What follows belongs to an exercise in optimizing a design on an open flow for small area; a production flow would make more cautious choices.
RTL that was checked went through simulation tests only; none was proved equivalent to the original.
The series may have gaps, and a smaller design here may also do less where the tests do not look.
No functional check of the RTL was part of runs 2, 3 and 10.
Power figures rest on the tool's default switching activity, not on a simulated workload. No driver is modelled on the clock port, so clocking that relies on it looks cheaper here than on a real chip.

`design.v`:
```
module buffer_1loc
#(
    parameter WIDTH = 64,
    parameter [WIDTH - 1:0] ZERO = 0
)
(
    input clk, reset,                  
    input we,                          
    input re,                          
    input [WIDTH - 1:0] din,
    output [WIDTH - 1:0] a_data, b_data,
    output reg a_full, b_full
);
    reg [WIDTH - 1:0] a_mem, b_mem;
    genvar i;
    generate
        for (i = 0; i < WIDTH; i = i + 1) begin : bit_g
            if (ZERO[i]) begin : z
                assign a_data[i] = 1'b0;
                assign b_data[i] = 1'b0;
            end else begin : s
                always @(posedge clk) begin
                    a_mem[i] <= b_full ? b_mem[i] : din[i];
                    b_mem[i] <= a_mem[i];
                end
                assign a_data[i] = a_mem[i];
                assign b_data[i] = b_mem[i];
            end
        end
    endgenerate
    always @(posedge clk) begin
        if (reset) begin
            a_full <= 1'b0;
            b_full <= 1'b0;
        end else begin
            a_full <= b_full | we;
            b_full <= a_full & ~re;
        end
    end
endmodule
module rotating_prioritizer
#(
    parameter initial_value = 1  
)
(
    input clk, reset,
    input rq_0, rq_1,
    output gt_0, gt_1
);
    reg cur_last, oth_last;
    assign gt_0 = rq_0 & (cur_last | ~rq_1);
    assign gt_1 = rq_1 & (~cur_last | ~rq_0);
    always @(posedge clk) begin
        if (reset) begin
            cur_last <= initial_value;
            oth_last <= initial_value;
        end else begin
            cur_last <= oth_last;
            oth_last <= (rq_0 & rq_1) ? gt_1 : initial_value;
        end
    end
endmodule
module cardinal_router
#(
    parameter PACKET_SIZE = 64
)
(
    input clk, reset,
    input cwsi, output cwri, input [PACKET_SIZE - 1:0] cwdi,
    input ccwsi, output ccwri, input [PACKET_SIZE - 1:0] ccwdi,
    input pesi, output peri, input [PACKET_SIZE - 1:0] pedi,
    output cwso, input cwro, output [PACKET_SIZE - 1:0] cwdo,
    output ccwso, input ccwro, output [PACKET_SIZE - 1:0] ccwdo,
    output peso, input pero, output [PACKET_SIZE - 1:0] pedo
);
    localparam [PACKET_SIZE - 1:0] Z1 = 64'h0080_0000_0000_0000;
    localparam [PACKET_SIZE - 1:0] Z2 = 64'h00c0_0000_0000_0000;
    function [PACKET_SIZE - 1:0] shift_hop(input [PACKET_SIZE - 1:0] p);
        shift_hop = {p[63:56], 1'b0, p[55:49], p[47:0]};
    endfunction
    wire [PACKET_SIZE - 1:0] cwi_d, ccwi_d, pei_d;
    wire cwi_f, ccwi_f, pei_f;
    wire cwi_bf, ccwi_bf, pei_bf;
    wire re_cwi, re_ccwi, re_pei;
    wire [PACKET_SIZE - 1:0] di_cwo, di_ccwo, di_peo;
    wire cwo_af, ccwo_af, peo_af;
    wire cwo_f, ccwo_f, peo_f;
    wire we_cwo, we_ccwo, we_peo;
    buffer_1loc #(.WIDTH(PACKET_SIZE), .ZERO(Z1)) buf_cwi (
        .clk(clk), .reset(reset), .we(cwsi), .re(re_cwi), .din(cwdi),
        .a_data(cwi_d), .b_data(), .a_full(cwi_f), .b_full(cwi_bf));
    buffer_1loc #(.WIDTH(PACKET_SIZE), .ZERO(Z1)) buf_ccwi (
        .clk(clk), .reset(reset), .we(ccwsi), .re(re_ccwi), .din(ccwdi),
        .a_data(ccwi_d), .b_data(), .a_full(ccwi_f), .b_full(ccwi_bf));
    buffer_1loc #(.WIDTH(PACKET_SIZE), .ZERO(64'd0)) buf_pei (
        .clk(clk), .reset(reset), .we(pesi), .re(re_pei), .din(pedi),
        .a_data(pei_d), .b_data(), .a_full(pei_f), .b_full(pei_bf));
    assign cwri = ~cwi_bf;
    assign ccwri = ~ccwi_bf;
    assign peri = ~pei_bf;
    buffer_1loc #(.WIDTH(PACKET_SIZE), .ZERO(Z1)) buf_cwo (
        .clk(clk), .reset(reset), .we(we_cwo), .re(cwro), .din(di_cwo),
        .a_data(cwdo), .b_data(), .a_full(cwo_af), .b_full(cwo_f));
    buffer_1loc #(.WIDTH(PACKET_SIZE), .ZERO(Z1)) buf_ccwo (
        .clk(clk), .reset(reset), .we(we_ccwo), .re(ccwro), .din(di_ccwo),
        .a_data(ccwdo), .b_data(), .a_full(ccwo_af), .b_full(ccwo_f));
    buffer_1loc #(.WIDTH(PACKET_SIZE), .ZERO(Z2)) buf_peo (
        .clk(clk), .reset(reset), .we(we_peo), .re(pero), .din(di_peo),
        .a_data(pedo), .b_data(), .a_full(peo_af), .b_full(peo_f));
    assign cwso = cwo_af & cwro;
    assign ccwso = ccwo_af & ccwro;
    assign peso = peo_af & pero;
    wire rq_cwi_cwo = cwi_f & cwi_d[48] & ~cwo_f;
    wire rq_cwi_peo = cwi_f & ~cwi_d[48] & ~peo_f;
    wire rq_ccwi_ccwo = ccwi_f & ccwi_d[48] & ~ccwo_f;
    wire rq_ccwi_peo = ccwi_f & ~ccwi_d[48] & ~peo_f;
    wire rq_pei_cwo = pei_f & ~pei_d[62] & ~cwo_f;
    wire rq_pei_ccwo = pei_f & pei_d[62] & ~ccwo_f;
    wire gt_cwi_cwo, gt_pei_cwo, gt_ccwi_ccwo, gt_pei_ccwo, gt_cwi_peo, gt_ccwi_peo;
    rotating_prioritizer #(.initial_value(1)) arbitor_cwo (
        .clk(clk), .reset(reset), .rq_0(rq_cwi_cwo), .rq_1(rq_pei_cwo),
        .gt_0(gt_cwi_cwo), .gt_1(gt_pei_cwo));
    rotating_prioritizer #(.initial_value(1)) arbitor_ccwo (
        .clk(clk), .reset(reset), .rq_0(rq_ccwi_ccwo), .rq_1(rq_pei_ccwo),
        .gt_0(gt_ccwi_ccwo), .gt_1(gt_pei_ccwo));
    rotating_prioritizer #(.initial_value(1)) arbitor_peo (
        .clk(clk), .reset(reset), .rq_0(rq_cwi_peo), .rq_1(rq_ccwi_peo),
        .gt_0(gt_cwi_peo), .gt_1(gt_ccwi_peo));
    assign re_cwi = gt_cwi_cwo | gt_cwi_peo;
    assign re_ccwi = gt_ccwi_ccwo | gt_ccwi_peo;
    assign re_pei = gt_pei_cwo | gt_pei_ccwo;
    assign we_cwo = gt_cwi_cwo | gt_pei_cwo;
    assign we_ccwo = gt_ccwi_ccwo | gt_pei_ccwo;
    assign we_peo = gt_cwi_peo | gt_ccwi_peo;
    assign di_cwo = shift_hop(gt_pei_cwo ? pei_d : cwi_d);
    assign di_ccwo = shift_hop(gt_pei_ccwo ? pei_d : ccwi_d);
    assign di_peo = shift_hop(gt_ccwi_peo ? ccwi_d : cwi_d);
endmodule
module cardinal_ring
#(
    parameter PAC_SIZE = 64
)
(
    input clk, reset,  
    input node0_pesi, node0_pero,
    output node0_peri, node0_peso,
    input [PAC_SIZE - 1:0] node0_pedi,
    output [PAC_SIZE - 1:0] node0_pedo,
    input node1_pesi, node1_pero,
    output node1_peri, node1_peso,
    input [PAC_SIZE - 1:0] node1_pedi,
    output [PAC_SIZE - 1:0] node1_pedo,
    input node2_pesi, node2_pero,
    output node2_peri, node2_peso,
    input [PAC_SIZE - 1:0] node2_pedi,
    output [PAC_SIZE - 1:0] node2_pedo,
    input node3_pesi, node3_pero,
    output node3_peri, node3_peso,
    input [PAC_SIZE - 1:0] node3_pedi,
    output [PAC_SIZE - 1:0] node3_pedo,
    output node0_polarity, node1_polarity, node2_polarity, node3_polarity
);
    reg polarity;
    always @(posedge clk)
    begin
        if (reset) polarity <= 1;
        else polarity <= ~polarity;
    end
    assign node0_polarity = polarity;
    assign node1_polarity = polarity;
    assign node2_polarity = polarity;
    assign node3_polarity = polarity;
    wire cwr_0, cwr_1, cwr_2, cwr_3;
    wire cws_0, cws_1, cws_2, cws_3;
    wire [PAC_SIZE - 1:0] cwd_0, cwd_1, cwd_2, cwd_3;
    wire ccwr_0, ccwr_1, ccwr_2, ccwr_3;
    wire ccws_0, ccws_1, ccws_2, ccws_3;
    wire [PAC_SIZE - 1:0] ccwd_0, ccwd_1, ccwd_2, ccwd_3;
    cardinal_router #(.PACKET_SIZE(PAC_SIZE)) router_0 (
        .clk(clk), .reset(reset),
        .cwsi(cws_3), .cwri(cwr_3), .cwdi(cwd_3),
        .ccwsi(ccws_1), .ccwri(ccwr_1), .ccwdi(ccwd_1),
        .pesi(node0_pesi), .peri(node0_peri), .pedi(node0_pedi),
        .cwso(cws_0), .cwro(cwr_0), .cwdo(cwd_0),
        .ccwso(ccws_0), .ccwro(ccwr_0), .ccwdo(ccwd_0),
        .peso(node0_peso), .pero(node0_pero), .pedo(node0_pedo));
    cardinal_router #(.PACKET_SIZE(PAC_SIZE)) router_1 (
        .clk(clk), .reset(reset),
        .cwsi(cws_0), .cwri(cwr_0), .cwdi(cwd_0),
        .ccwsi(ccws_2), .ccwri(ccwr_2), .ccwdi(ccwd_2),
        .pesi(node1_pesi), .peri(node1_peri), .pedi(node1_pedi),
        .cwso(cws_1), .cwro(cwr_1), .cwdo(cwd_1),
        .ccwso(ccws_1), .ccwro(ccwr_1), .ccwdo(ccwd_1),
        .peso(node1_peso), .pero(node1_pero), .pedo(node1_pedo));
    cardinal_router #(.PACKET_SIZE(PAC_SIZE)) router_2 (
        .clk(clk), .reset(reset),
        .cwsi(cws_1), .cwri(cwr_1), .cwdi(cwd_1),
        .ccwsi(ccws_3), .ccwri(ccwr_3), .ccwdi(ccwd_3),
        .pesi(node2_pesi), .peri(node2_peri), .pedi(node2_pedi),
        .cwso(cws_2), .cwro(cwr_2), .cwdo(cwd_2),
        .ccwso(ccws_2), .ccwro(ccwr_2), .ccwdo(ccwd_2),
        .peso(node2_peso), .pero(node2_pero), .pedo(node2_pedo));
    cardinal_router #(.PACKET_SIZE(PAC_SIZE)) router_3 (
        .clk(clk), .reset(reset),
        .cwsi(cws_2), .cwri(cwr_2), .cwdi(cwd_2),
        .ccwsi(ccws_0), .ccwri(ccwr_0), .ccwdi(ccwd_0),
        .pesi(node3_pesi), .peri(node3_peri), .pedi(node3_pedi),
        .cwso(cws_3), .cwro(cwr_3), .cwdo(cwd_3),
        .ccwso(ccws_3), .ccwro(ccwr_3), .ccwdo(ccwd_3),
        .peso(node3_peso), .pero(node3_pero), .pedo(node3_pedo));
endmodule
```
`run.sh`:
```
#!/bin/bash
# synth_recipe.tcl (not shown) runs the flow's synth.tcl, then flattens the netlist and writes it again
# the make line also repeats each setting of config.mk as NAME=value (left out here)
make -C /OpenROAD-flow-scripts/flow DESIGN_CONFIG=/design/flow/config.mk WORK_HOME=/design/flow/orfs CLKGATE_MAP_FILE= SYNTH_SCRIPT=/design/flow/synth_recipe.tcl finish
```
`config.mk`:
```
export PLATFORM = sky130hd
export DESIGN_NAME = cardinal_ring
export DESIGN_NICKNAME = cardinal_ring
export VERILOG_FILES = /design/flow/design.v
export SDC_FILE = /design/flow/constraint.sdc
export NUM_CORES = 4
export LEC_CHECK = 0
export CAP_MARGIN = 20
export CORE_MARGIN = 2
export CORE_UTILIZATION = 40
export PLACE_DENSITY = 0.6
export SLEW_MARGIN = 20
```
`constraint.sdc`:
```
create_clock -name core_clock -period 4.5 [get_ports {clk}]
set_input_delay 0.9000 -clock core_clock [delete_from_list [all_inputs] [get_ports {clk}]]
set_output_delay 0.9000 -clock core_clock [all_outputs]
set_load 0.01 [all_outputs]
```
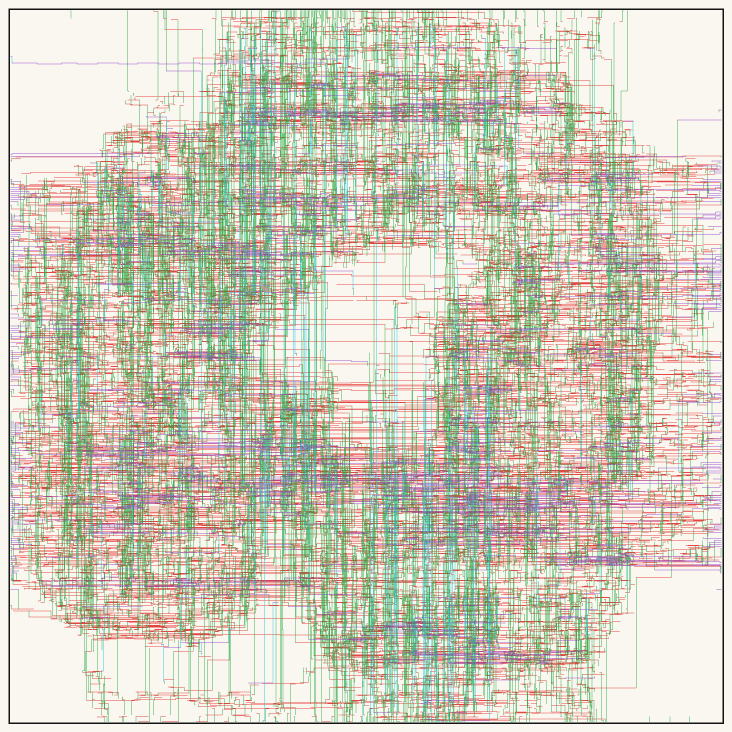
Run 1: wiring by layer
(1.5 px per um)
| layer | colour | wire length |
|---|---|---|
| met2 | green | 129 mm |
| met3 | purple | 26.1 mm |
| met4 | cyan | 15400 um |
| met1 | red | 130 mm |

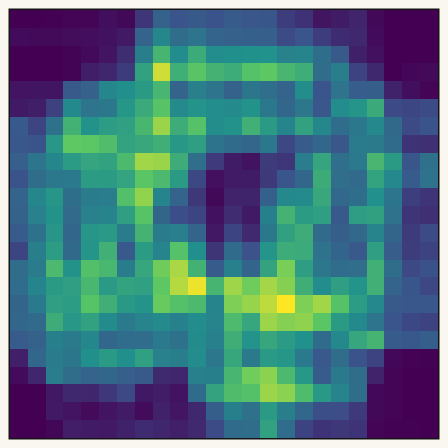
Run 1: signal metal coverage by tile
24 x 24 tiles, from dark purple (low) to yellow (high), scaled to the fullest tile. Values are wire area over tile area, all layers added.
fullest tile: 0.61
tiles over half the peak: 30%
nearly empty tiles: 8.2%
mean over tiles: 0.22

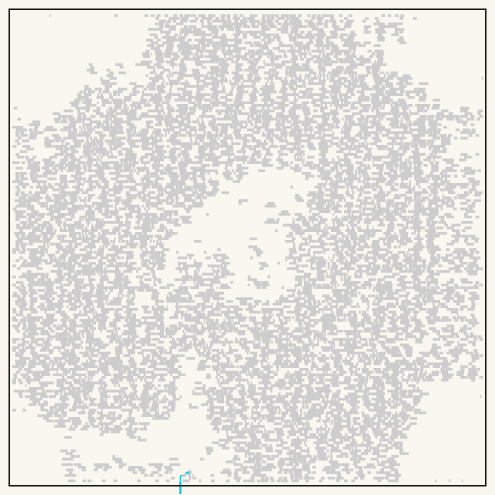
Run 1: wires at chosen ports, followed through buffers
(1 px per um)
| port | colour | bits | direction | end cells | buffers | wire |
|---|---|---|---|---|---|---|
| node3_pesi | cyan | 1 | input | 1 | 1 | 15.2 um |

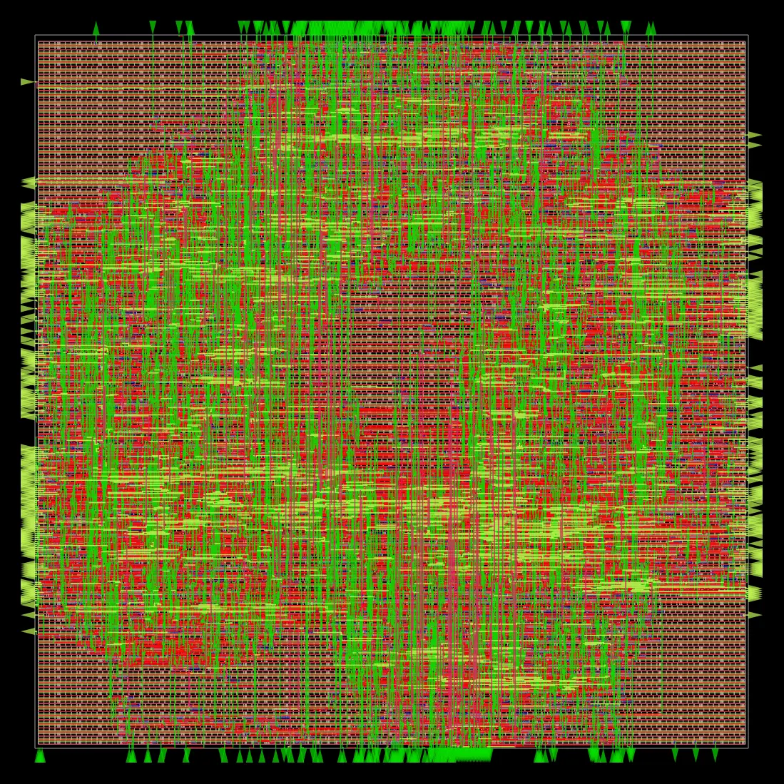
Run 1: wires after detailed routing
uppermost layer routed: met4
total length of routed met3 wires: 26.08 mm
drt wl/cell: 28.25 um

==> key figures, run 1 <==
Final layout
  • Layout Area Growth over Synthesis: 21.30%
  • Post-route insts no fill: ~11000
  • Fillers: about 19000
  • Final Util: approximately half

Placed design
  • Hpwl dp: ~180 mm
  • Port Buffers: roughly 520

Worst setup path
  • Bufs and invs on worst path: 2
  • Worst-path cell chain: inv_1 > clkdlybuf4s50_1
  • Critical Path Slowest Stage Cell: dfxtp_4
  • Critical Path Fanout Max: 26
  • Crit Path Class: reg -> out

Floorplan
  • Rows: 172
  • Core area: 220200 um^2

Status
  • Status: timing/DRC/antenna clean

Pwr
  • Switching share of power: between 20% and 30%
  • Pwr top: registers
  • Clock-net power: about 27 mW
  • Int Pwr: around 52 mW
  • Reg power frac: a little over half
  • Comb group: 5.07 mW
  • Clk pwr share: just under 40%

Timing
  • Fin Setup TNS: 0 ns
  • Hold slack: 0.2993 ns
  • Slew headroom: between 15 and 20%
  • Final WS setup: ~1.3 ns
  • Tcrit/Tclk final: ~70%

Synthesis
  • Distinct cells, synth: 44
  • FFs w/ async S/R, synth: 0%
  • Post-synth EDFFs: 0
  • Area leader, netlist: dfxtp_1
  • Yosys top cell area share: ~70%
  • Yosys reg bits: 3089
  • Synth top area cells: dfxtp_1 70%, mux2_2 9.6%, a31oi_1 3.5%
  • Sequential cell area fraction in the yosys report: a little over two thirds
  • Post-synthesis cell count: ~7000

CTS
  • TritonCTS Sinks: between 3000 and 4000
  • # resized after CTS: 0
  • Clock Path Buffers: 4
  • Hold buffer count at CTS: 0
  • CTS buffer count: between 300 and 400

Detailed routing
  • DRT iter0 DRCs: about 6000
  • Vias: 57890

Global route
  • Number of global-route vias before repair: 57450
  • GRT Residual Overflow: 0
[run 1: worst paths after layout]
kind                                from                          end  slack, ns  cells past startpoint
max              router_3.buf_pei.b_full                   node3_peri       1.26                      2
min          router_2.buf_ccwo.a_mem[21]  router_2.buf_ccwo.b_mem[21]       0.30                      0
max reg2reg     router_1.buf_ccwo.b_full     router_1.buf_ccwi.b_full       1.78                      4
min reg2reg  router_2.buf_ccwo.a_mem[21]  router_2.buf_ccwo.b_mem[21]       0.30                      0
[run 1: cells in the final DEF, fill, tap and decap left out, types with 5 or more instances in the layout]
cell and instances:
conb_1 8, bufinv_16 27, and3_1 9, o21ai_0 469, mux2_2 756, nor2b_1 440
a21oi_1 453, nand3_4 6, o21ai_1 46, or4_1 8, clkbuf_16 329, or2_2 12
and2_1 250, clkdlybuf4s50_1 520, buf_16 5, nand2_1 17, inv_1 10, clkinv_2 46
dfxtp_1 3065, nand3_1 8, buf_12 15, nand2b_4 6, and3_4 6, a221o_1 246
clkbuf_8 70, nor2_1 30, nor3_1 5, dfxtp_4 24, buf_4 69, inv_6 12
nor2b_4 6, a2bb2oi_1 61, nor3b_1 6, a31oi_1 490, diode_2 18, clkinvlp_4 8
clkbuf_1 68
[run 1: worst register-to-register path, stage by stage, from the launching register on]
cell	delay, ns
dfxtp_4	0.70
clkinv_2	1.02
buf_4	0.66
o211a_1	0.20
nor2_1	0.09
[run 1: metal layers]
metal	vias to the layer above	wire length, um	GRT usage (%)	share of wire [%]
li1	25510	-	-	-
met1	28890	129500	34.73	43
met2	2898	129300	38.78	43
met3	594	26080	6.114	8.7
met4	0	15350	13.21	5.1
met5	-	0	0	0
[run 1: cells by family (layout without fill, tap and decap cells)]
logic type	after synthesis	after routing	share of synthesized area (%)
mux	756	756	9.597
other cells	1	26	0.004227
compound gates	1779	1779	12.43
simple gates	836	836	5.801
flops	3089	3089	69.71
buf+inv	519	1186	2.456
[run 1: area by class of cell]
cell class	instances	area [um^2]	share of cell area, %
Antenna cell	18	45.04	0.04186
Timing Repair Buffer	611	6181	5.744
Clock inverter	97	1242	1.155
Inverter	11	42.54	0.03954
Tap cell	2958	3701	3.440
Multi-Input combinational cell	3379	25010	23.24
Clock buffer	467	9452	8.784
Sequential cell	3089	61930	57.56
--- run 2 (diff from run 1) ---
--- a/design.v
+++ b/design.v
@@ -3,3 +3,4 @@
     parameter WIDTH = 64,
-    parameter [WIDTH - 1:0] ZERO = 0
+    parameter [WIDTH - 1:0] ZERO = 0,
+    parameter NSRC = 1
 )
@@ -9,3 +10,4 @@
     input re,                          
-    input [WIDTH - 1:0] din,
+    input s0, s1,                      
+    input [WIDTH - 1:0] din0, din1,    
     output [WIDTH - 1:0] a_data, b_data,
@@ -21,4 +23,11 @@
             end else begin : s
+                wire nxt;
+                if (NSRC == 1) begin : m1
+                    and_or2 sel (.s0(b_full), .d0(b_mem[i]), .s1(~b_full), .d1(din0[i]), .y(nxt));
+                end else begin : m2
+                    and_or3 sel (.s0(b_full), .d0(b_mem[i]), .s1(s0), .d1(din0[i]),
+                                 .s2(s1), .d2(din1[i]), .y(nxt));
+                end
                 always @(posedge clk) begin
-                    a_mem[i] <= b_full ? b_mem[i] : din[i];
+                    a_mem[i] <= nxt;
                     b_mem[i] <= a_mem[i];
@@ -40,2 +49,8 @@
 endmodule
+module and_or2 (input s0, d0, s1, d1, output y);
+    assign y = (s0 & d0) | (s1 & d1);
+endmodule
+module and_or3 (input s0, d0, s1, d1, s2, d2, output y);
+    assign y = (s0 & d0) | (s1 & d1) | (s2 & d2);
+endmodule
 module rotating_prioritizer
@@ -84,3 +99,2 @@
     wire re_cwi, re_ccwi, re_pei;
-    wire [PACKET_SIZE - 1:0] di_cwo, di_ccwo, di_peo;
     wire cwo_af, ccwo_af, peo_af;
@@ -89,9 +103,9 @@
     buffer_1loc #(.WIDTH(PACKET_SIZE), .ZERO(Z1)) buf_cwi (
-        .clk(clk), .reset(reset), .we(cwsi), .re(re_cwi), .din(cwdi),
+        .clk(clk), .reset(reset), .we(cwsi), .re(re_cwi), .s0(1'b0), .s1(1'b0), .din1(64'd0), .din0(cwdi),
         .a_data(cwi_d), .b_data(), .a_full(cwi_f), .b_full(cwi_bf));
     buffer_1loc #(.WIDTH(PACKET_SIZE), .ZERO(Z1)) buf_ccwi (
-        .clk(clk), .reset(reset), .we(ccwsi), .re(re_ccwi), .din(ccwdi),
+        .clk(clk), .reset(reset), .we(ccwsi), .re(re_ccwi), .s0(1'b0), .s1(1'b0), .din1(64'd0), .din0(ccwdi),
         .a_data(ccwi_d), .b_data(), .a_full(ccwi_f), .b_full(ccwi_bf));
     buffer_1loc #(.WIDTH(PACKET_SIZE), .ZERO(64'd0)) buf_pei (
-        .clk(clk), .reset(reset), .we(pesi), .re(re_pei), .din(pedi),
+        .clk(clk), .reset(reset), .we(pesi), .re(re_pei), .s0(1'b0), .s1(1'b0), .din1(64'd0), .din0(pedi),
         .a_data(pei_d), .b_data(), .a_full(pei_f), .b_full(pei_bf));
@@ -100,10 +114,10 @@
     assign peri = ~pei_bf;
-    buffer_1loc #(.WIDTH(PACKET_SIZE), .ZERO(Z1)) buf_cwo (
-        .clk(clk), .reset(reset), .we(we_cwo), .re(cwro), .din(di_cwo),
+    buffer_1loc #(.WIDTH(PACKET_SIZE), .ZERO(Z1), .NSRC(2)) buf_cwo (
+        .clk(clk), .reset(reset), .we(we_cwo), .re(cwro), .s0(gt_cwi_cwo), .din0(shift_hop(cwi_d)), .s1(gt_pei_cwo), .din1(shift_hop(pei_d)),
         .a_data(cwdo), .b_data(), .a_full(cwo_af), .b_full(cwo_f));
-    buffer_1loc #(.WIDTH(PACKET_SIZE), .ZERO(Z1)) buf_ccwo (
-        .clk(clk), .reset(reset), .we(we_ccwo), .re(ccwro), .din(di_ccwo),
+    buffer_1loc #(.WIDTH(PACKET_SIZE), .ZERO(Z1), .NSRC(2)) buf_ccwo (
+        .clk(clk), .reset(reset), .we(we_ccwo), .re(ccwro), .s0(gt_ccwi_ccwo), .din0(shift_hop(ccwi_d)), .s1(gt_pei_ccwo), .din1(shift_hop(pei_d)),
         .a_data(ccwdo), .b_data(), .a_full(ccwo_af), .b_full(ccwo_f));
-    buffer_1loc #(.WIDTH(PACKET_SIZE), .ZERO(Z2)) buf_peo (
-        .clk(clk), .reset(reset), .we(we_peo), .re(pero), .din(di_peo),
+    buffer_1loc #(.WIDTH(PACKET_SIZE), .ZERO(Z2), .NSRC(2)) buf_peo (
+        .clk(clk), .reset(reset), .we(we_peo), .re(pero), .s0(gt_cwi_peo), .din0(shift_hop(cwi_d)), .s1(gt_ccwi_peo), .din1(shift_hop(ccwi_d)),
         .a_data(pedo), .b_data(), .a_full(peo_af), .b_full(peo_f));
@@ -134,5 +148,2 @@
     assign we_peo = gt_cwi_peo | gt_ccwi_peo;
-    assign di_cwo = shift_hop(gt_pei_cwo ? pei_d : cwi_d);
-    assign di_ccwo = shift_hop(gt_pei_ccwo ? pei_d : ccwi_d);
-    assign di_peo = shift_hop(gt_ccwi_peo ? ccwi_d : cwi_d);
 endmodule
--- a/config.mk
+++ b/config.mk
@@ -12 +12,3 @@
 export SLEW_MARGIN = 20
+export SYNTH_HIERARCHICAL = 1
+export SYNTH_MINIMUM_KEEP_SIZE = 0
==> run 2 against run 1 <==
Compared with the run above:
- combinational power is about 70% lower
- setup slack gained 0.045 ns
- first-iteration DRC count grew 47%
- synthesized cell count shrank 20%
- largest cell class unchanged
- non-clock buffer count is 1 lower
- synthesized area fell by 9.4%
- maximum frequency is 1.4% higher
- critical endpoint unchanged
- largest power group unchanged
- clock skew up 0.014 ns
- wire length shrank 4.6%
- highest routed layer is now met5
- total power down 17%
- critical path depth is the same
==> key figures, run 2 <==
CTS
  • Hold buffer count at CTS: 0 (unchanged)
  • CTS buffer count: 313 (was 322)
  • H-tree lvl count: 5 (unchanged)
  • Root Driver: clkbuf_16 (unchanged)
  • # resized after CTS: 0 (unchanged)
  • TritonCTS Sinks: 3089 (unchanged)

Worst setup path
  • WP data arrival: 2.30 ns (was 2.34 ns)
  • Worst-path cell chain: inv_1 > clkdlybuf4s50_1 (unchanged)
  • Crit Path Class: reg -> out (unchanged)
  • Crit Reg-Reg Endpoint: router_0.buf_peo.a_mem[42] (was router_1.buf_ccwi.b_full)
  • Critical Path Fanout Max: 29 (was 26)
  • Critical Path Slowest Stage Cell: dfxtp_4 (unchanged)
  • Reg-to-reg setup timing slack: 1.40 ns (was 1.78 ns)
  • CP Launch Type: flip-flop (unchanged)
  • Reg2Reg Depth: 6 (was 4)
  • Reg2reg start: router_0.buf_peo.b_full (was router_1.buf_ccwo.b_full)
  • Critical Path Max Stage Delay: 0.76 ns (was 0.81 ns)
  • WP data required: 3.60 ns (about the same)
  • Bufs and invs on worst path: 2 (unchanged)

Placed design
  • Hpwl dp: 165.9 mm (was 184.0 mm)
  • Final GP Congestion: 0.7980 (was 0.8290)
  • Port Buffers: 521 (unchanged)

Floorplan
  • Core area: 199700 um^2 (was 220200 um^2)
  • Rows: 164 (was 172)
  • Die Footprint: 204600 um^2 (was 225600 um^2)

Timing
  • Tcrit/Tclk final: 71.03% (was 72.03%)
  • Post-Route Skew: 0.06919 ns (was 0.05565 ns)
  • Fin Setup TNS: 0 ns (unchanged)
  • Slew headroom: 14.98% (was 17.16%)

Final layout
  • Sequential Area: 61930 um^2 (unchanged)
  • Post-route insts no fill: 9363 (was 10630)
  • Most frequent cells in the layout: 3065 x dfxtp_1, 776 x inv_1, 756 x a22o_1, 752 x a222oi_1, 520 x clkdlybuf4s50_1 (was 3065 x dfxtp_1, 756 x mux2_2, 520 x clkdlybuf4s50_1, 490 x a31oi_1, 469 x o21ai_0)
  • Multi-input gate area: 15750 um^2 (was 25010 um^2)
  • Fillers: 16890 (was 19180)
  • Final Util: 50.22% (was 48.87%)
  • Layout Area Growth over Synthesis: 24.71% (was 21.30%)
  • Most common cell after layout, fill and taps aside: dfxtp_1 (unchanged)

Detailed routing
  • DRT iter0 DRCs: 8929 (was 6068)
  • Drt wl/cell: 30.60 um (was 28.25 um)
  • DR vias/cell: 5.645 (was 5.446)

Worst hold path
  • HP Start: router_2.buf_cwo.a_mem[10] (was router_2.buf_ccwo.a_mem[21])
  • WHS Endpoint: router_2.buf_cwo.b_mem[10] (was router_2.buf_ccwo.b_mem[21])
  • Hold depth: 0 (unchanged)

Global route
  • GRT Residual Overflow: 0 (unchanged)
  • Number of global-route vias before repair: 52670 (was 57450)

Synthesis
  • Post-synthesis cell count: 5573 (was 6980)

Status
  • Status: timing/DRC/antenna clean (unchanged)
-- run 2: final cells by class --
cell class | instances | share of cell area (%)
antenna | 8 | 0.01997
tap | 2656 | 3.314
clock inverter | 95 | 1.023
inverter | 788 | 2.980
clock buffer | 436 | 9.112
timing repair buffer | 610 | 6.075
sequential | 3089 | 61.77
multi-input combinational | 1681 | 15.71
-- run 2: through the flow --
stage | total power [mW] | hold WS, ns | cell area [um^2] | setup slack [ns]
after floorplan | 30.19 | 0.3317 | 80420 | 0.1807
after global placement | 31.26 | 0.3346 | 90080 | 1.521
after detailed placement | 31.30 | 0.3345 | 90080 | 1.499
after CTS | 56.73 | 0.2975 | 100200 | 1.226
after global routing | 58.00 | 0.3100 | 100300 | 1.182
final | 56.51 | 0.2884 | 100300 | 1.304
-- run 2: per-layer routing --
metal	vias up	track usage, %	wire, um
li1	22800	-	-
met1	26670	35.38	116900
met2	2817	43.31	131400
met3	574	4.610	24070
met4	2	13.10	14150
met5	-	0	13
-- run 2: worst register-to-register path: cells and delay by family, from the launching register on --
kind / cells / cell delay (ns)
buf+inv: 3 / 1.47
flops: 1 / 0.43
simple gates: 1 / 0.37
compound gates: 2 / 0.75
-- run 2: how the worst max path moves through the flow --
stage	from	to	cells past startpoint
2_1_floorplan	router_0.buf_cwo.b_full	router_0.buf_cwo.a_mem[0]	4
3_3_place_gp	router_0.buf_peo.b_full	router_0.buf_peo.a_mem[36]	6
3_5_place_dp	router_0.buf_peo.b_full	router_0.buf_peo.a_mem[56]	6
4_1_cts	router_3.buf_pei.b_full	node3_peri	2
5_1_grt	router_3.buf_pei.b_full	node3_peri	2
6_report	router_3.buf_pei.b_full	node3_peri	2
-- run 2: power by group --
group          internal (mW)  total, mW  switching [mW]
registers               28.5       29.2           0.740
logic                  0.704       1.54           0.832
clock network           15.2       25.7            10.5
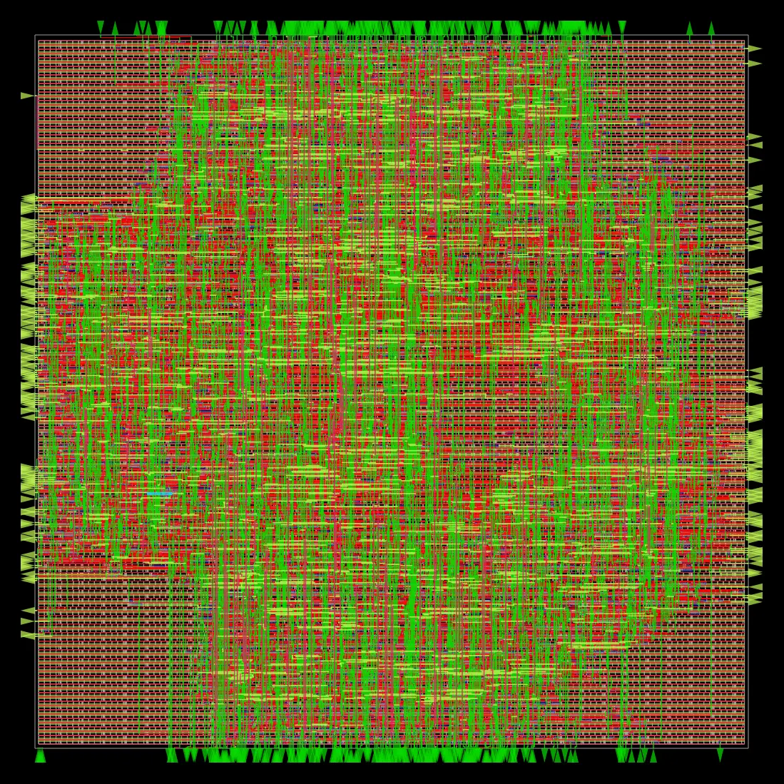
Run 2: wires after detailed routing
vias: 52860
uppermost layer routed: met5

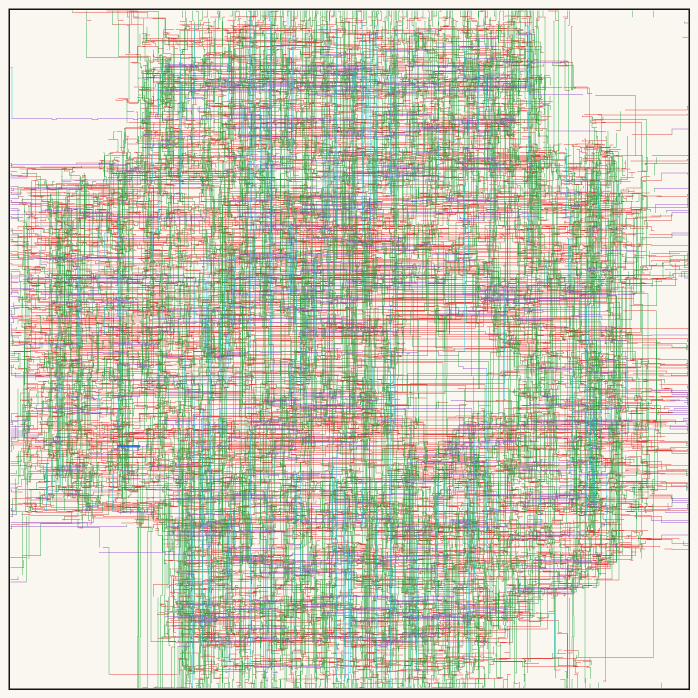
Run 2: wiring by layer
(1.5 px per um)
| layer | colour | wire length |
|---|---|---|
| met1 | red | 117 mm |
| met4 | cyan | 14100 um |
| met3 | purple | 24.1 mm |
| met5 | blue | 13.8 um |
| met2 | green | 131 mm |

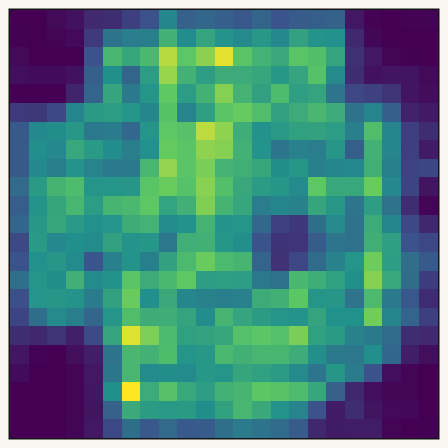
Run 2: signal metal coverage by tile
23 x 23 tiles, from dark purple (low) to yellow (high), scaled to the fullest tile. Values are wire area over tile area, all layers added.
fullest tile: 0.56
tiles over half the peak: 45%
mean over tiles: 0.23
nearly empty tiles: 9.3%

--- run 3 (diff from run 2) ---
==> flow/run.sh (new file) <==
#!/bin/bash
# Standard ORFS layout, with smaller port buffers and a clock tree without
# dummy loads and with larger sink clusters.
set -euo pipefail
export BUFFER_PORTS_ARGS="-buffer_cell sky130_fd_sc_hd__buf_1"
export CTS_ARGS="-sink_clustering_enable -repair_clock_nets -dont_use_dummy_load -sink_clustering_size 30 -sink_clustering_max_diameter 100"
bash standard.sh > standard.log 2>&1
==> standard.sh (new file) <==
#!/bin/bash
# synth_recipe.tcl (not shown) runs the flow's synth.tcl, then flattens the netlist and writes it again
# the make line also repeats each setting of config.mk as NAME=value (left out here)
make -C /OpenROAD-flow-scripts/flow DESIGN_CONFIG=/design/flow/config.mk WORK_HOME=/design/flow/orfs CLKGATE_MAP_FILE= SYNTH_SCRIPT=/design/flow/synth_recipe.tcl "${@:-finish}"
removed: run.sh
==> run 3 against run 2 <==
Compared with the run above:
- maximum frequency up 4.8%
- die area is the same
- clock power is 51% lower
- critical endpoint is now node1_peri
==> key figures, run 3 <==
Global route
  • GRT Residual Overflow: 0 (unchanged)
  • GRT met3 Usage: 3.559% (was 4.610%)
  • Busiest layer in global routing: met2 (unchanged)
  • Met1 usage: 34.31% (was 35.38%)
  • M2 GR Usage: 42.11% (was 43.31%)
  • Number of global-route vias before repair: 50240 (was 52670)

Worst setup path
  • Worst-path cell chain: inv_1 > buf_1 (was inv_1 > clkdlybuf4s50_1)
  • CP Launch Type: flip-flop (unchanged)
  • Critical Path Max Stage Delay: 0.86 ns (was 0.76 ns)
  • WP data arrival: 2.15 ns (was 2.30 ns)
  • Reg2Reg Depth: 5 (was 6)
  • Crit Path Class: reg -> out (unchanged)
  • Critical Path Slowest Stage Cell: dfxtp_4 (unchanged)

Pwr
  • Int Pwr: 33.56 mW (was 44.42 mW)
  • Switching share of power: 22.00% (was 21.41%)
  • Switching pwr: 9.463 mW (was 12.10 mW)

Floorplan
  • Core area: 199700 um^2 (unchanged)
  • Die Footprint: 204600 um^2 (unchanged)
  • Rows: 164 (unchanged)

Placed design
  • Final GP Congestion: 0.7964 (was 0.7980)
  • Port Buffers: 521 (unchanged)
  • Dpl cell area: 86820 um^2 (was 90080 um^2)

Detailed routing
  • DR vias/cell: 5.672 (was 5.645)
  • Drt wl/cell: 30.78 um (was 30.60 um)

Final layout
  • Sequential Area: 61930 um^2 (unchanged)
  • Multi-input gate area: 15750 um^2 (about the same)
  • Post-route insts no fill: 8946 (was 9363)
  • Fin area: 89690 um^2 (was 100300 um^2)
  • Final Util: 44.92% (was 50.22%)
  • Most frequent cells in the layout: 3065 x dfxtp_1, 776 x inv_1, 756 x a22o_1, 752 x a222oi_1, 520 x buf_1 (was 3065 x dfxtp_1, 776 x inv_1, 756 x a22o_1, 752 x a222oi_1, 520 x clkdlybuf4s50_1)
  • Fillers: 17880 (was 16890)

CTS
  • Root Driver: clkbuf_16 (unchanged)
  • # resized after CTS: 0 (unchanged)
  • Clock Path Buffers: 3 (was 4)
  • CTS buffer count: 114 (was 313)

Timing
  • Tcrit/Tclk final: 67.80% (was 71.03%)
  • Post-Route Skew: 0.05678 ns (was 0.06919 ns)
  • Fin Setup TNS: 0 ns (unchanged)
  • Slew headroom: 20.04% (was 14.98%)

Worst hold path
  • Hold depth: 2 (was 0)

Synthesis
  • Post-synthesis cell count: 5573 (unchanged)

Status
  • Status: timing/DRC/antenna clean (unchanged)
run 3: cell types whose count changed in the layout (fill, tap and decap cells not counted), sizes merged, moves of 8 or more:
cell,delta
buf,+523
bufinv,-19
clkbuf,-321
clkdlybuf4s50,-520
clkinv,-59
clkinvlp,-8
inv,-9
run 3: layout make-up:
class,instances,area share [%]
diodes,4,0.01116
well taps,2656,3.705
multi-input cells,1681,17.56
clock buffers,114,3.181
flip-flops and latches,3089,69.05
repair buffers,614,3.164
inverters,788,3.331
run 3: final timing paths:
check / startpoint / end / slack, ns
worst max-delay path: router_1.buf_pei.b_full / node1_peri / 1.45
worst min-delay path: node2_pedi[32] / router_2.buf_pei.a_mem[32] / 0.29
worst max register to register: router_2.buf_ccwo.b_full / router_2.buf_ccwo.a_mem[9] / 1.65
worst min register to register: router_1.buf_cwo.a_mem[25] / router_1.buf_cwo.b_mem[25] / 0.30
run 3: critical path, delay by kind of cell, from the launching register on:
family	cells	cell delay [ns]
flops	1	0.86
buf+inv	2	0.44
run 3: per-layer routing:
metal  share of wire (%)  wire length [um]  vias to the layer above
li1                    -                 -                    22130
met1                  42            114800                    25790
met2                  46            127000                     2395
met3                 7.5             20690                      423
met4                 4.7             12840                        0
met5                   0                 0                        -
run 3: per-stage QoR:
| stage | power, mW | hold slack (ns) | worst slack [ns] |
|---|---|---|---|
| 5_1_grt | 44.30 | 0.2365 | 1.388 |
| 3_3_place_gp | 31.08 | 0.3354 | 1.794 |
| 2_1_floorplan | 30.19 | 0.3317 | 0.1807 |
| 4_1_cts | 43.18 | 0.2024 | 1.356 |
| 6_report | 43.02 | 0.2895 | 1.449 |
| 3_5_place_dp | 31.12 | 0.3337 | 1.752 |
run 3: power by group through the flow:
stage / clock, mW / sequential [mW] / combinational, mW
2_1_floorplan: 0 / 29.5 / 0.684
3_3_place_gp: 0 / 29.8 / 1.31
3_5_place_dp: 0 / 29.8 / 1.33
4_1_cts: 12.7 / 29.2 / 1.34
5_1_grt: 13.6 / 29.3 / 1.42
6_report: 12.5 / 29.2 / 1.35
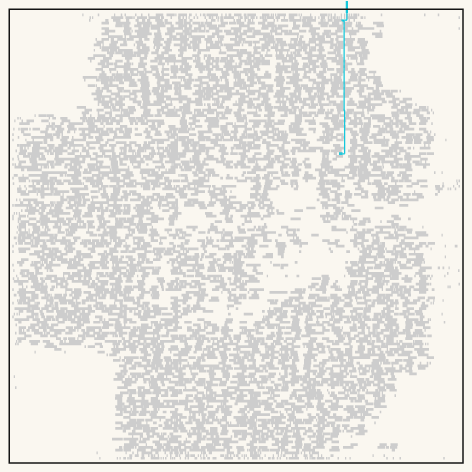
Run 3: wires at chosen ports, followed through buffers
(1 px per um)
| port | colour | bits | direction | end cells | buffers | wire |
|---|---|---|---|---|---|---|
| node3_pesi | cyan | 1 | input | 1 | 1 | 152 um |

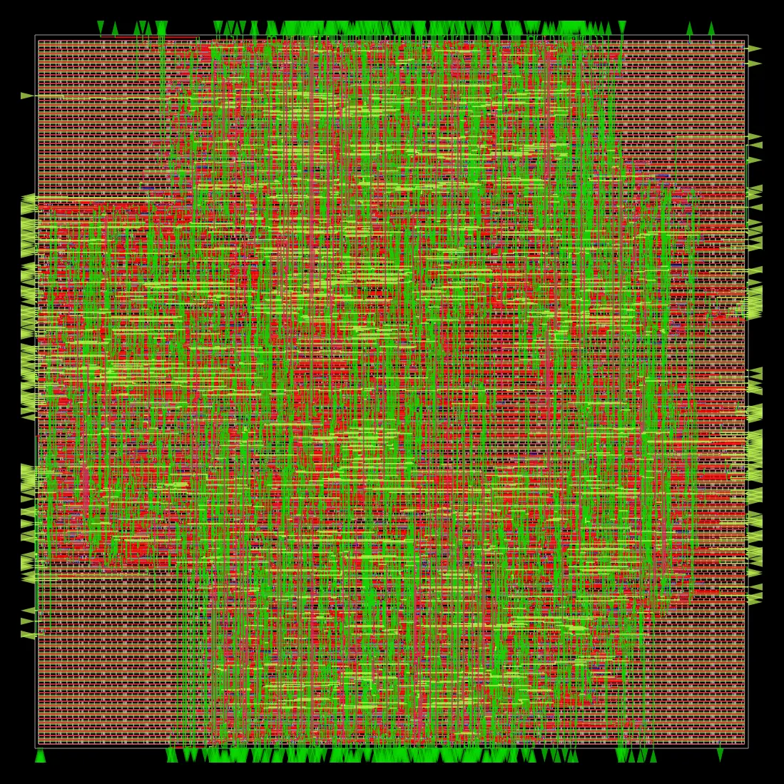
Run 3: wires after detailed routing
total length of routed met3 wires: 20.69 mm
vias: 50740

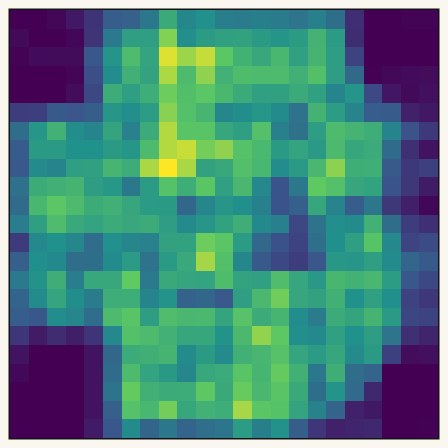
Run 3: signal metal coverage by tile
23 x 23 tiles, from dark purple (low) to yellow (high), scaled to the fullest tile. Values are wire area over tile area, all layers added.
tiles over half the peak: 49%
nearly empty tiles: 11%
mean over tiles: 0.22

--- run 4 (diff from run 3) ---
--- a/design.v
+++ b/design.v
@@ -3,4 +3,3 @@
     parameter WIDTH = 64,
-    parameter [WIDTH - 1:0] ZERO = 0,
-    parameter NSRC = 1
+    parameter [WIDTH - 1:0] ZERO = 0
 )
@@ -10,5 +9,4 @@
     input re,                          
-    input s0, s1,                      
-    input [WIDTH - 1:0] din0, din1,    
-    output [WIDTH - 1:0] a_data, b_data,
+    input [WIDTH - 1:0] din,
+    output [WIDTH - 1:0] a_data,
     output reg a_full, b_full
@@ -16,2 +14,3 @@
     reg [WIDTH - 1:0] a_mem, b_mem;
+    wire b_empty = ~b_full;
     genvar i;
@@ -21,11 +20,5 @@
                 assign a_data[i] = 1'b0;
-                assign b_data[i] = 1'b0;
             end else begin : s
                 wire nxt;
-                if (NSRC == 1) begin : m1
-                    and_or2 sel (.s0(b_full), .d0(b_mem[i]), .s1(~b_full), .d1(din0[i]), .y(nxt));
-                end else begin : m2
-                    and_or3 sel (.s0(b_full), .d0(b_mem[i]), .s1(s0), .d1(din0[i]),
-                                 .s2(s1), .d2(din1[i]), .y(nxt));
-                end
+                and_or2 sel (.s0(b_full), .d0(b_mem[i]), .s1(b_empty), .d1(din[i]), .y(nxt));
                 always @(posedge clk) begin
@@ -35,3 +28,2 @@
                 assign a_data[i] = a_mem[i];
-                assign b_data[i] = b_mem[i];
             end
@@ -45,2 +37,43 @@
             a_full <= b_full | we;
+            b_full <= a_full & ~re;
+        end
+    end
+endmodule
+module buffer_1loc_2src
+#(
+    parameter WIDTH = 64,
+    parameter [WIDTH - 1:0] ZERO = 0
+)
+(
+    input clk, reset,                  
+    input s0, s1,                      
+    input re,                          
+    input [WIDTH - 1:0] din0, din1,
+    output [WIDTH - 1:0] a_data,
+    output reg a_full, b_full
+);
+    reg [WIDTH - 1:0] a_mem, b_mem;
+    genvar i;
+    generate
+        for (i = 0; i < WIDTH; i = i + 1) begin : bit_g
+            if (ZERO[i]) begin : z
+                assign a_data[i] = 1'b0;
+            end else begin : s
+                wire nxt;
+                and_or3 sel (.s0(b_full), .d0(b_mem[i]), .s1(s0), .d1(din0[i]),
+                             .s2(s1), .d2(din1[i]), .y(nxt));
+                always @(posedge clk) begin
+                    a_mem[i] <= nxt;
+                    b_mem[i] <= a_mem[i];
+                end
+                assign a_data[i] = a_mem[i];
+            end
+        end
+    endgenerate
+    always @(posedge clk) begin
+        if (reset) begin
+            a_full <= 1'b0;
+            b_full <= 1'b0;
+        end else begin
+            a_full <= b_full | s0 | s1;
             b_full <= a_full & ~re;
@@ -101,12 +134,11 @@
     wire cwo_f, ccwo_f, peo_f;
-    wire we_cwo, we_ccwo, we_peo;
     buffer_1loc #(.WIDTH(PACKET_SIZE), .ZERO(Z1)) buf_cwi (
-        .clk(clk), .reset(reset), .we(cwsi), .re(re_cwi), .s0(1'b0), .s1(1'b0), .din1(64'd0), .din0(cwdi),
-        .a_data(cwi_d), .b_data(), .a_full(cwi_f), .b_full(cwi_bf));
+        .clk(clk), .reset(reset), .we(cwsi), .re(re_cwi), .din(cwdi),
+        .a_data(cwi_d), .a_full(cwi_f), .b_full(cwi_bf));
     buffer_1loc #(.WIDTH(PACKET_SIZE), .ZERO(Z1)) buf_ccwi (
-        .clk(clk), .reset(reset), .we(ccwsi), .re(re_ccwi), .s0(1'b0), .s1(1'b0), .din1(64'd0), .din0(ccwdi),
-        .a_data(ccwi_d), .b_data(), .a_full(ccwi_f), .b_full(ccwi_bf));
+        .clk(clk), .reset(reset), .we(ccwsi), .re(re_ccwi), .din(ccwdi),
+        .a_data(ccwi_d), .a_full(ccwi_f), .b_full(ccwi_bf));
     buffer_1loc #(.WIDTH(PACKET_SIZE), .ZERO(64'd0)) buf_pei (
-        .clk(clk), .reset(reset), .we(pesi), .re(re_pei), .s0(1'b0), .s1(1'b0), .din1(64'd0), .din0(pedi),
-        .a_data(pei_d), .b_data(), .a_full(pei_f), .b_full(pei_bf));
+        .clk(clk), .reset(reset), .we(pesi), .re(re_pei), .din(pedi),
+        .a_data(pei_d), .a_full(pei_f), .b_full(pei_bf));
     assign cwri = ~cwi_bf;
@@ -114,11 +146,11 @@
     assign peri = ~pei_bf;
-    buffer_1loc #(.WIDTH(PACKET_SIZE), .ZERO(Z1), .NSRC(2)) buf_cwo (
-        .clk(clk), .reset(reset), .we(we_cwo), .re(cwro), .s0(gt_cwi_cwo), .din0(shift_hop(cwi_d)), .s1(gt_pei_cwo), .din1(shift_hop(pei_d)),
-        .a_data(cwdo), .b_data(), .a_full(cwo_af), .b_full(cwo_f));
-    buffer_1loc #(.WIDTH(PACKET_SIZE), .ZERO(Z1), .NSRC(2)) buf_ccwo (
-        .clk(clk), .reset(reset), .we(we_ccwo), .re(ccwro), .s0(gt_ccwi_ccwo), .din0(shift_hop(ccwi_d)), .s1(gt_pei_ccwo), .din1(shift_hop(pei_d)),
-        .a_data(ccwdo), .b_data(), .a_full(ccwo_af), .b_full(ccwo_f));
-    buffer_1loc #(.WIDTH(PACKET_SIZE), .ZERO(Z2), .NSRC(2)) buf_peo (
-        .clk(clk), .reset(reset), .we(we_peo), .re(pero), .s0(gt_cwi_peo), .din0(shift_hop(cwi_d)), .s1(gt_ccwi_peo), .din1(shift_hop(ccwi_d)),
-        .a_data(pedo), .b_data(), .a_full(peo_af), .b_full(peo_f));
+    buffer_1loc_2src #(.WIDTH(PACKET_SIZE), .ZERO(Z1)) buf_cwo (
+        .clk(clk), .reset(reset), .re(cwro), .s0(gt_cwi_cwo), .din0(shift_hop(cwi_d)), .s1(gt_pei_cwo), .din1(shift_hop(pei_d)),
+        .a_data(cwdo), .a_full(cwo_af), .b_full(cwo_f));
+    buffer_1loc_2src #(.WIDTH(PACKET_SIZE), .ZERO(Z1)) buf_ccwo (
+        .clk(clk), .reset(reset), .re(ccwro), .s0(gt_ccwi_ccwo), .din0(shift_hop(ccwi_d)), .s1(gt_pei_ccwo), .din1(shift_hop(pei_d)),
+        .a_data(ccwdo), .a_full(ccwo_af), .b_full(ccwo_f));
+    buffer_1loc_2src #(.WIDTH(PACKET_SIZE), .ZERO(Z2)) buf_peo (
+        .clk(clk), .reset(reset), .re(pero), .s0(gt_cwi_peo), .din0(shift_hop(cwi_d)), .s1(gt_ccwi_peo), .din1(shift_hop(ccwi_d)),
+        .a_data(pedo), .a_full(peo_af), .b_full(peo_f));
     assign cwso = cwo_af & cwro;
@@ -145,5 +177,2 @@
     assign re_pei = gt_pei_cwo | gt_pei_ccwo;
-    assign we_cwo = gt_cwi_cwo | gt_pei_cwo;
-    assign we_ccwo = gt_ccwi_ccwo | gt_pei_ccwo;
-    assign we_peo = gt_cwi_peo | gt_ccwi_peo;
 endmodule
==> flow/run.sh (replaced) <==
#!/bin/bash
# Standard ORFS layout, with the smallest buffer on the ports and a clock tree
# without dummy loads and with larger sink clusters.
set -euo pipefail
export BUFFER_PORTS_ARGS="-buffer_cell sky130_fd_sc_hd__buf_1"
export CTS_ARGS="-sink_clustering_enable -repair_clock_nets -dont_use_dummy_load -sink_clustering_size 25 -sink_clustering_max_diameter 80"
bash standard.sh > standard.log 2>&1
==> run 4 against run 3 <==
Compared with the run above:
- still clean
- setup slack worse by 0.062 ns
- maximum frequency decreased by 2.0%
- via count grew 1.7%
- combinational power barely moved
- synthesized area shrank 0.11%
- sequential power is essentially flat
- clock skew is 0.032 ns higher
- core utilization grew 0.39 points
- die area shrank 0.11%
- total power increased by 3.8%
- critical endpoint is now node3_peri
- largest power group unchanged
- highest routed layer is now met5
==> key figures, run 4 <==
Placed design
  • Final GP Congestion: 0.8011 (was 0.7964)
  • Hpwl dp: 165.6 mm (was 163.4 mm)
  • Pre-CTS setup slack: 1.682 ns (was 1.752 ns)
  • Port Buffers: 521 (unchanged)

Floorplan
  • Rows: 164 (unchanged)
  • Die Footprint: 204400 um^2 (was 204600 um^2)
  • Core area: 199700 um^2 (unchanged)

CTS
  • TritonCTS Sinks: 3089 (unchanged)
  • # resized after CTS: 0 (unchanged)

Pwr
  • Clk pwr share: 31.5% (was 29.0%)
  • Reg power frac: 65.4% (was 67.9%)
  • Switching pwr: 9.826 mW (was 9.463 mW)
  • Switching share of power: 22.01% (was 22.00%)
  • Int Pwr: 34.82 mW (was 33.56 mW)

Final layout
  • Layout Area Growth over Synthesis: 12.65% (was 11.55%)
  • Most common cell after layout, fill and taps aside: dfxtp_1 (unchanged)
  • Sequential Area: 61930 um^2 (unchanged)
  • Most frequent cells in the layout: 3065 x dfxtp_1, 776 x inv_1, 756 x a22o_1, 752 x a222oi_1, 520 x buf_1 (unchanged)
  • Fillers: 17920 (was 17880)

Detailed routing
  • Drt wl/cell: 31.50 um (was 30.78 um)
  • DR vias/cell: 5.742 (was 5.672)

Timing
  • Slew headroom: 23.13% (was 20.04%)
  • Final WS setup: 1.387 ns (was 1.449 ns)

Worst setup path
  • Crit Path Class: reg -> out (unchanged)
  • Critical Path Fanout Max: 30 (was 34)

Global route
  • GRT Residual Overflow: 0 (unchanged)
  • Number of global-route vias before repair: 49980 (was 50240)

Status
  • Status: timing/DRC/antenna clean (unchanged)
==> run 4: worst paths after layout <==
check / from / depth (start not counted) / end / slack [ns]
worst max-delay path: router_3.buf_pei.b_full / 2 / node3_peri / 1.39
worst min-delay path: node3_pedi[54] / 2 / router_3.buf_pei.a_mem[54] / 0.25
worst max register to register: router_1.buf_cwo.b_full / 5 / router_1.buf_pei.b_full / 1.50
worst min register to register: router_0.buf_cwo.a_mem[34] / 0 / router_0.buf_cwo.b_mem[34] / 0.30
==> run 4: per-layer routing <==
| layer | up-vias | part of all wire, % | track usage (%) |
|---|---|---|---|
| li1 | 22210 | - | - |
| met1 | 26180 | 41 | 35.66 |
| met2 | 2701 | 45 | 42.24 |
| met3 | 477 | 8.6 | 4.412 |
| met4 | 2 | 4.7 | 11.71 |
| met5 | - | 0.0025 | 0 |
==> run 4: layout make-up <==
cell class | count | share of cell area, %
diodes | 4 | 0.01106
clock buffers | 146 | 4.038
inverters | 788 | 3.305
multi-input cells | 1681 | 17.31
flip-flops and latches | 3089 | 68.45
well taps | 2656 | 3.673
repair buffers | 618 | 3.211
==> run 4: worst max-delay path: stages, from the launching register on <==
cell,delay [ns]
dfxtp_4,0.82
inv_1,0.35
buf_1,0.21
==> run 4: through the flow <==
| stage | instance area (um^2) | power, mW | std cells | util, % | hold slack (ns) |
|---|---|---|---|---|---|
| 5_1_grt | 90470 | 45.90 | 8981 | 45.31 | 0.2350 |
| 3_3_place_gp | 86750 | 31.13 | 8830 | 43.45 | 0.3351 |
| 2_1_floorplan | 80330 | 30.21 | 5577 | - | 0.3317 |
| 3_5_place_dp | 86760 | 31.17 | 8830 | 43.45 | 0.3349 |
| 6_report | 90470 | 44.65 | 8982 | 45.31 | 0.2487 |
| 4_1_cts | 90410 | 44.76 | 8976 | 45.28 | 0.2013 |
==> run 4: power groups by stage <==
stage	Sequential (mW)	Combinational, mW	Clock (mW)
3_5_place_dp	29.8	1.36	0
4_1_cts	29.2	1.37	14.2
5_1_grt	29.3	1.45	15.1
2_1_floorplan	29.5	0.686	0
3_3_place_gp	29.8	1.33	0
6_report	29.2	1.38	14.0
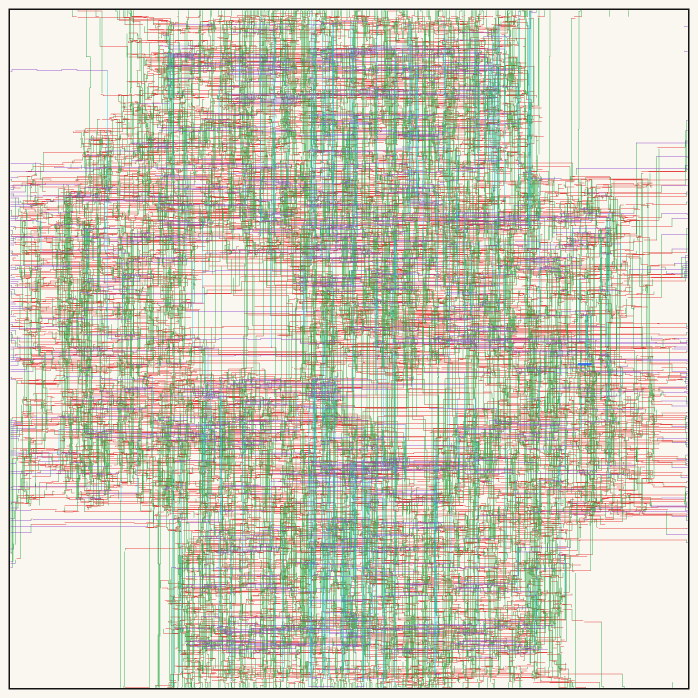
Run 4: wiring by layer
(1.5 px per um)
| layer | colour | wire length |
|---|---|---|
| met3 | purple | 24.3 mm |
| met4 | cyan | 13300 um |
| met5 | blue | 7.40 um |
| met2 | green | 129 mm |
| met1 | red | 117 mm |

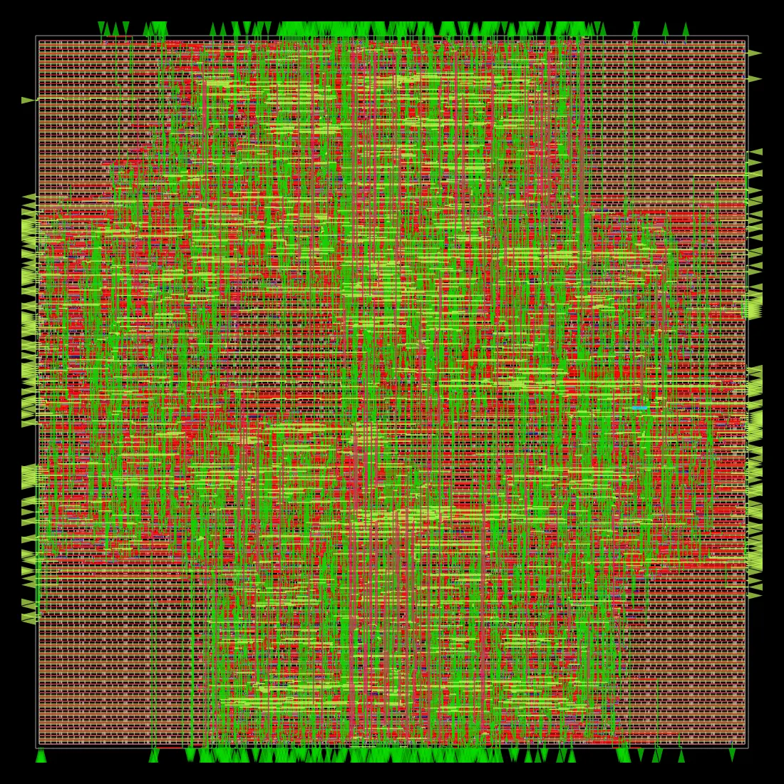
Run 4: wires after detailed routing
GRT Resource Usage Total: 26.58%
vias: 51580
Post-Route WL: 282.9 mm
M1 WL: 116.8 mm

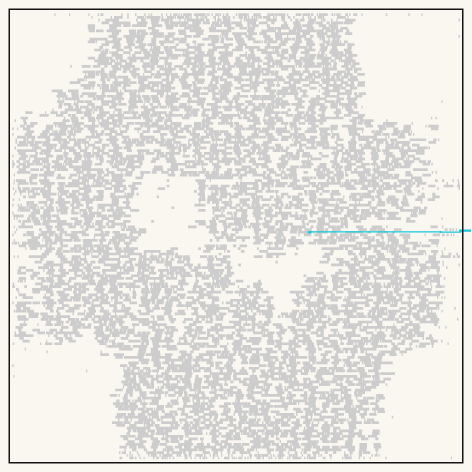
Run 4: wires at chosen ports, followed through buffers
(1 px per um)
| port | colour | bits | direction | end cells | buffers | wire |
|---|---|---|---|---|---|---|
| node3_pesi | cyan | 1 | input | 1 | 1 | 154 um |

--- run 5 (diff from run 4) ---
==> flow/run.sh (replaced) <==
#!/bin/bash
# Standard ORFS layout, with the smallest buffer on the ports and a clock tree
# without dummy loads and with larger sink clusters.
set -euo pipefail
export BUFFER_PORTS_ARGS="-buffer_cell sky130_fd_sc_hd__buf_1"
export CTS_ARGS="-sink_clustering_enable -repair_clock_nets -dont_use_dummy_load -sink_clustering_size 30 -sink_clustering_max_diameter 50"
bash standard.sh > standard.log 2>&1
--- a/config.mk
+++ b/config.mk
@@ -7,7 +7,7 @@
 export LEC_CHECK = 0
-export CAP_MARGIN = 20
+export CAP_MARGIN = 0
 export CORE_MARGIN = 2
-export CORE_UTILIZATION = 40
-export PLACE_DENSITY = 0.6
-export SLEW_MARGIN = 20
+export CORE_UTILIZATION = 60
+export PLACE_DENSITY = 0.75
+export SLEW_MARGIN = 0
 export SYNTH_HIERARCHICAL = 1
==> run 5 against run 4 <==
Compared with the run above:
- sequential power about the same
- cell count fell by 9.8%
- total power up 1.8%
- register-to-register slack got worse by 0.26 ns
- clock power increased by 6%
- via count grew 2.7%
- sequential cell count unchanged
- largest cell class unchanged
- largest power group unchanged
==> key figures, run 5 <==
Detailed routing
  • DR vias/cell: 6.538 (was 5.742)
  • DRT iter0 DRCs: 10300 (was 9438)

Worst setup path
  • Reg2Reg Depth: 5 (unchanged)
  • CP Launch Type: flip-flop (unchanged)

Timing
  • Slew headroom: 11.50% (was 23.13%)
  • Fin Setup TNS: 0 ns (unchanged)
  • Final WS setup: 1.237 ns (was 1.387 ns)
  • Tcrit/Tclk final: 72.51% (was 69.18%)

Final layout
  • Layout Area Growth over Synthesis: 11.77% (was 12.65%)
  • Final Util: 67.43% (was 45.31%)
  • Fin area: 89770 um^2 (was 90470 um^2)

Worst hold path
  • Hold depth: 2 (unchanged)
  • WHS Endpoint: router_3.buf_pei.a_mem[27] (was router_3.buf_pei.a_mem[54])

Global route
  • GRT Residual Overflow: 0 (unchanged)
  • Number of global-route vias before repair: 51490 (was 49980)

Status
  • Status: timing/DRC/antenna clean (unchanged)

CTS
  • # resized after CTS: 0 (unchanged)
  • Root Driver: clkbuf_16 (unchanged)
  • Clock Path Buffers: 3 (unchanged)
  • H-tree lvl count: 4 (unchanged)

Placed design
  • Final GP Congestion: 0.8307 (was 0.8011)
  • Port Buffers: 521 (unchanged)
  • Hpwl dp: 145.4 mm (was 165.6 mm)
  • Dpl cell area: 85530 um^2 (was 86760 um^2)
  • Placed cell count: 7929 (was 8830)

Floorplan
  • Core area: 133100 um^2 (was 199700 um^2)
run 5: worst max-delay path: stages (launching register included):
cell and delay [ns]:
dfxtp_4 0.57, and3b_1 0.45, a21boi_4 0.80, buf_4 0.97, a222oi_1 0.15, inv_1 0.11
run 5: final cells by class:
type / instances / share of cell area [%]
well taps: 1768 / 2.464
clock buffers: 169 / 4.711
multi-input cells: 1681 / 17.44
inverters: 788 / 3.328
flip-flops and latches: 3089 / 68.99
diodes: 2 / 0.005575
repair buffers: 603 / 3.061
run 5: how the worst max path moves through the flow:
stage          slack [ns]                          to                     from  cells past startpoint
2_1_floorplan        0.17   router_0.buf_cwo.a_mem[0]  router_0.buf_cwo.b_full                      4
3_3_place_gp         1.43     router_1.buf_cwi.b_full  router_1.buf_cwo.b_full                      5
3_5_place_dp         1.36     router_1.buf_cwi.b_full  router_1.buf_cwo.b_full                      5
4_1_cts              1.36  router_1.buf_cwo.a_mem[19]  router_1.buf_cwo.b_full                      5
5_1_grt              1.31  router_1.buf_cwo.a_mem[19]  router_1.buf_cwo.b_full                      5
6_report             1.24  router_1.buf_cwo.a_mem[19]  router_1.buf_cwo.b_full                      5
run 5: power by group:
group	switching (mW)	total (mW)	internal, mW
Clock	8.19	14.9	6.67
Combinational	0.818	1.34	0.526
Sequential	0.752	29.2	28.5
Total	9.76	45.4	35.7
run 5: through the flow:
step	hold WS [ns]	power (mW)
finish	0.2341	45.43
global placement	0.3348	31.01
detailed placement	0.3349	31.08
CTS	0.1915	45.39
floorplan	0.3317	30.21
global route	0.2170	46.56
run 5: metal layers:
layer / up-vias / part of all wire (%) / GRT usage [%]
met3: 779 / 12 / 7.844
met2: 3728 / 45 / 56.21
met5: - / 0 / 0
li1: 22240 / - / -
met4: 0 / 5.6 / 19.75
met1: 26210 / 38 / 48.24
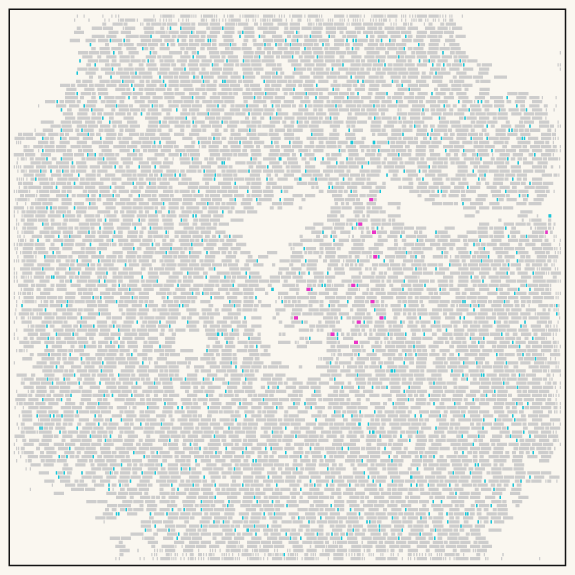
Run 5: gate-type map
(1.5 px per um)
| family | colour | cells | most used |
|---|---|---|---|
| inverters | cyan | 788 | inv_1 |
| NAND gates | magenta | 13 | nand4b_1 |

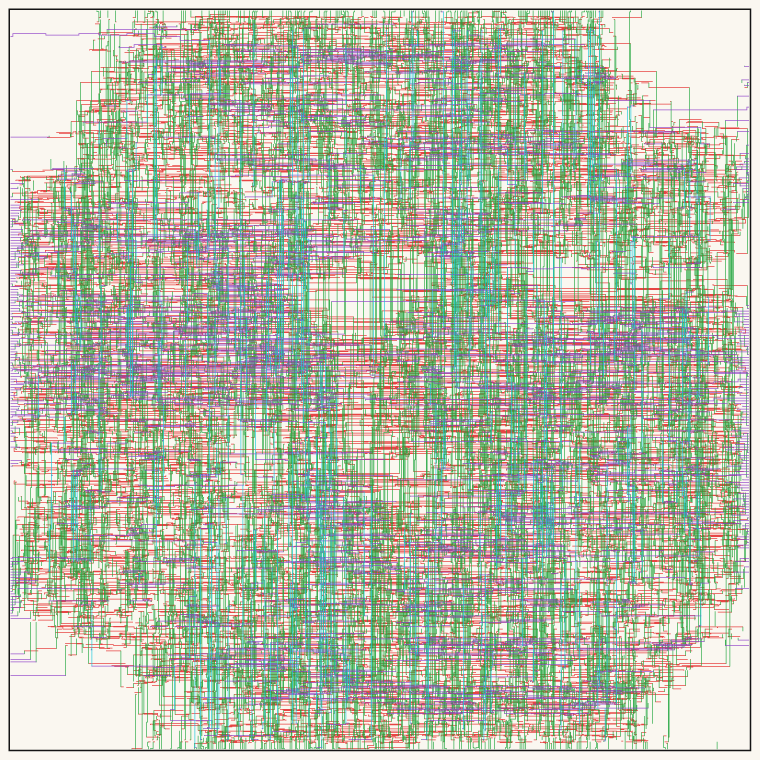
Run 5: wiring by layer
(2 px per um)
| layer | colour | wire length |
|---|---|---|
| met2 | green | 115 mm |
| met1 | red | 97.4 mm |
| met4 | cyan | 14500 um |
| met3 | purple | 30.7 mm |

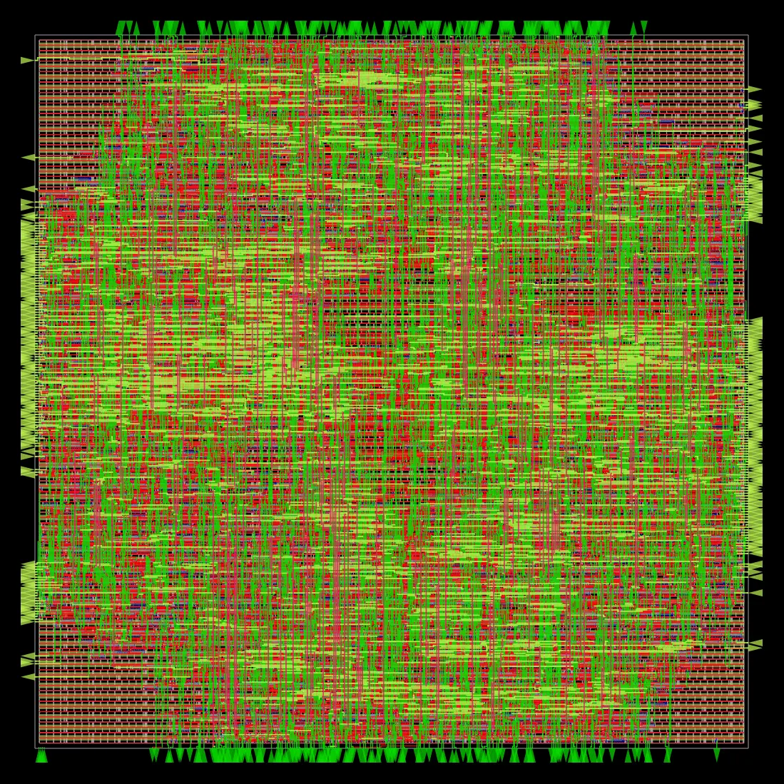
Run 5: wires after detailed routing
Post-Route WL: 258.0 mm
drt wl/cell: 31.85 um
GRT Resource Usage Total: 36.47%
M1 WL: 97.38 mm
uppermost layer routed: met4

--- run 6 (diff from run 5) ---
==> flow/run.sh (replaced) <==
#!/bin/bash
# Standard ORFS layout, with the smallest buffer on the ports and a clock tree
# without dummy loads and with larger sink clusters.
set -euo pipefail
export BUFFER_PORTS_ARGS="-buffer_cell sky130_fd_sc_hd__buf_1"
export CTS_ARGS="-sink_clustering_enable -repair_clock_nets -dont_use_dummy_load -sink_clustering_size 30 -sink_clustering_max_diameter 100"
bash standard.sh > standard.log 2>&1
==> run 6 against run 5 <==
Compared with the run above:
- still clean on timing, DRC and antenna
- first-iteration DRC count decreased by 1.9%
- clock skew barely moved
- core utilization down 1.0 points
- critical path depth unchanged
- cell count decreased by 0.69%
- combinational power about the same
- worst hold slack improved by 0.025 ns
- via count down 1.5%
- largest power group unchanged
==> key figures, run 6 <==
Status
  • Status: timing/DRC/antenna clean (unchanged)

Timing
  • Tcrit/Tclk final: 73.68% (was 72.51%)
  • Fin. Hold Viols: 0 (unchanged)
  • Hold slack: 0.2589 ns (was 0.2341 ns)
  • Post-Route Skew: 0.09168 ns (was 0.09204 ns)
  • Slew headroom: 12.93% (was 11.50%)
  • Final Slew Violations: 0 (unchanged)
  • Fin Setup TNS: 0 ns (unchanged)

Worst setup path
  • CP Launch Type: flip-flop (unchanged)
  • WP data arrival: 3.96 ns (was 3.94 ns)
  • Reg-to-reg setup timing slack: 1.18 ns (was 1.24 ns)
  • Critical Path Fanout Max: 49 (unchanged)
  • Crit Path Class: reg -> reg (unchanged)
  • WP data required: 5.15 ns (was 5.18 ns)

Detailed routing
  • Vias: 52160 (was 52960)
  • DRT iter0 DRCs: 10100 (was 10300)
  • Post-Route WL: 255.9 mm (was 258.0 mm)
  • Drt wl/cell: 31.81 um (was 31.85 um)
  • DR vias/cell: 6.484 (was 6.538)

Global route
  • Number of global-route vias before repair: 50850 (was 51490)
  • GRT Resource Usage Total: 36.08% (was 36.47%)
  • GRT Residual Overflow: 0 (unchanged)

Placed design
  • Final GP Congestion: 0.8307 (unchanged)
  • Port Buffers: 521 (unchanged)

CTS
  • TritonCTS Sinks: 3089 (unchanged)
  • Hold buffer count at CTS: 0 (unchanged)
  • Clock Path Buffers: 3 (unchanged)
  • CTS buffer count: 114 (was 169)
  • # resized after CTS: 0 (unchanged)
  • Root Driver: clkbuf_16 (unchanged)

Floorplan
  • Die Footprint: 136800 um^2 (unchanged)
  • Die height: 369.9 um (unchanged)
  • Core area: 133100 um^2 (unchanged)
  • Rows: 134 (unchanged)

Pwr
  • Leakage: 39.69 nW (was 40.37 nW)
  • Final Total Pwr: 42.92 mW (was 45.43 mW)
  • Cell area power density: 485.6 nW/um^2 (was 506.1 nW/um^2)

Run
  • Max-cap check violation count: 0 (unchanged)

Final layout
  • Most frequent cells in the layout: 3065 x dfxtp_1, 776 x inv_1, 756 x a22o_1, 752 x a222oi_1, 520 x buf_1 (unchanged)
  • Most common cell after layout, fill and taps aside: dfxtp_1 (unchanged)
  • Layout Area Growth over Synthesis: 10.06% (was 11.77%)

Synthesis
  • Post-synthesis cell count: 5573 (unchanged)
-- run 6: per-stage QoR --
step / setup WS (ns) / area [um^2] / std cells
after floorplan: 0.1663 / 80330 / 5577
after global placement: 1.426 / 85530 / 7929
after detailed placement: 1.364 / 85530 / 7929
after CTS: 1.294 / 88390 / 8043
after global routing: 1.234 / 88390 / 8043
final: 1.184 / 88390 / 8044
-- run 6: routing by layer --
metal	up-vias	GRT usage, %	share of wire [%]	wire [um]
li1	22120	-	-	-
met1	25880	47.78	38	97840
met4	0	18.27	5.4	13710
met2	3502	56.09	45	114900
met3	663	7.834	12	29460
met5	-	0	0	0
-- run 6: final timing paths --
check / from / cells past startpoint / endpoint
max: router_1.buf_cwo.b_full / 5 / router_1.buf_cwo.a_mem[19]
min: router_2.buf_ccwo.a_mem[31] / 0 / router_2.buf_ccwo.b_mem[31]
max reg2reg: router_1.buf_cwo.b_full / 5 / router_1.buf_cwo.a_mem[19]
min reg2reg: router_2.buf_ccwo.a_mem[31] / 0 / router_2.buf_ccwo.b_mem[31]
-- run 6: area by class of cell --
| cell class | count | area (um^2) |
|---|---|---|
| antenna | 1 | 2.502 |
| multi-input combinational | 1681 | 15660 |
| timing repair buffer | 603 | 2748 |
| sequential | 3089 | 61930 |
| fill | 9687 | 44730 |
| tap | 1768 | 2212 |
| inverter | 788 | 2988 |
| clock buffer | 114 | 2853 |
-- run 6: where the power goes --
part	switching [mW]	leakage [nW]	internal, mW
Clock	7.79	1.40	4.56
Combinational	0.813	13.0	0.526
Sequential	0.749	25.3	28.5
-- run 6: critical path: stages (launching register included) --
cell and delay, ns:
dfxtp_4 0.58, and3b_1 0.46, a21boi_4 0.79, buf_4 0.97, a222oi_1 0.15, inv_1 0.11
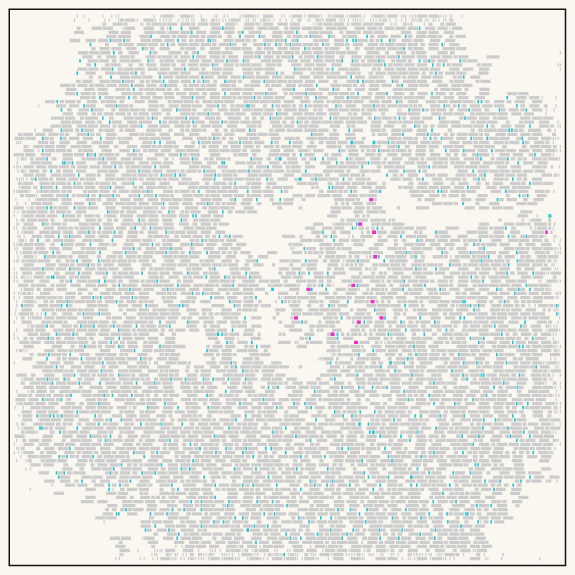
Run 6: gate-type map
(1.5 px per um)
| family | colour | cells | most used |
|---|---|---|---|
| NAND gates | magenta | 13 | nand4b_1 |
| inverters | cyan | 788 | inv_1 |

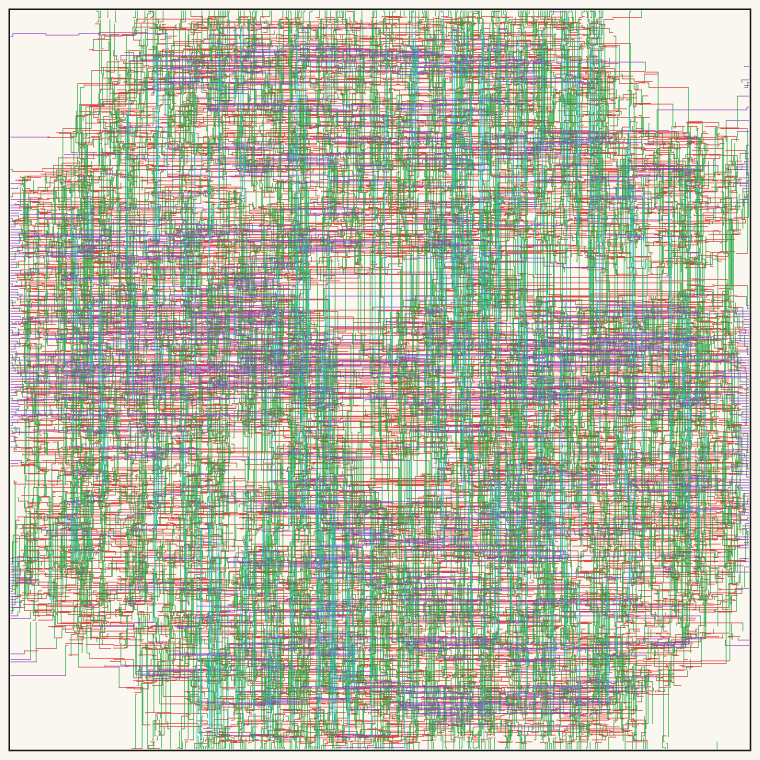
Run 6: wiring by layer
(2 px per um)
| layer | colour | wire length |
|---|---|---|
| met4 | cyan | 13700 um |
| met3 | purple | 29.5 mm |
| met1 | red | 97.8 mm |
| met2 | green | 115 mm |

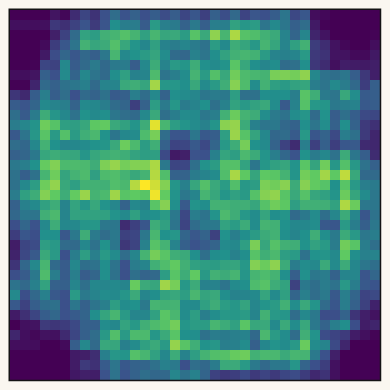
Run 6: signal metal coverage by tile
(1 px per um) 37 x 37 tiles, from dark purple (low) to yellow (high), scaled to the fullest tile. Values are wire area over tile area, all layers added.
fullest tile: 0.75
mean over tiles: 0.32
emptiest ninth of the die: south-west
tiles over half the peak: 39%
nearly empty tiles: 5.6%

--- run 7 (diff from run 6) ---
--- a/config.mk
+++ b/config.mk
@@ -10,2 +10,4 @@
 export CORE_UTILIZATION = 60
+export GPL_ROUTABILITY_DRIVEN = 0
+export GPL_TIMING_DRIVEN = 0
 export PLACE_DENSITY = 0.75
==> run 7 against run 6 <==
Compared with the run above:
- first-iteration DRC count rose by 4.1%
- combinational power rose by 13%
- register-to-register slack lost 0.07 ns
- cell area rose by 2.9%
- cell count grew 0.82%
- core utilization grew 1.9 points
- clock power hardly changed
- maximum frequency down 1.9%
- critical endpoint is now router_0.buf_cwo.a_mem[29]
- largest cell class unchanged
==> key figures, run 7 <==
Worst setup path
  • Critical path destination: router_0.buf_cwo.a_mem[29] (was router_1.buf_cwo.a_mem[19])
  • Reg2reg start: router_0.buf_cwo.b_full (was router_1.buf_cwo.b_full)
  • Reg-to-reg setup timing slack: 1.12 ns (was 1.18 ns)
  • WP data arrival: 4.08 ns (was 3.96 ns)
  • CP Launch Point: router_0.buf_cwo.b_full (was router_1.buf_cwo.b_full)
  • Reg2Reg Depth: 9 (was 5)
  • Crit Reg-Reg Endpoint: router_0.buf_cwo.a_mem[29] (was router_1.buf_cwo.a_mem[19])
  • CP Launch Type: flip-flop (unchanged)
  • Crit Path Class: reg -> reg (unchanged)

Final layout
  • Most common cell after layout, fill and taps aside: dfxtp_1 (unchanged)
  • Layout Area Growth over Synthesis: 13.27% (was 10.06%)
  • Multi-input gate area: 15660 um^2 (unchanged)
  • Most frequent cells in the layout: 3065 x dfxtp_1, 776 x inv_1, 756 x a22o_1, 752 x a222oi_1, 520 x buf_1 (unchanged)

Floorplan
  • Core area: 133100 um^2 (unchanged)
  • Rows: 134 (unchanged)

CTS
  • Hold buffer count at CTS: 0 (unchanged)
  • TritonCTS Sinks: 3089 (unchanged)

Worst hold path
  • Hold depth: 2 (was 0)

Pwr
  • Leakage: 40.69 nW (was 39.69 nW)
  • Reg power frac: 68.0% (was 68.1%)
  • Combinational group share of total power: 3.5% (was 3.1%)
  • Final Total Pwr: 43.00 mW (was 42.92 mW)

Timing
  • Fin. Hold Viols: 0 (unchanged)
  • Final Slew Violations: 0 (unchanged)
  • Final WS setup: 1.119 ns (was 1.184 ns)

Detailed routing
  • DRT iter0 DRCs: 10510 (was 10100)
  • DR vias/cell: 6.526 (was 6.484)
  • Drt wl/cell: 32.00 um (was 31.81 um)

Status
  • Status: timing/DRC/antenna clean (unchanged)

Placed design
  • Hpwl dp: 159.7 mm (was 145.4 mm)
  • Port Buffers: 521 (unchanged)

Run
  • Max-cap check violation count: 0 (unchanged)

Synthesis
  • Post-synthesis cell count: 5573 (unchanged)
[run 7: area by class of cell]
class	count	area share (%)
timing repair buffer	652	5.755
buffer	19	0.1568
antenna	1	0.002751
inverter	788	3.285
clock buffer	112	3.081
tap	1768	2.432
multi-input combinational	1681	17.21
sequential	3089	68.08
[run 7: how the worst min path moves through the flow]
| stage | startpoint | to | slack (ns) |
|---|---|---|---|
| 6_report | node1_pero | router_1.buf_peo.b_full | 0.30 |
| 5_1_grt | node3_pero | router_3.buf_peo.b_full | 0.28 |
| 4_1_cts | node1_pero | router_1.buf_peo.b_full | 0.26 |
| 3_5_place_dp | router_3.buf_peo.a_mem[5] | router_3.buf_peo.b_mem[5] | 0.33 |
| 3_3_place_gp | router_0.buf_ccwo.a_mem[7] | router_0.buf_ccwo.b_mem[7] | 0.33 |
| 2_1_floorplan | router_0.buf_ccwo.a_mem[0] | router_0.buf_ccwo.b_mem[0] | 0.33 |
[run 7: power by group through the flow]
stage | sequential (mW) | combinational [mW] | clock (mW)
3_3_place_gp | 29.8 | 1.19 | 0
5_1_grt | 29.3 | 1.56 | 13.2
2_1_floorplan | 29.5 | 0.686 | 0
6_report | 29.2 | 1.52 | 12.3
3_5_place_dp | 29.8 | 1.45 | 0
4_1_cts | 29.2 | 1.47 | 12.3
[run 7: metal layers]
layer | global-route usage [%] | share of wire, % | vias up
met1 | 48.90 | 38 | 26210
met3 | 9.459 | 13 | 693
met5 | 0 | 0 | -
met4 | 16.74 | 5.0 | 0
met2 | 56.43 | 44 | 3791
li1 | - | - | 22230
[run 7: worst max-delay path, cell delays in order (launching register included)]
cell      delay [ns]
dfxtp_4         0.82
buf_16          0.38
and3b_1         0.31
a21boi_4        0.74
buf_16          0.26
buf_16          0.21
buf_16          0.19
buf_16          0.19
a222oi_1        0.11
inv_1           0.07
[run 7: per-stage QoR]
stage          TNS [ns]  utilization [%]  area (um^2)  hold slack, ns  std cells
2_1_floorplan         0                -        80330          0.3317       5577
3_3_place_gp   -9270.15            63.47        84490          0.3339       7866
3_5_place_dp          0            66.23        88160          0.3337       7997
4_1_cts               0            68.33        90970          0.2574       8109
5_1_grt               0            68.33        90970          0.2810       8109
6_report              0            68.33        90970          0.3001       8110
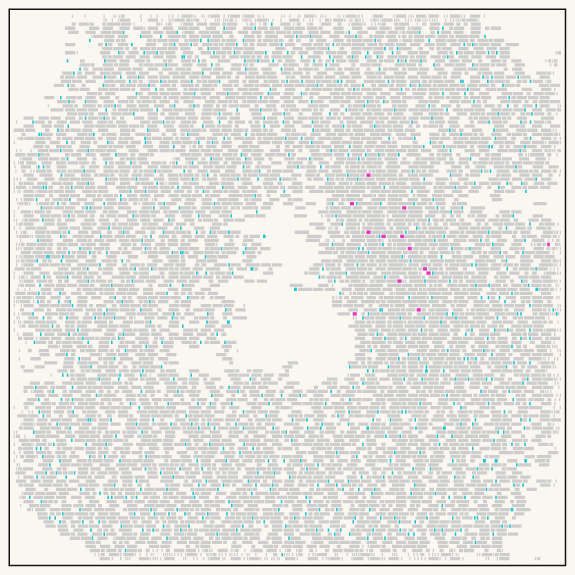
Run 7: gate-type map
(1.5 px per um)
| family | colour | cells | most used |
|---|---|---|---|
| NAND gates | magenta | 13 | nand4b_1 |
| inverters | cyan | 788 | inv_1 |

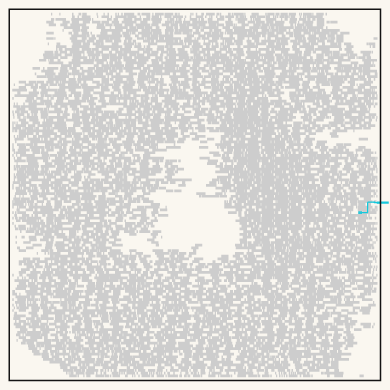
Run 7: wires at chosen ports, followed through buffers
(1 px per um)
| port | colour | bits | direction | end cells | buffers | wire |
|---|---|---|---|---|---|---|
| node3_pesi | cyan | 1 | input | 1 | 1 | 30.4 um |

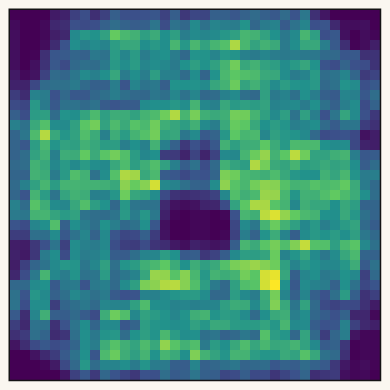
Run 7: signal metal coverage by tile
(1 px per um) 37 x 37 tiles, from dark purple (low) to yellow (high), scaled to the fullest tile. Values are wire area over tile area, all layers added.
tiles over half the peak: 38%
nearly empty tiles: 4.4%
mean over tiles: 0.33
fullest tile: 0.78

--- run 8 (diff from run 7) ---
--- a/design.v
+++ b/design.v
@@ -3,3 +3,4 @@
     parameter WIDTH = 64,
-    parameter [WIDTH - 1:0] ZERO = 0
+    parameter [WIDTH - 1:0] ZERO = 0,
+    parameter [WIDTH - 1:0] ONE = 0
 )
@@ -20,2 +21,4 @@
                 assign a_data[i] = 1'b0;
+            end else if (ONE[i]) begin : o
+                assign a_data[i] = 1'b1;
             end else begin : s
@@ -44,3 +47,4 @@
     parameter WIDTH = 64,
-    parameter [WIDTH - 1:0] ZERO = 0
+    parameter [WIDTH - 1:0] ZERO = 0,
+    parameter [WIDTH - 1:0] ONE = 0
 )
@@ -60,2 +64,4 @@
                 assign a_data[i] = 1'b0;
+            end else if (ONE[i]) begin : o
+                assign a_data[i] = 1'b1;
             end else begin : s
@@ -125,2 +131,3 @@
     localparam [PACKET_SIZE - 1:0] Z2 = 64'h00c0_0000_0000_0000;
+    localparam [PACKET_SIZE - 1:0] DIR = 64'h4000_0000_0000_0000;
     function [PACKET_SIZE - 1:0] shift_hop(input [PACKET_SIZE - 1:0] p);
@@ -134,6 +141,6 @@
     wire cwo_f, ccwo_f, peo_f;
-    buffer_1loc #(.WIDTH(PACKET_SIZE), .ZERO(Z1)) buf_cwi (
+    buffer_1loc #(.WIDTH(PACKET_SIZE), .ZERO(Z1 | DIR)) buf_cwi (
         .clk(clk), .reset(reset), .we(cwsi), .re(re_cwi), .din(cwdi),
         .a_data(cwi_d), .a_full(cwi_f), .b_full(cwi_bf));
-    buffer_1loc #(.WIDTH(PACKET_SIZE), .ZERO(Z1)) buf_ccwi (
+    buffer_1loc #(.WIDTH(PACKET_SIZE), .ZERO(Z1), .ONE(DIR)) buf_ccwi (
         .clk(clk), .reset(reset), .we(ccwsi), .re(re_ccwi), .din(ccwdi),
@@ -146,6 +153,6 @@
     assign peri = ~pei_bf;
-    buffer_1loc_2src #(.WIDTH(PACKET_SIZE), .ZERO(Z1)) buf_cwo (
+    buffer_1loc_2src #(.WIDTH(PACKET_SIZE), .ZERO(Z1 | DIR)) buf_cwo (
         .clk(clk), .reset(reset), .re(cwro), .s0(gt_cwi_cwo), .din0(shift_hop(cwi_d)), .s1(gt_pei_cwo), .din1(shift_hop(pei_d)),
         .a_data(cwdo), .a_full(cwo_af), .b_full(cwo_f));
-    buffer_1loc_2src #(.WIDTH(PACKET_SIZE), .ZERO(Z1)) buf_ccwo (
+    buffer_1loc_2src #(.WIDTH(PACKET_SIZE), .ZERO(Z1), .ONE(DIR)) buf_ccwo (
         .clk(clk), .reset(reset), .re(ccwro), .s0(gt_ccwi_ccwo), .din0(shift_hop(ccwi_d)), .s1(gt_pei_ccwo), .din1(shift_hop(pei_d)),
--- a/config.mk
+++ b/config.mk
@@ -10,5 +10,3 @@
 export CORE_UTILIZATION = 60
-export GPL_ROUTABILITY_DRIVEN = 0
-export GPL_TIMING_DRIVEN = 0
-export PLACE_DENSITY = 0.75
+export PLACE_DENSITY = 0.85
 export SLEW_MARGIN = 0
==> run 8 against run 7 <==
Compared with the run above:
- clock power hardly changed
- clock-buffer cell count rose by 1
- total power fell by 1.0%
- sequential cell count fell by 32
- worst hold slack got worse by 0.020 ns
- register-to-register slack improved by 0.42 ns
- die area decreased by 0.92%
- critical endpoint is now node0_peri
- largest cell class unchanged
==> key figures, run 8 <==
CTS
  • # resized after CTS: 0 (unchanged)
  • Clock Path Buffers: 3 (unchanged)
  • H-tree lvl count: 3 (unchanged)
  • TritonCTS Sinks: 3057 (was 3089)
  • Root Driver: clkbuf_16 (unchanged)
  • CTS buffer count: 113 (was 112)
  • Hold buffer count at CTS: 0 (unchanged)

Timing
  • Post-Route Skew: 0.1260 ns (was 0.04961 ns)
  • Tcrit/Tclk final: 65.96% (was 75.13%)
  • Slew headroom: 12.61% (was 25.23%)
  • Worst-margin pin slew: 1.311 ns (was 1.119 ns)
  • Final setup fails: 0 (unchanged)
  • Fin. Hold Viols: 0 (unchanged)
  • Final WS setup: 1.532 ns (was 1.119 ns)
  • Final Slew Violations: 0 (unchanged)
  • Minimum clock period: 2.968 ns (was 3.381 ns)
  • Fin Setup TNS: 0 ns (unchanged)

Floorplan
  • Die Footprint: 135500 um^2 (was 136800 um^2)
  • Core area: 131500 um^2 (was 133100 um^2)
  • Die height: 368.2 um (was 369.9 um)
  • Rows: 133 (was 134)

Worst setup path
  • Reg2Reg Depth: 5 (was 9)
  • Crit Path Class: reg -> out (was reg -> reg)
  • Critical Path Fanout Max: 36 (was 40)
  • Critical Path Slowest Stage Cell: dfxtp_4 (unchanged)
  • WP data arrival: 2.07 ns (was 4.08 ns)
  • Worst-path cell chain: inv_1 > buf_1 (was buf_16 > and3b_1 > a21boi_4 > buf_16 > buf_16 > buf_16 > buf_16 > a222oi_1 > inv_1)
  • WP data required: 3.60 ns (was 5.20 ns)
  • CP Launch Type: flip-flop (unchanged)

Final layout
  • Layout Area Growth over Synthesis: 9.884% (was 13.27%)
  • Final Util: 66.50% (was 68.33%)
  • Most frequent cells in the layout: 3033 x dfxtp_1, 768 x inv_1, 748 x a22o_1, 744 x a222oi_1, 520 x buf_1 (was 3065 x dfxtp_1, 776 x inv_1, 756 x a22o_1, 752 x a222oi_1, 520 x buf_1)
  • Most common cell after layout, fill and taps aside: dfxtp_1 (unchanged)
  • Post-route insts no fill: 7975 (was 8110)
  • Layout cells sized above 1: 4.120% (was 5.283%)
  • Layout net count: 6482 (was 6609)

Detailed routing
  • DR vias/cell: 6.675 (was 6.526)
  • DRT iter0 DRCs: 11080 (was 10510)
  • DRT Pass-1 Iters: 10 (unchanged)

Placed design
  • Port Buffers: 521 (unchanged)
  • Pre-CTS setup slack: 1.852 ns (was 1.326 ns)
  • Final GP Congestion: roughly 0.85
  • Placed cell count: 7856 (was 7997)
  • Hpwl dp: 144.9 mm (was 159.7 mm)

Synthesis
  • Post-Syn Area: 79570 um^2 (was 80310 um^2)
  • Post-synthesis cell count: 5529 (was 5573)

Worst hold path
  • Hold depth: 2 (unchanged)

Pwr
  • Leakage: 39.26 nW (was 40.69 nW)
  • Cell area power density: 486.8 nW/um^2 (was 472.7 nW/um^2)

Global route
  • GRT Residual Overflow: 0 (unchanged)
  • Number of global-route vias before repair: 52890 (was 51410)

Status
  • Status: timing/DRC/antenna clean (unchanged)

Run
  • Max-cap check violation count: 0 (unchanged)
==> run 8: cell count changes in the layout (fill, tap and decap cells not counted) <==
cell / delta
a222oi_1: -8
a22o_1: -8
buf_12: -32
buf_16: -88
buf_2: -1
buf_4: +41
buf_8: -1
clkbuf_16: +1
clkbuf_2: +1
conb_1: +8
dfxtp_1: -32
diode_2: +5
inv_1: -8
==> run 8: area by class of cell <==
class | count | area, um^2
Inverter | 780 | 2958
Multi-Input combinational cell | 1673 | 15540
Clock buffer | 113 | 2828
Timing Repair Buffer | 591 | 2608
Sequential cell | 3057 | 61290
Antenna cell | 6 | 15.01
Fill cell | 8815 | 44030
Tap cell | 1755 | 2196
==> run 8: critical path: cells and delay by family (launching register included) <==
family,cells,cell delay (ns)
buf+inv,2,0.25
flops,1,0.99
==> run 8: metrics by stage <==
| step | instance area [um^2] | power [mW] | hold slack, ns |
|---|---|---|---|
| 2_1_floorplan | 79600 | 29.90 | 0.3317 |
| 3_3_place_gp | 84590 | 30.66 | 0.3338 |
| 3_5_place_dp | 84590 | 30.76 | 0.3347 |
| 4_1_cts | 87410 | 42.36 | 0.2451 |
| 5_1_grt | 87420 | 43.48 | 0.2814 |
| 6_report | 87430 | 42.56 | 0.2798 |
==> run 8: worst paths after layout <==
kind                              start                         end  slack (ns)
max             router_0.buf_pei.b_full                  node0_peri        1.53
min                      node3_pedi[40]  router_3.buf_pei.a_mem[40]        0.28
max reg2reg     router_2.buf_cwo.b_full  router_2.buf_cwo.a_mem[56]        1.54
min reg2reg  router_0.buf_pei.a_mem[46]  router_0.buf_pei.b_mem[46]        0.30
==> run 8: report_power, final <==
part           switching, mW  internal (mW)  total (mW)
logic                  0.813          0.519        1.33
clock network           7.75           4.52        12.3
registers              0.776           28.2        29.0
==> run 8: metal layers <==
metal / up-vias / share of wire (%) / global-route usage (%)
met5: - / 0.016 / 0
met4: 6 / 6.6 / 21.46
met3: 885 / 14 / 9.413
met2: 4333 / 43 / 54.69
met1: 26160 / 36 / 47.22
li1: 21850 / - / -
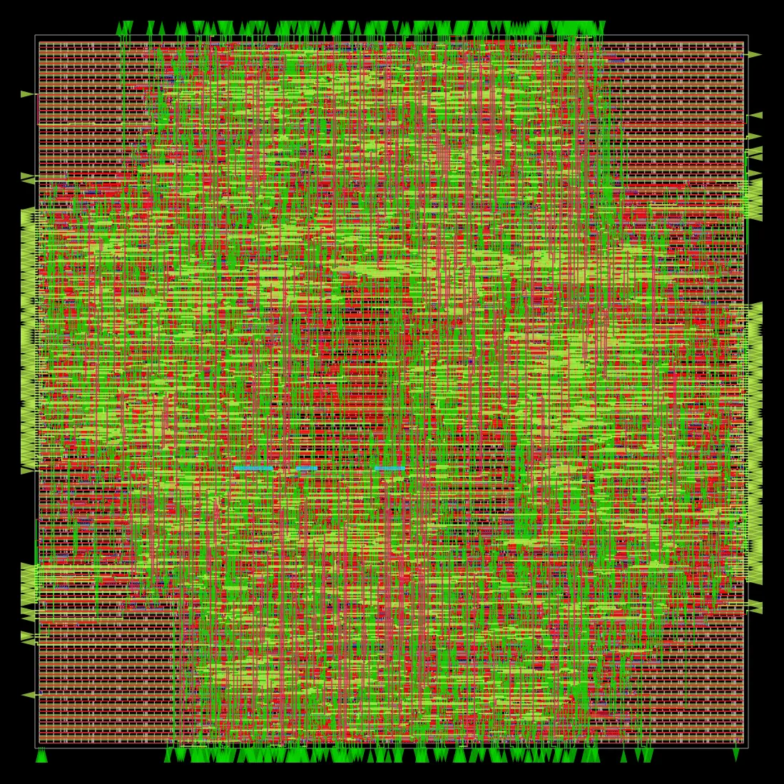
Run 8: wires after detailed routing
vias: 53230
total length of routed met3 wires: 34.65 mm
GRT Resource Usage Total: 36.27%
Post-Route WL: 256.6 mm
drt wl/cell: 32.18 um

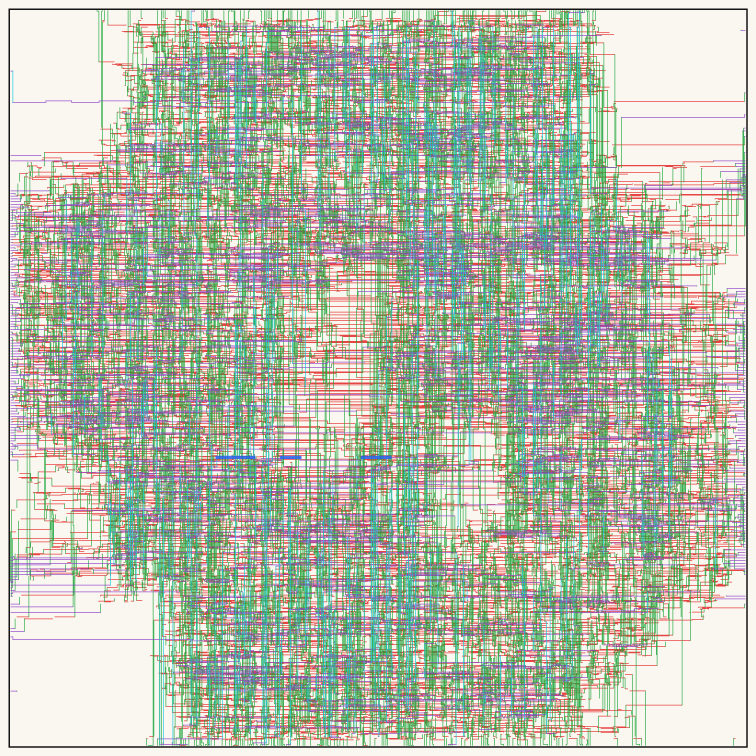
Run 8: wiring by layer
(2 px per um)
| layer | colour | wire length |
|---|---|---|
| met5 | blue | 41.4 um |
| met1 | red | 93.6 mm |
| met4 | cyan | 16800 um |
| met3 | purple | 34.7 mm |
| met2 | green | 111 mm |

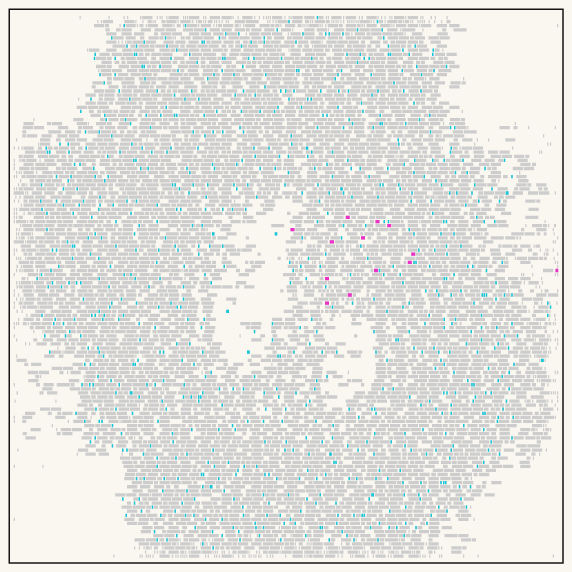
Run 8: gate-type map
(1.5 px per um)
| family | colour | cells | most used |
|---|---|---|---|
| inverters | cyan | 780 | inv_1 |
| NAND gates | magenta | 13 | nand4b_1 |

--- run 9 (diff from run 8) ---
--- a/config.mk
+++ b/config.mk
@@ -10,3 +10,3 @@
 export CORE_UTILIZATION = 60
-export PLACE_DENSITY = 0.85
+export PLACE_DENSITY = 0.75
 export SLEW_MARGIN = 0
==> run 9 against run 8 <==
Compared with the run above:
- still clean
- clock power about the same
- register-to-register slack better by 0.04 ns
- setup slack better by 0.049 ns
- via count is 3.3% lower
- synthesized cell count is the same
- die area is the same
- global-route usage down 1.2 points
- cell area about the same
- clock skew fell by 0.036 ns
- critical endpoint is now router_1.buf_cwi.a_mem[2]
==> key figures, run 9 <==
Worst setup path
  • CP Launch Point: router_1.buf_cwi.b_full (was router_0.buf_pei.b_full)
  • Crit Path Class: reg -> reg (was reg -> out)
  • Bufs and invs on worst path: 2 (unchanged)
  • WP data arrival: 3.56 ns (was 2.07 ns)
  • Crit Reg-Reg Endpoint: router_1.buf_cwi.a_mem[2] (was router_2.buf_cwo.a_mem[56])
  • Worst-path cell chain: clkinv_2 > buf_4 > a22o_1 (was inv_1 > buf_1)
  • Reg2Reg Depth: 3 (was 5)
  • CP delay by family, top: buffers and inverters (was flip-flops)
  • Crit. path cell count: 3 (was 2)
  • Reg-to-reg setup timing slack: 1.58 ns (was 1.54 ns)
  • Critical Path Max Stage Delay: 0.90 ns (was 0.99 ns)
  • Critical path destination: router_1.buf_cwi.a_mem[2] (was node0_peri)
  • Critical Path Fanout Max: 34 (was 36)
  • Critical Path Slowest Stage Cell: clkinv_2 (was dfxtp_4)
  • Reg2reg start: router_1.buf_cwi.b_full (was router_2.buf_cwo.b_full)

Final layout
  • Fin area: 87500 um^2 (was 87430 um^2)
  • Most common cell after layout, fill and taps aside: dfxtp_1 (unchanged)
  • Layout net count: 6499 (was 6482)
  • Layout cells sized above 1: 4.381% (was 4.120%)
  • Most frequent cells in the layout: 3033 x dfxtp_1, 768 x inv_1, 748 x a22o_1, 744 x a222oi_1, 520 x buf_1 (unchanged)
  • Layout Area Growth over Synthesis: 9.978% (was 9.884%)

Detailed routing
  • DRT iter0 DRCs: 9886 (was 11080)
  • Total length of routed met3 wires: 28.58 mm (was 34.65 mm)
  • DR vias/cell: 6.444 (was 6.675)
  • DRT Pass-1 Iters: 13 (was 10)
  • M1 WL: 97.06 mm (was 93.63 mm)

Timing
  • Final Slew Violations: 0 (unchanged)
  • Slew headroom: 14.25% (was 12.61%)
  • Post-Route Skew: 0.08965 ns (was 0.1260 ns)
  • Tcrit/Tclk final: 64.87% (was 65.96%)
  • Fin. Hold Viols: 0 (unchanged)
  • Worst-margin pin slew: 1.286 ns (was 1.311 ns)
  • Fin Setup TNS: 0 ns (unchanged)
  • Minimum clock period: 2.919 ns (was 2.968 ns)

CTS
  • TritonCTS Sinks: 3057 (unchanged)
  • Clock Path Buffers: 3 (unchanged)
  • CTS buffer count: 112 (was 113)
  • CTS clk-pin slew, worst paths: 0.11 ns (about the same)
  • Root Driver: clkbuf_16 (unchanged)
  • # resized after CTS: 0 (unchanged)
  • Hold buffer count at CTS: 0 (unchanged)

Placed design
  • Final GP Congestion: 0.8411 (was 0.8526)
  • Port Buffers: 521 (unchanged)
  • Hpwl dp: 142.6 mm (was 144.9 mm)

Pwr
  • Cell area power density: 484.6 nW/um^2 (was 486.8 nW/um^2)
  • Leakage: 39.33 nW (was 39.26 nW)

Run
  • Max-cap check violation count: 0 (unchanged)

Synthesis
  • Post-synthesis cell count: 5529 (unchanged)

Global route
  • GRT Residual Overflow: 0 (unchanged)
  • Number of global-route vias before repair: 49930 (was 52890)

Floorplan
  • Core area: 131500 um^2 (unchanged)
  • Rows: 133 (unchanged)
  • Die Footprint: 135500 um^2 (unchanged)
  • Die height: 368.2 um (unchanged)

Status
  • Status: timing/DRC/antenna clean (unchanged)
-- run 9: per-layer routing --
| layer | track usage, % | vias up |
|---|---|---|
| met1 | 48.04 | 25640 |
| met2 | 54.07 | 3364 |
| met3 | 7.568 | 583 |
| li1 | - | 21890 |
| met5 | 0 | - |
| met4 | 15.16 | 2 |
-- run 9: power by group --
part | internal (mW) | switching, mW | leakage (nW)
Sequential | 28.2 | 0.721 | 25.0
Combinational | 0.519 | 0.794 | 12.9
Clock | 4.48 | 7.70 | 1.38
Total | 33.2 | 9.21 | 39.3
-- run 9: worst min path at each step --
stage | startpoint | endpoint | slack (ns) | cells after the start
after floorplan | router_0.buf_ccwo.a_mem[0] | router_0.buf_ccwo.b_mem[0] | 0.33 | 0
after global placement | router_0.buf_cwo.a_mem[15] | router_0.buf_cwo.b_mem[15] | 0.33 | 0
after detailed placement | router_0.buf_ccwo.a_mem[59] | router_0.buf_ccwo.b_mem[59] | 0.34 | 0
after CTS | node2_pedi[11] | router_2.buf_pei.a_mem[11] | 0.26 | 2
after global routing | node2_pedi[41] | router_2.buf_pei.a_mem[41] | 0.28 | 2
final | node2_pedi[11] | router_2.buf_pei.a_mem[11] | 0.30 | 2
-- run 9: final cells by class --
type	instances	area, um^2
inverter	780	2943
tap	1755	2196
timing repair buffer	609	2730
clock buffer	112	2803
antenna	3	7.507
sequential	3057	61290
multi-input combinational	1673	15540
fill	9521	43960
-- run 9: through the flow --
step / total power [mW] / util, % / hold slack (ns) / cells / setup WS [ns]
5_1_grt: 43.49 / 66.56 / 0.2843 / 7987 / 1.597
4_1_cts: 42.34 / 66.56 / 0.2604 / 7986 / 1.639
6_report: 42.40 / 66.56 / 0.3019 / 7989 / 1.581
3_5_place_dp: 30.74 / 64.42 / 0.3367 / 7874 / 1.692
2_1_floorplan: 29.90 / - / 0.3317 / 5537 / 0.2191
3_3_place_gp: 30.67 / 64.42 / 0.3336 / 7874 / 1.671
-- run 9: worst reg2reg max path: cells and delay by family, from the launching register on --
| kind | cells | cell delay, ns |
|---|---|---|
| AO/OA/AOI/OAI | 1 | 0.35 |
| flip-flops | 1 | 0.83 |
| buffers and inverters | 2 | 1.60 |
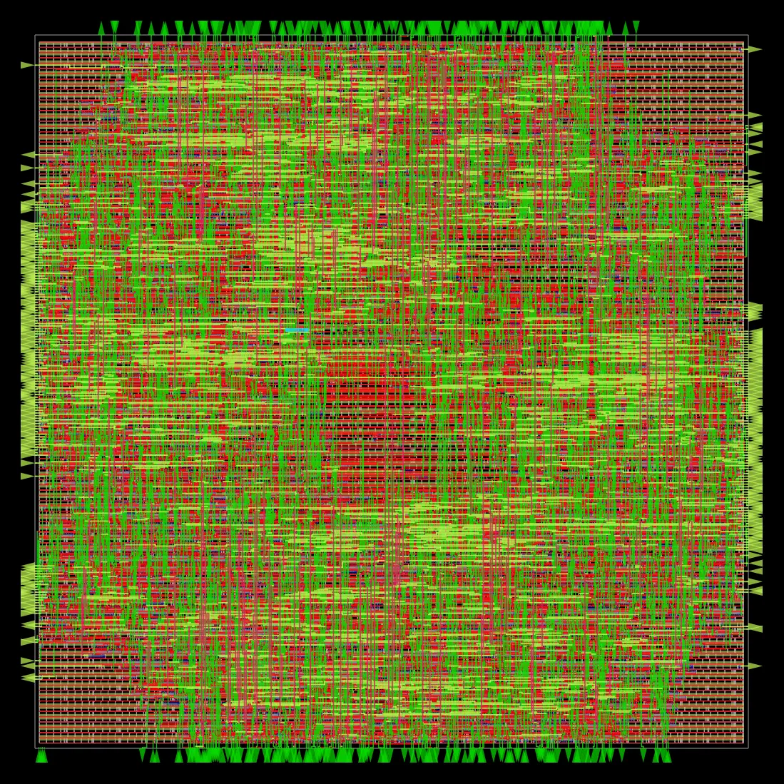
Run 9: wires after detailed routing
drt wl/cell: 30.98 um
Post-Route WL: 247.5 mm
vias: 51480
met2 WL post-DR: 110.2 mm
uppermost layer routed: met5

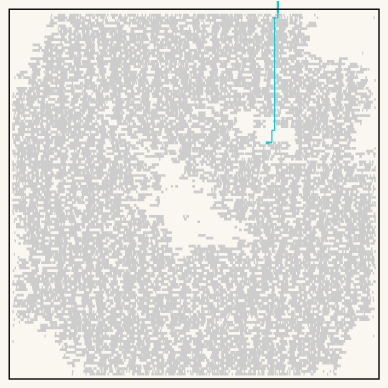
Run 9: wires at chosen ports, followed through buffers
(1 px per um)
| port | colour | bits | direction | end cells | buffers | wire |
|---|---|---|---|---|---|---|
| node3_pesi | cyan | 1 | input | 1 | 1 | 142 um |

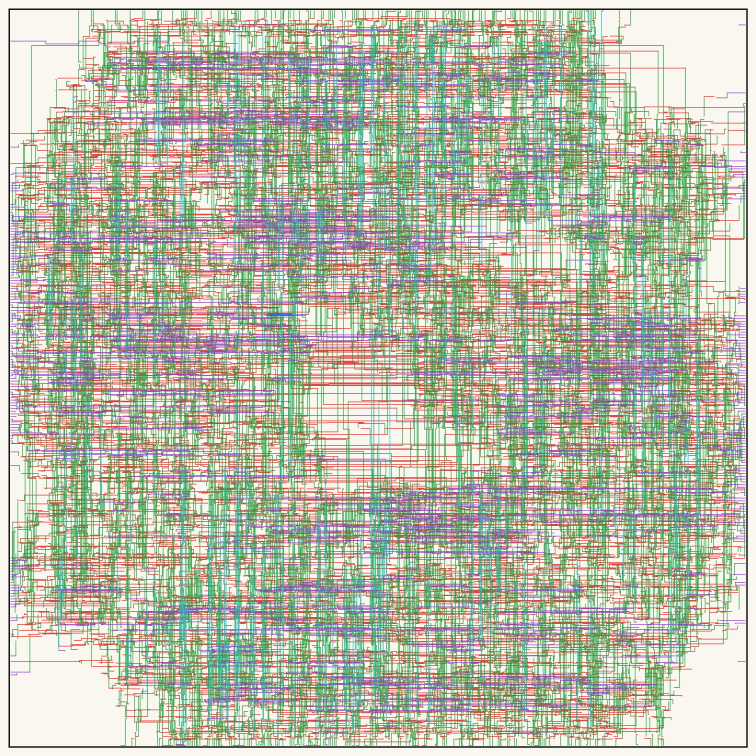
Run 9: wiring by layer
(2 px per um)
| layer | colour | wire length |
|---|---|---|
| met3 | purple | 28.6 mm |
| met5 | blue | 10.1 um |
| met4 | cyan | 11600 um |
| met1 | red | 97.1 mm |
| met2 | green | 110 mm |

==> run 10: too many edits to list; what changed since run 9 <==
design.v: 258 -> 634 lines; modules unchanged: 0
  buffer_1loc: edited, 44 -> 34 lines
  rotating_prioritizer: edited, 22 -> 79 lines
  cardinal_router: edited, 69 -> 428 lines
  cardinal_ring: edited, 73 -> 93 lines
  removed: buffer_1loc_2src, and_or2, and_or3
==> module rotating_prioritizer as of run 10 <==
module rotating_prioritizer 
#(
	parameter initial_value = 1  
)
(
	input clk, reset,  
	input polarity,  
	input rq_0, rq_1,  
	output reg gt_0, gt_1  
);
	reg last_gt_v0, last_gt_v1; 
	reg rq_0_f, rq_1_f;
	reg gt_0_f, gt_1_f;
	always @(*)
	begin
		if(rq_0_f == 1) 
		begin
			gt_0_f = 1;
			gt_1_f = 0;
		end
		else
		begin
			gt_0_f = 0;
			gt_1_f = rq_1_f;
		end
	end
	always @(*)
	begin
		if(polarity == 1)
			if(last_gt_v1 == 1) 
			begin
				{rq_0_f, rq_1_f} = {rq_0, rq_1};  
				{gt_0, gt_1} = {gt_0_f, gt_1_f};  
			end
			else 
			begin
				{rq_1_f, rq_0_f} = {rq_0, rq_1};  
				{gt_1, gt_0} = {gt_0_f, gt_1_f};  
			end
		else  
			if(last_gt_v0 == 1) 
			begin
				{rq_0_f, rq_1_f} = {rq_0, rq_1};  
				{gt_0, gt_1} = {gt_0_f, gt_1_f};  
			end
			else 
			begin
				{rq_1_f, rq_0_f} = {rq_0, rq_1};  
				{gt_1, gt_0} = {gt_0_f, gt_1_f};  
			end	
	end	
	always @(posedge clk)
	begin
		if(reset) 
		begin
			last_gt_v0 <= initial_value;
			last_gt_v1 <= initial_value;
		end
		else
		begin
			if(polarity == 1)
				if((rq_0 == 0) || (rq_1 == 0))  
					last_gt_v1 <= initial_value;
				else
				begin
					if(gt_0) last_gt_v1 <= 0;
					if(gt_1) last_gt_v1 <= 1;
				end
			else  
				if((rq_0 == 0) || (rq_1 == 0))  
					last_gt_v0 <= initial_value;
				else
				begin
					if(gt_0) last_gt_v0 <= 0;
					if(gt_1) last_gt_v0 <= 1;
				end
		end
	end
endmodule
==> module cardinal_ring as of run 10 <==
module cardinal_ring 
#(
    parameter PAC_SIZE = 64
)
(
    input clk, reset,  
    input node0_pesi, node0_pero,
    output node0_peri, node0_peso,
    input [PAC_SIZE - 1:0] node0_pedi,
    output [PAC_SIZE - 1:0] node0_pedo,
    input node1_pesi, node1_pero,
    output node1_peri, node1_peso,
    input [PAC_SIZE - 1:0] node1_pedi,
    output [PAC_SIZE - 1:0] node1_pedo, 
    input node2_pesi, node2_pero,
    output node2_peri, node2_peso,
    input [PAC_SIZE - 1:0] node2_pedi,
    output [PAC_SIZE - 1:0] node2_pedo,
    input node3_pesi, node3_pero,
    output node3_peri, node3_peso,
    input [PAC_SIZE - 1:0] node3_pedi,
    output [PAC_SIZE - 1:0] node3_pedo,
    output node0_polarity, node1_polarity, node2_polarity, node3_polarity
);
    reg polarity;
    always @(posedge clk)
    begin
        if(reset) polarity <= 1;  
        else polarity <= ~ polarity;
    end
    assign node0_polarity = polarity;
    assign node1_polarity = polarity;
    assign node2_polarity = polarity;
    assign node3_polarity = polarity;
    wire cwr_0, cwr_1, cwr_2, cwr_3;
    wire cws_0, cws_1, cws_2, cws_3;
    wire [PAC_SIZE - 1:0] cwd_0, cwd_1, cwd_2, cwd_3;
    wire ccwr_0, ccwr_1, ccwr_2, ccwr_3;
    wire ccws_0, ccws_1, ccws_2, ccws_3;
    wire [PAC_SIZE - 1:0] ccwd_0, ccwd_1, ccwd_2, ccwd_3;
    cardinal_router #(
        .PACKET_SIZE(PAC_SIZE)
    )
    router_0
    (
        .clk(clk), .reset(reset), .polarity(node0_polarity),
        .cwsi(cws_3), .cwri(cwr_3), .cwdi(cwd_3),
        .ccwsi(ccws_1), .ccwri(ccwr_1), .ccwdi(ccwd_1),
        .pesi(node0_pesi), .peri(node0_peri), .pedi(node0_pedi),
        .cwso(cws_0), .cwro(cwr_0), .cwdo(cwd_0),
        .ccwso(ccws_0), .ccwro(ccwr_0), .ccwdo(ccwd_0),
        .peso(node0_peso), .pero(node0_pero), .pedo(node0_pedo)
    );
    cardinal_router #(
        .PACKET_SIZE(PAC_SIZE)
    )
    router_1
    (
        .clk(clk), .reset(reset), .polarity(node1_polarity),
        .cwsi(cws_0), .cwri(cwr_0), .cwdi(cwd_0),
        .ccwsi(ccws_2), .ccwri(ccwr_2), .ccwdi(ccwd_2),
        .pesi(node1_pesi), .peri(node1_peri), .pedi(node1_pedi),
        .cwso(cws_1), .cwro(cwr_1), .cwdo(cwd_1),
        .ccwso(ccws_1), .ccwro(ccwr_1), .ccwdo(ccwd_1),
        .peso(node1_peso), .pero(node1_pero), .pedo(node1_pedo)
    );
    cardinal_router #(
        .PACKET_SIZE(PAC_SIZE)
    )
    router_2
    (
        .clk(clk), .reset(reset), .polarity(node2_polarity),
        .cwsi(cws_1), .cwri(cwr_1), .cwdi(cwd_1),
        .ccwsi(ccws_3), .ccwri(ccwr_3), .ccwdi(ccwd_3),
        .pesi(node2_pesi), .peri(node2_peri), .pedi(node2_pedi),
        .cwso(cws_2), .cwro(cwr_2), .cwdo(cwd_2),
        .ccwso(ccws_2), .ccwro(ccwr_2), .ccwdo(ccwd_2),
        .peso(node2_peso), .pero(node2_pero), .pedo(node2_pedo)
    );
    cardinal_router #(
        .PACKET_SIZE(PAC_SIZE)
    )
    router_3
    (
        .clk(clk), .reset(reset), .polarity(node3_polarity),
        .cwsi(cws_2), .cwri(cwr_2), .cwdi(cwd_2),
        .ccwsi(ccws_0), .ccwri(ccwr_0), .ccwdi(ccwd_0),
        .pesi(node3_pesi), .peri(node3_peri), .pedi(node3_pedi),
        .cwso(cws_3), .cwro(cwr_3), .cwdo(cwd_3),
        .ccwso(ccws_3), .ccwro(ccwr_3), .ccwdo(ccwd_3),
        .peso(node3_peso), .pero(node3_pero), .pedo(node3_pedo)
    );
endmodule
==> run.sh (new file) <==
#!/bin/bash
# synth_recipe.tcl (not shown) runs the flow's synth.tcl, then flattens the netlist and writes it again
# the make line also repeats each setting of config.mk as NAME=value (left out here)
make -C /OpenROAD-flow-scripts/flow DESIGN_CONFIG=/design/flow/config.mk WORK_HOME=/design/flow/orfs CLKGATE_MAP_FILE= SYNTH_SCRIPT=/design/flow/synth_recipe.tcl finish
==> config.mk (replaced) <==
export PLATFORM = sky130hd
export DESIGN_NAME = cardinal_ring
export DESIGN_NICKNAME = cardinal_ring
export VERILOG_FILES = /design/flow/design.v
export SDC_FILE = /design/flow/constraint.sdc
export NUM_CORES = 4
export LEC_CHECK = 0
export CAP_MARGIN = 20
export CORE_MARGIN = 2
export CORE_UTILIZATION = 40
export PLACE_DENSITY = 0.6
export SLEW_MARGIN = 20
removed: flow/run.sh
removed: standard.sh
==> run 10 against run 9 <==
Compared with the run above:
- critical path depth stayed put
- via count up 110%
- sequential cell count increased by 32
- synthesized area grew 55%
- largest cell class unchanged
==> key figures, run 10 <==
Placed design
  • Pre-CTS setup slack: 0.8577 ns (was 1.692 ns)
  • Hpwl dp: 370.0 mm (was 142.6 mm)
  • Final GP Congestion: 0.9743 (was 0.8411)

Synthesis
  • Area leader, netlist: dfxtp_1
  • Yosys reg bits: about 3100
  • Synth Area in Adders: 0%
  • Post-synthesis compound-gate area fraction: 18.26%
  • FFs w/ async S/R, synth: 0%
  • Yosys top cell area share: 50.25%
  • Synth top area cells: dfxtp_1 50%, mux2i_1 12%, nand2_1 10%
  • Post-Syn Area: 123100 um^2 (was 79570 um^2)
  • Simple-Gate Fraction of Synth Area: between 10% and 20%
  • Post-synthesis cell count: 14150 (was 5529)
  • Distinct cells, synth: 77
  • Combinational family with the most area after synthesis: compound AO/OA/AOI/OAI gates
  • XOR/XNOR Fraction of Synth Area: 0%
  • Mux share of post-synthesis cell area: between 10 and 15%

Detailed routing
  • Post-Route WL: 526.4 mm (was 247.5 mm)
  • DR vias/cell: 5.800 (was 6.444)
  • DRT iter0 DRCs: 14900 (was 9886)
  • Vias: 107600 (was 51480)
  • DRT Pass-1 Iters: 8 (was 13)

Pwr
  • Max VDD drop: 0.0003219 V (was 0.0003746 V)
  • Leakage: 50.45 nW (was 39.33 nW)

Floorplan
  • Rows: 203 (was 133)
  • Die height: 558.7 um (was 368.2 um)

Timing
  • Tcrit/Tclk final: 98.47% (was 64.87%)
  • Hold slack: 0.4060 ns (was 0.3019 ns)
  • Worst-margin pin slew: 1.102 ns (was 1.286 ns)
  • Slew headroom: 26.55% (was 14.25%)
  • Final WS setup: 0.06871 ns (was 1.581 ns)
  • Minimum clock period: 4.431 ns (was 2.919 ns)
  • Final setup fails: 0 (unchanged)
  • Post-Route Skew: 0.03568 ns (was 0.08965 ns)

Final layout
  • Layout Area Growth over Synthesis: 17.14% (was 9.978%)
  • Most frequent cells in the layout: 3268 x nand2_1, 3088 x dfxtp_1, 2319 x a21oi_1, 1437 x mux2i_1, 912 x o21ai_0 (was 3033 x dfxtp_1, 768 x inv_1, 748 x a22o_1, 744 x a222oi_1, 520 x buf_1)
  • Layout net count: 14450 (was 6499)
  • Most common cell after layout, fill and taps aside: nand2_1 (was dfxtp_1)
  • Layout cells sized above 1: 8.785% (was 4.381%)

Worst setup path
  • WP data required: 3.60 ns (was 5.14 ns)
  • Reg2Reg Depth: 7 (was 3)
  • Critical Path Fanout Max: 26 (was 34)
  • Crit. path cell count: 3 (unchanged)
  • Crit Path Class: reg -> out (was reg -> reg)
  • Worst-path cell chain: buf_4 > mux2i_1 > clkdlybuf4s50_1 (was clkinv_2 > buf_4 > a22o_1)
  • Bufs and invs on worst path: 2 (unchanged)
  • WP data arrival: 3.53 ns (was 3.56 ns)
  • Critical Path Slowest Stage Cell: dfxtp_4 (was clkinv_2)
  • CP delay by family, top: buffers and inverters (unchanged)
  • CP Launch Type: flip-flop (unchanged)

CTS
  • CTS buffer count: 318 (was 112)
  • Root Driver: clkbuf_16 (unchanged)
  • CTS clk-pin slew, worst paths: 0.06 ns (was 0.11 ns)
  • TritonCTS Sinks: 3089 (was 3057)
  • # resized after CTS: 0 (unchanged)

Global route
  • GRT Residual Overflow: 0 (unchanged)
  • Number of global-route vias before repair: 94350 (was 49930)

Status
  • Status: timing/DRC/antenna clean (unchanged)

Worst hold path
  • Hold depth: 2 (unchanged)

Run
  • Max-cap check violation count: 0 (unchanged)
-- run 10: power breakdown --
group | switching [mW] | internal, mW
logic | 2.45 | 1.26
clock network | 11.6 | 16.5
registers | 0.485 | 27.9
total | 14.5 | 45.6
-- run 10: final timing paths --
kind | from | to | slack [ns]
setup / recovery | polarity | node0_peri | 0.07
hold reg to reg | router_1.buf_ccwo_v0.mem[31] | router_0.buf_ccwi_v0.mem[31] | 0.43
setup reg to reg | polarity | router_0.buf_cwo_v0.mem[49] | 0.70
hold / removal | reset | router_1.buf_ccwi_v0.mem[59] | 0.41
-- run 10: metal layers --
layer  vias to the layer above  wire length (um)  global-route usage, %
met5                         -               334                      0
met4                        56             18570                  10.76
met3                       599             78850                  13.32
met2                      5583            194100                  40.72
met1                     52510            234600                  48.07
li1                      48860                 -                      -
-- run 10: logic make-up (layout without fill, tap and decap cells) --
family,count (synthesis),in the layout
buf+inv,1231,1510
other cells,1,27
flops,3089,3089
compound gates,4061,4061
mux,1690,1690
simple gates,4076,4076
-- run 10: area by class of cell --
class	instances	area (um^2)
fill	29770	161900
sequential	3089	61840
multi-input combinational	9835	56310
timing repair buffer	926	9874
clock buffer	462	9392
tap	4100	5130
clock inverter	107	1504
inverter	15	63.81
antenna	19	47.55
-- run 10: through the flow --
| stage | utilization [%] | power (mW) | cells | area (um^2) |
|---|---|---|---|---|
| 4_1_cts | 47.09 | 60.14 | 18530 | 144100 |
| 3_5_place_dp | 43.53 | 32.59 | 17970 | 133200 |
| 6_report | 47.10 | 60.13 | 18550 | 144200 |
| 3_3_place_gp | 43.53 | 32.56 | 17970 | 133200 |
| 2_1_floorplan | - | 30.86 | 14160 | 123100 |
| 5_1_grt | 47.09 | 61.55 | 18540 | 144100 |
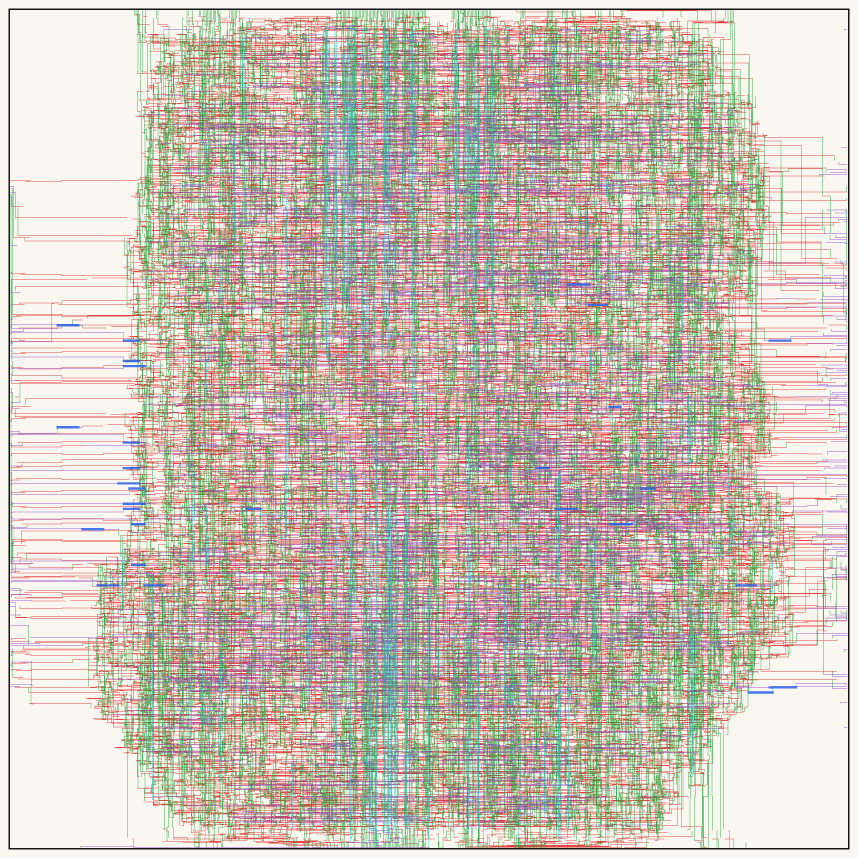
Run 10: wiring by layer
(1.5 px per um)
| layer | colour | wire length |
|---|---|---|
| met5 | blue | 335 um |
| met4 | cyan | 18600 um |
| met2 | green | 194 mm |
| met1 | red | 235 mm |
| met3 | purple | 78.8 mm |

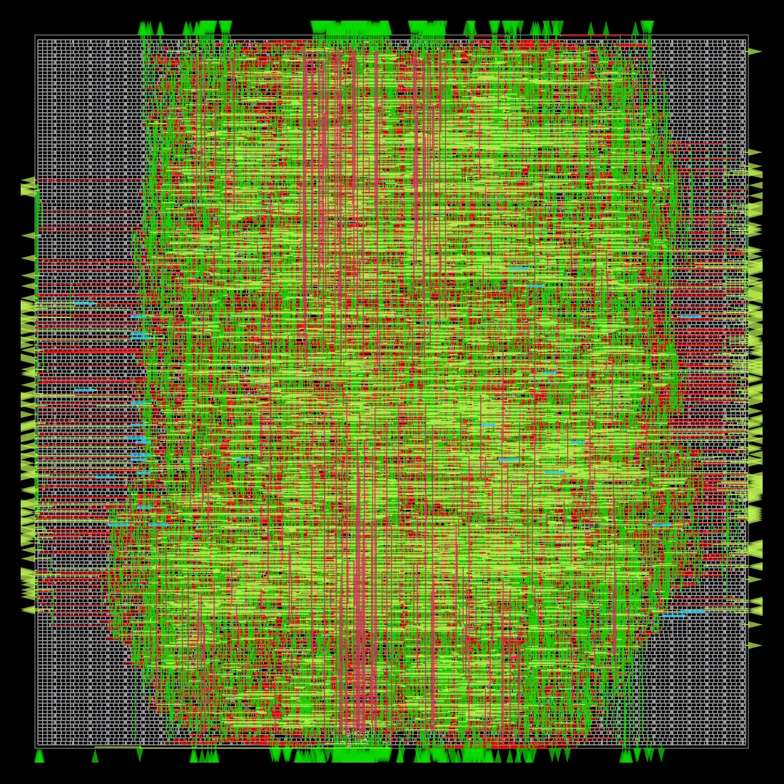
Run 10: wires after detailed routing
GRT Resource Usage Total: 32.30%
total length of routed met3 wires: 78.85 mm

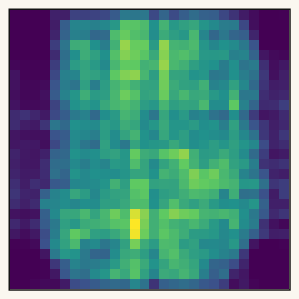
Run 10: signal metal coverage by tile
(0.5 px per um) 28 x 28 tiles, from dark purple (low) to yellow (high), scaled to the fullest tile. Values are wire area over tile area, all layers added.
tiles over half the peak: 42%
fullest tile: 0.74
mean over tiles: 0.30
emptiest ninth of the die: north-west
nearly empty tiles: 10%

[re-timing with driven ports]
How much do the figures lean on ideal ports? The routed layouts below were timed once more, with nothing changed but the port constraints.
Step 1 sets driving cells, clkbuf_16 on the clock port and buf_2 on the other inputs (assumed; they add their load-dependent delay and slew).
Step 2 also shifts input and output timing later by t, the mid clock arrival at the registers, as if the neighbouring blocks saw the same clock.
Slacks: ideal ports / drivers / drivers and shift; pairs: ideal ports / drivers.
run	shift t [ns]	slack for setup (ns)	hold slack, ns	worst slew at a driven data input, ns
run 1	1.008	1.259 / 1.167 / 1.495	0.299 / 0.299 / 0.299	0.17
run 2	1.000	1.304 / 1.218 / 1.395	0.288 / 0.288 / 0.288	0.22
run 3	0.867	1.449 / 1.362 / 1.654	0.290 / 0.227 / 0.301	0.21
run 4	0.880	1.387 / 1.302 / 1.503	0.249 / 0.189 / 0.304	0.20
run 5	0.889	1.237 / 1.237 / 1.237	0.234 / 0.172 / 0.297	0.05
run 6	0.842	1.184 / 1.184 / 1.184	0.259 / 0.226 / 0.259	0.06
run 7	0.850	1.119 / 1.119 / 1.119	0.300 / 0.245 / 0.321	0.04
run 8	0.837	1.532 / 1.454 / 1.538	0.280 / 0.230 / 0.302	0.15
run 9	0.842	1.581 / 1.581 / 1.581	0.302 / 0.246 / 0.327	0.15
run 10	0.978	0.069 / -0.032 / 0.701	0.406 / 0.367 / 0.432	0.26
After both steps every run listed still meets setup and hold.
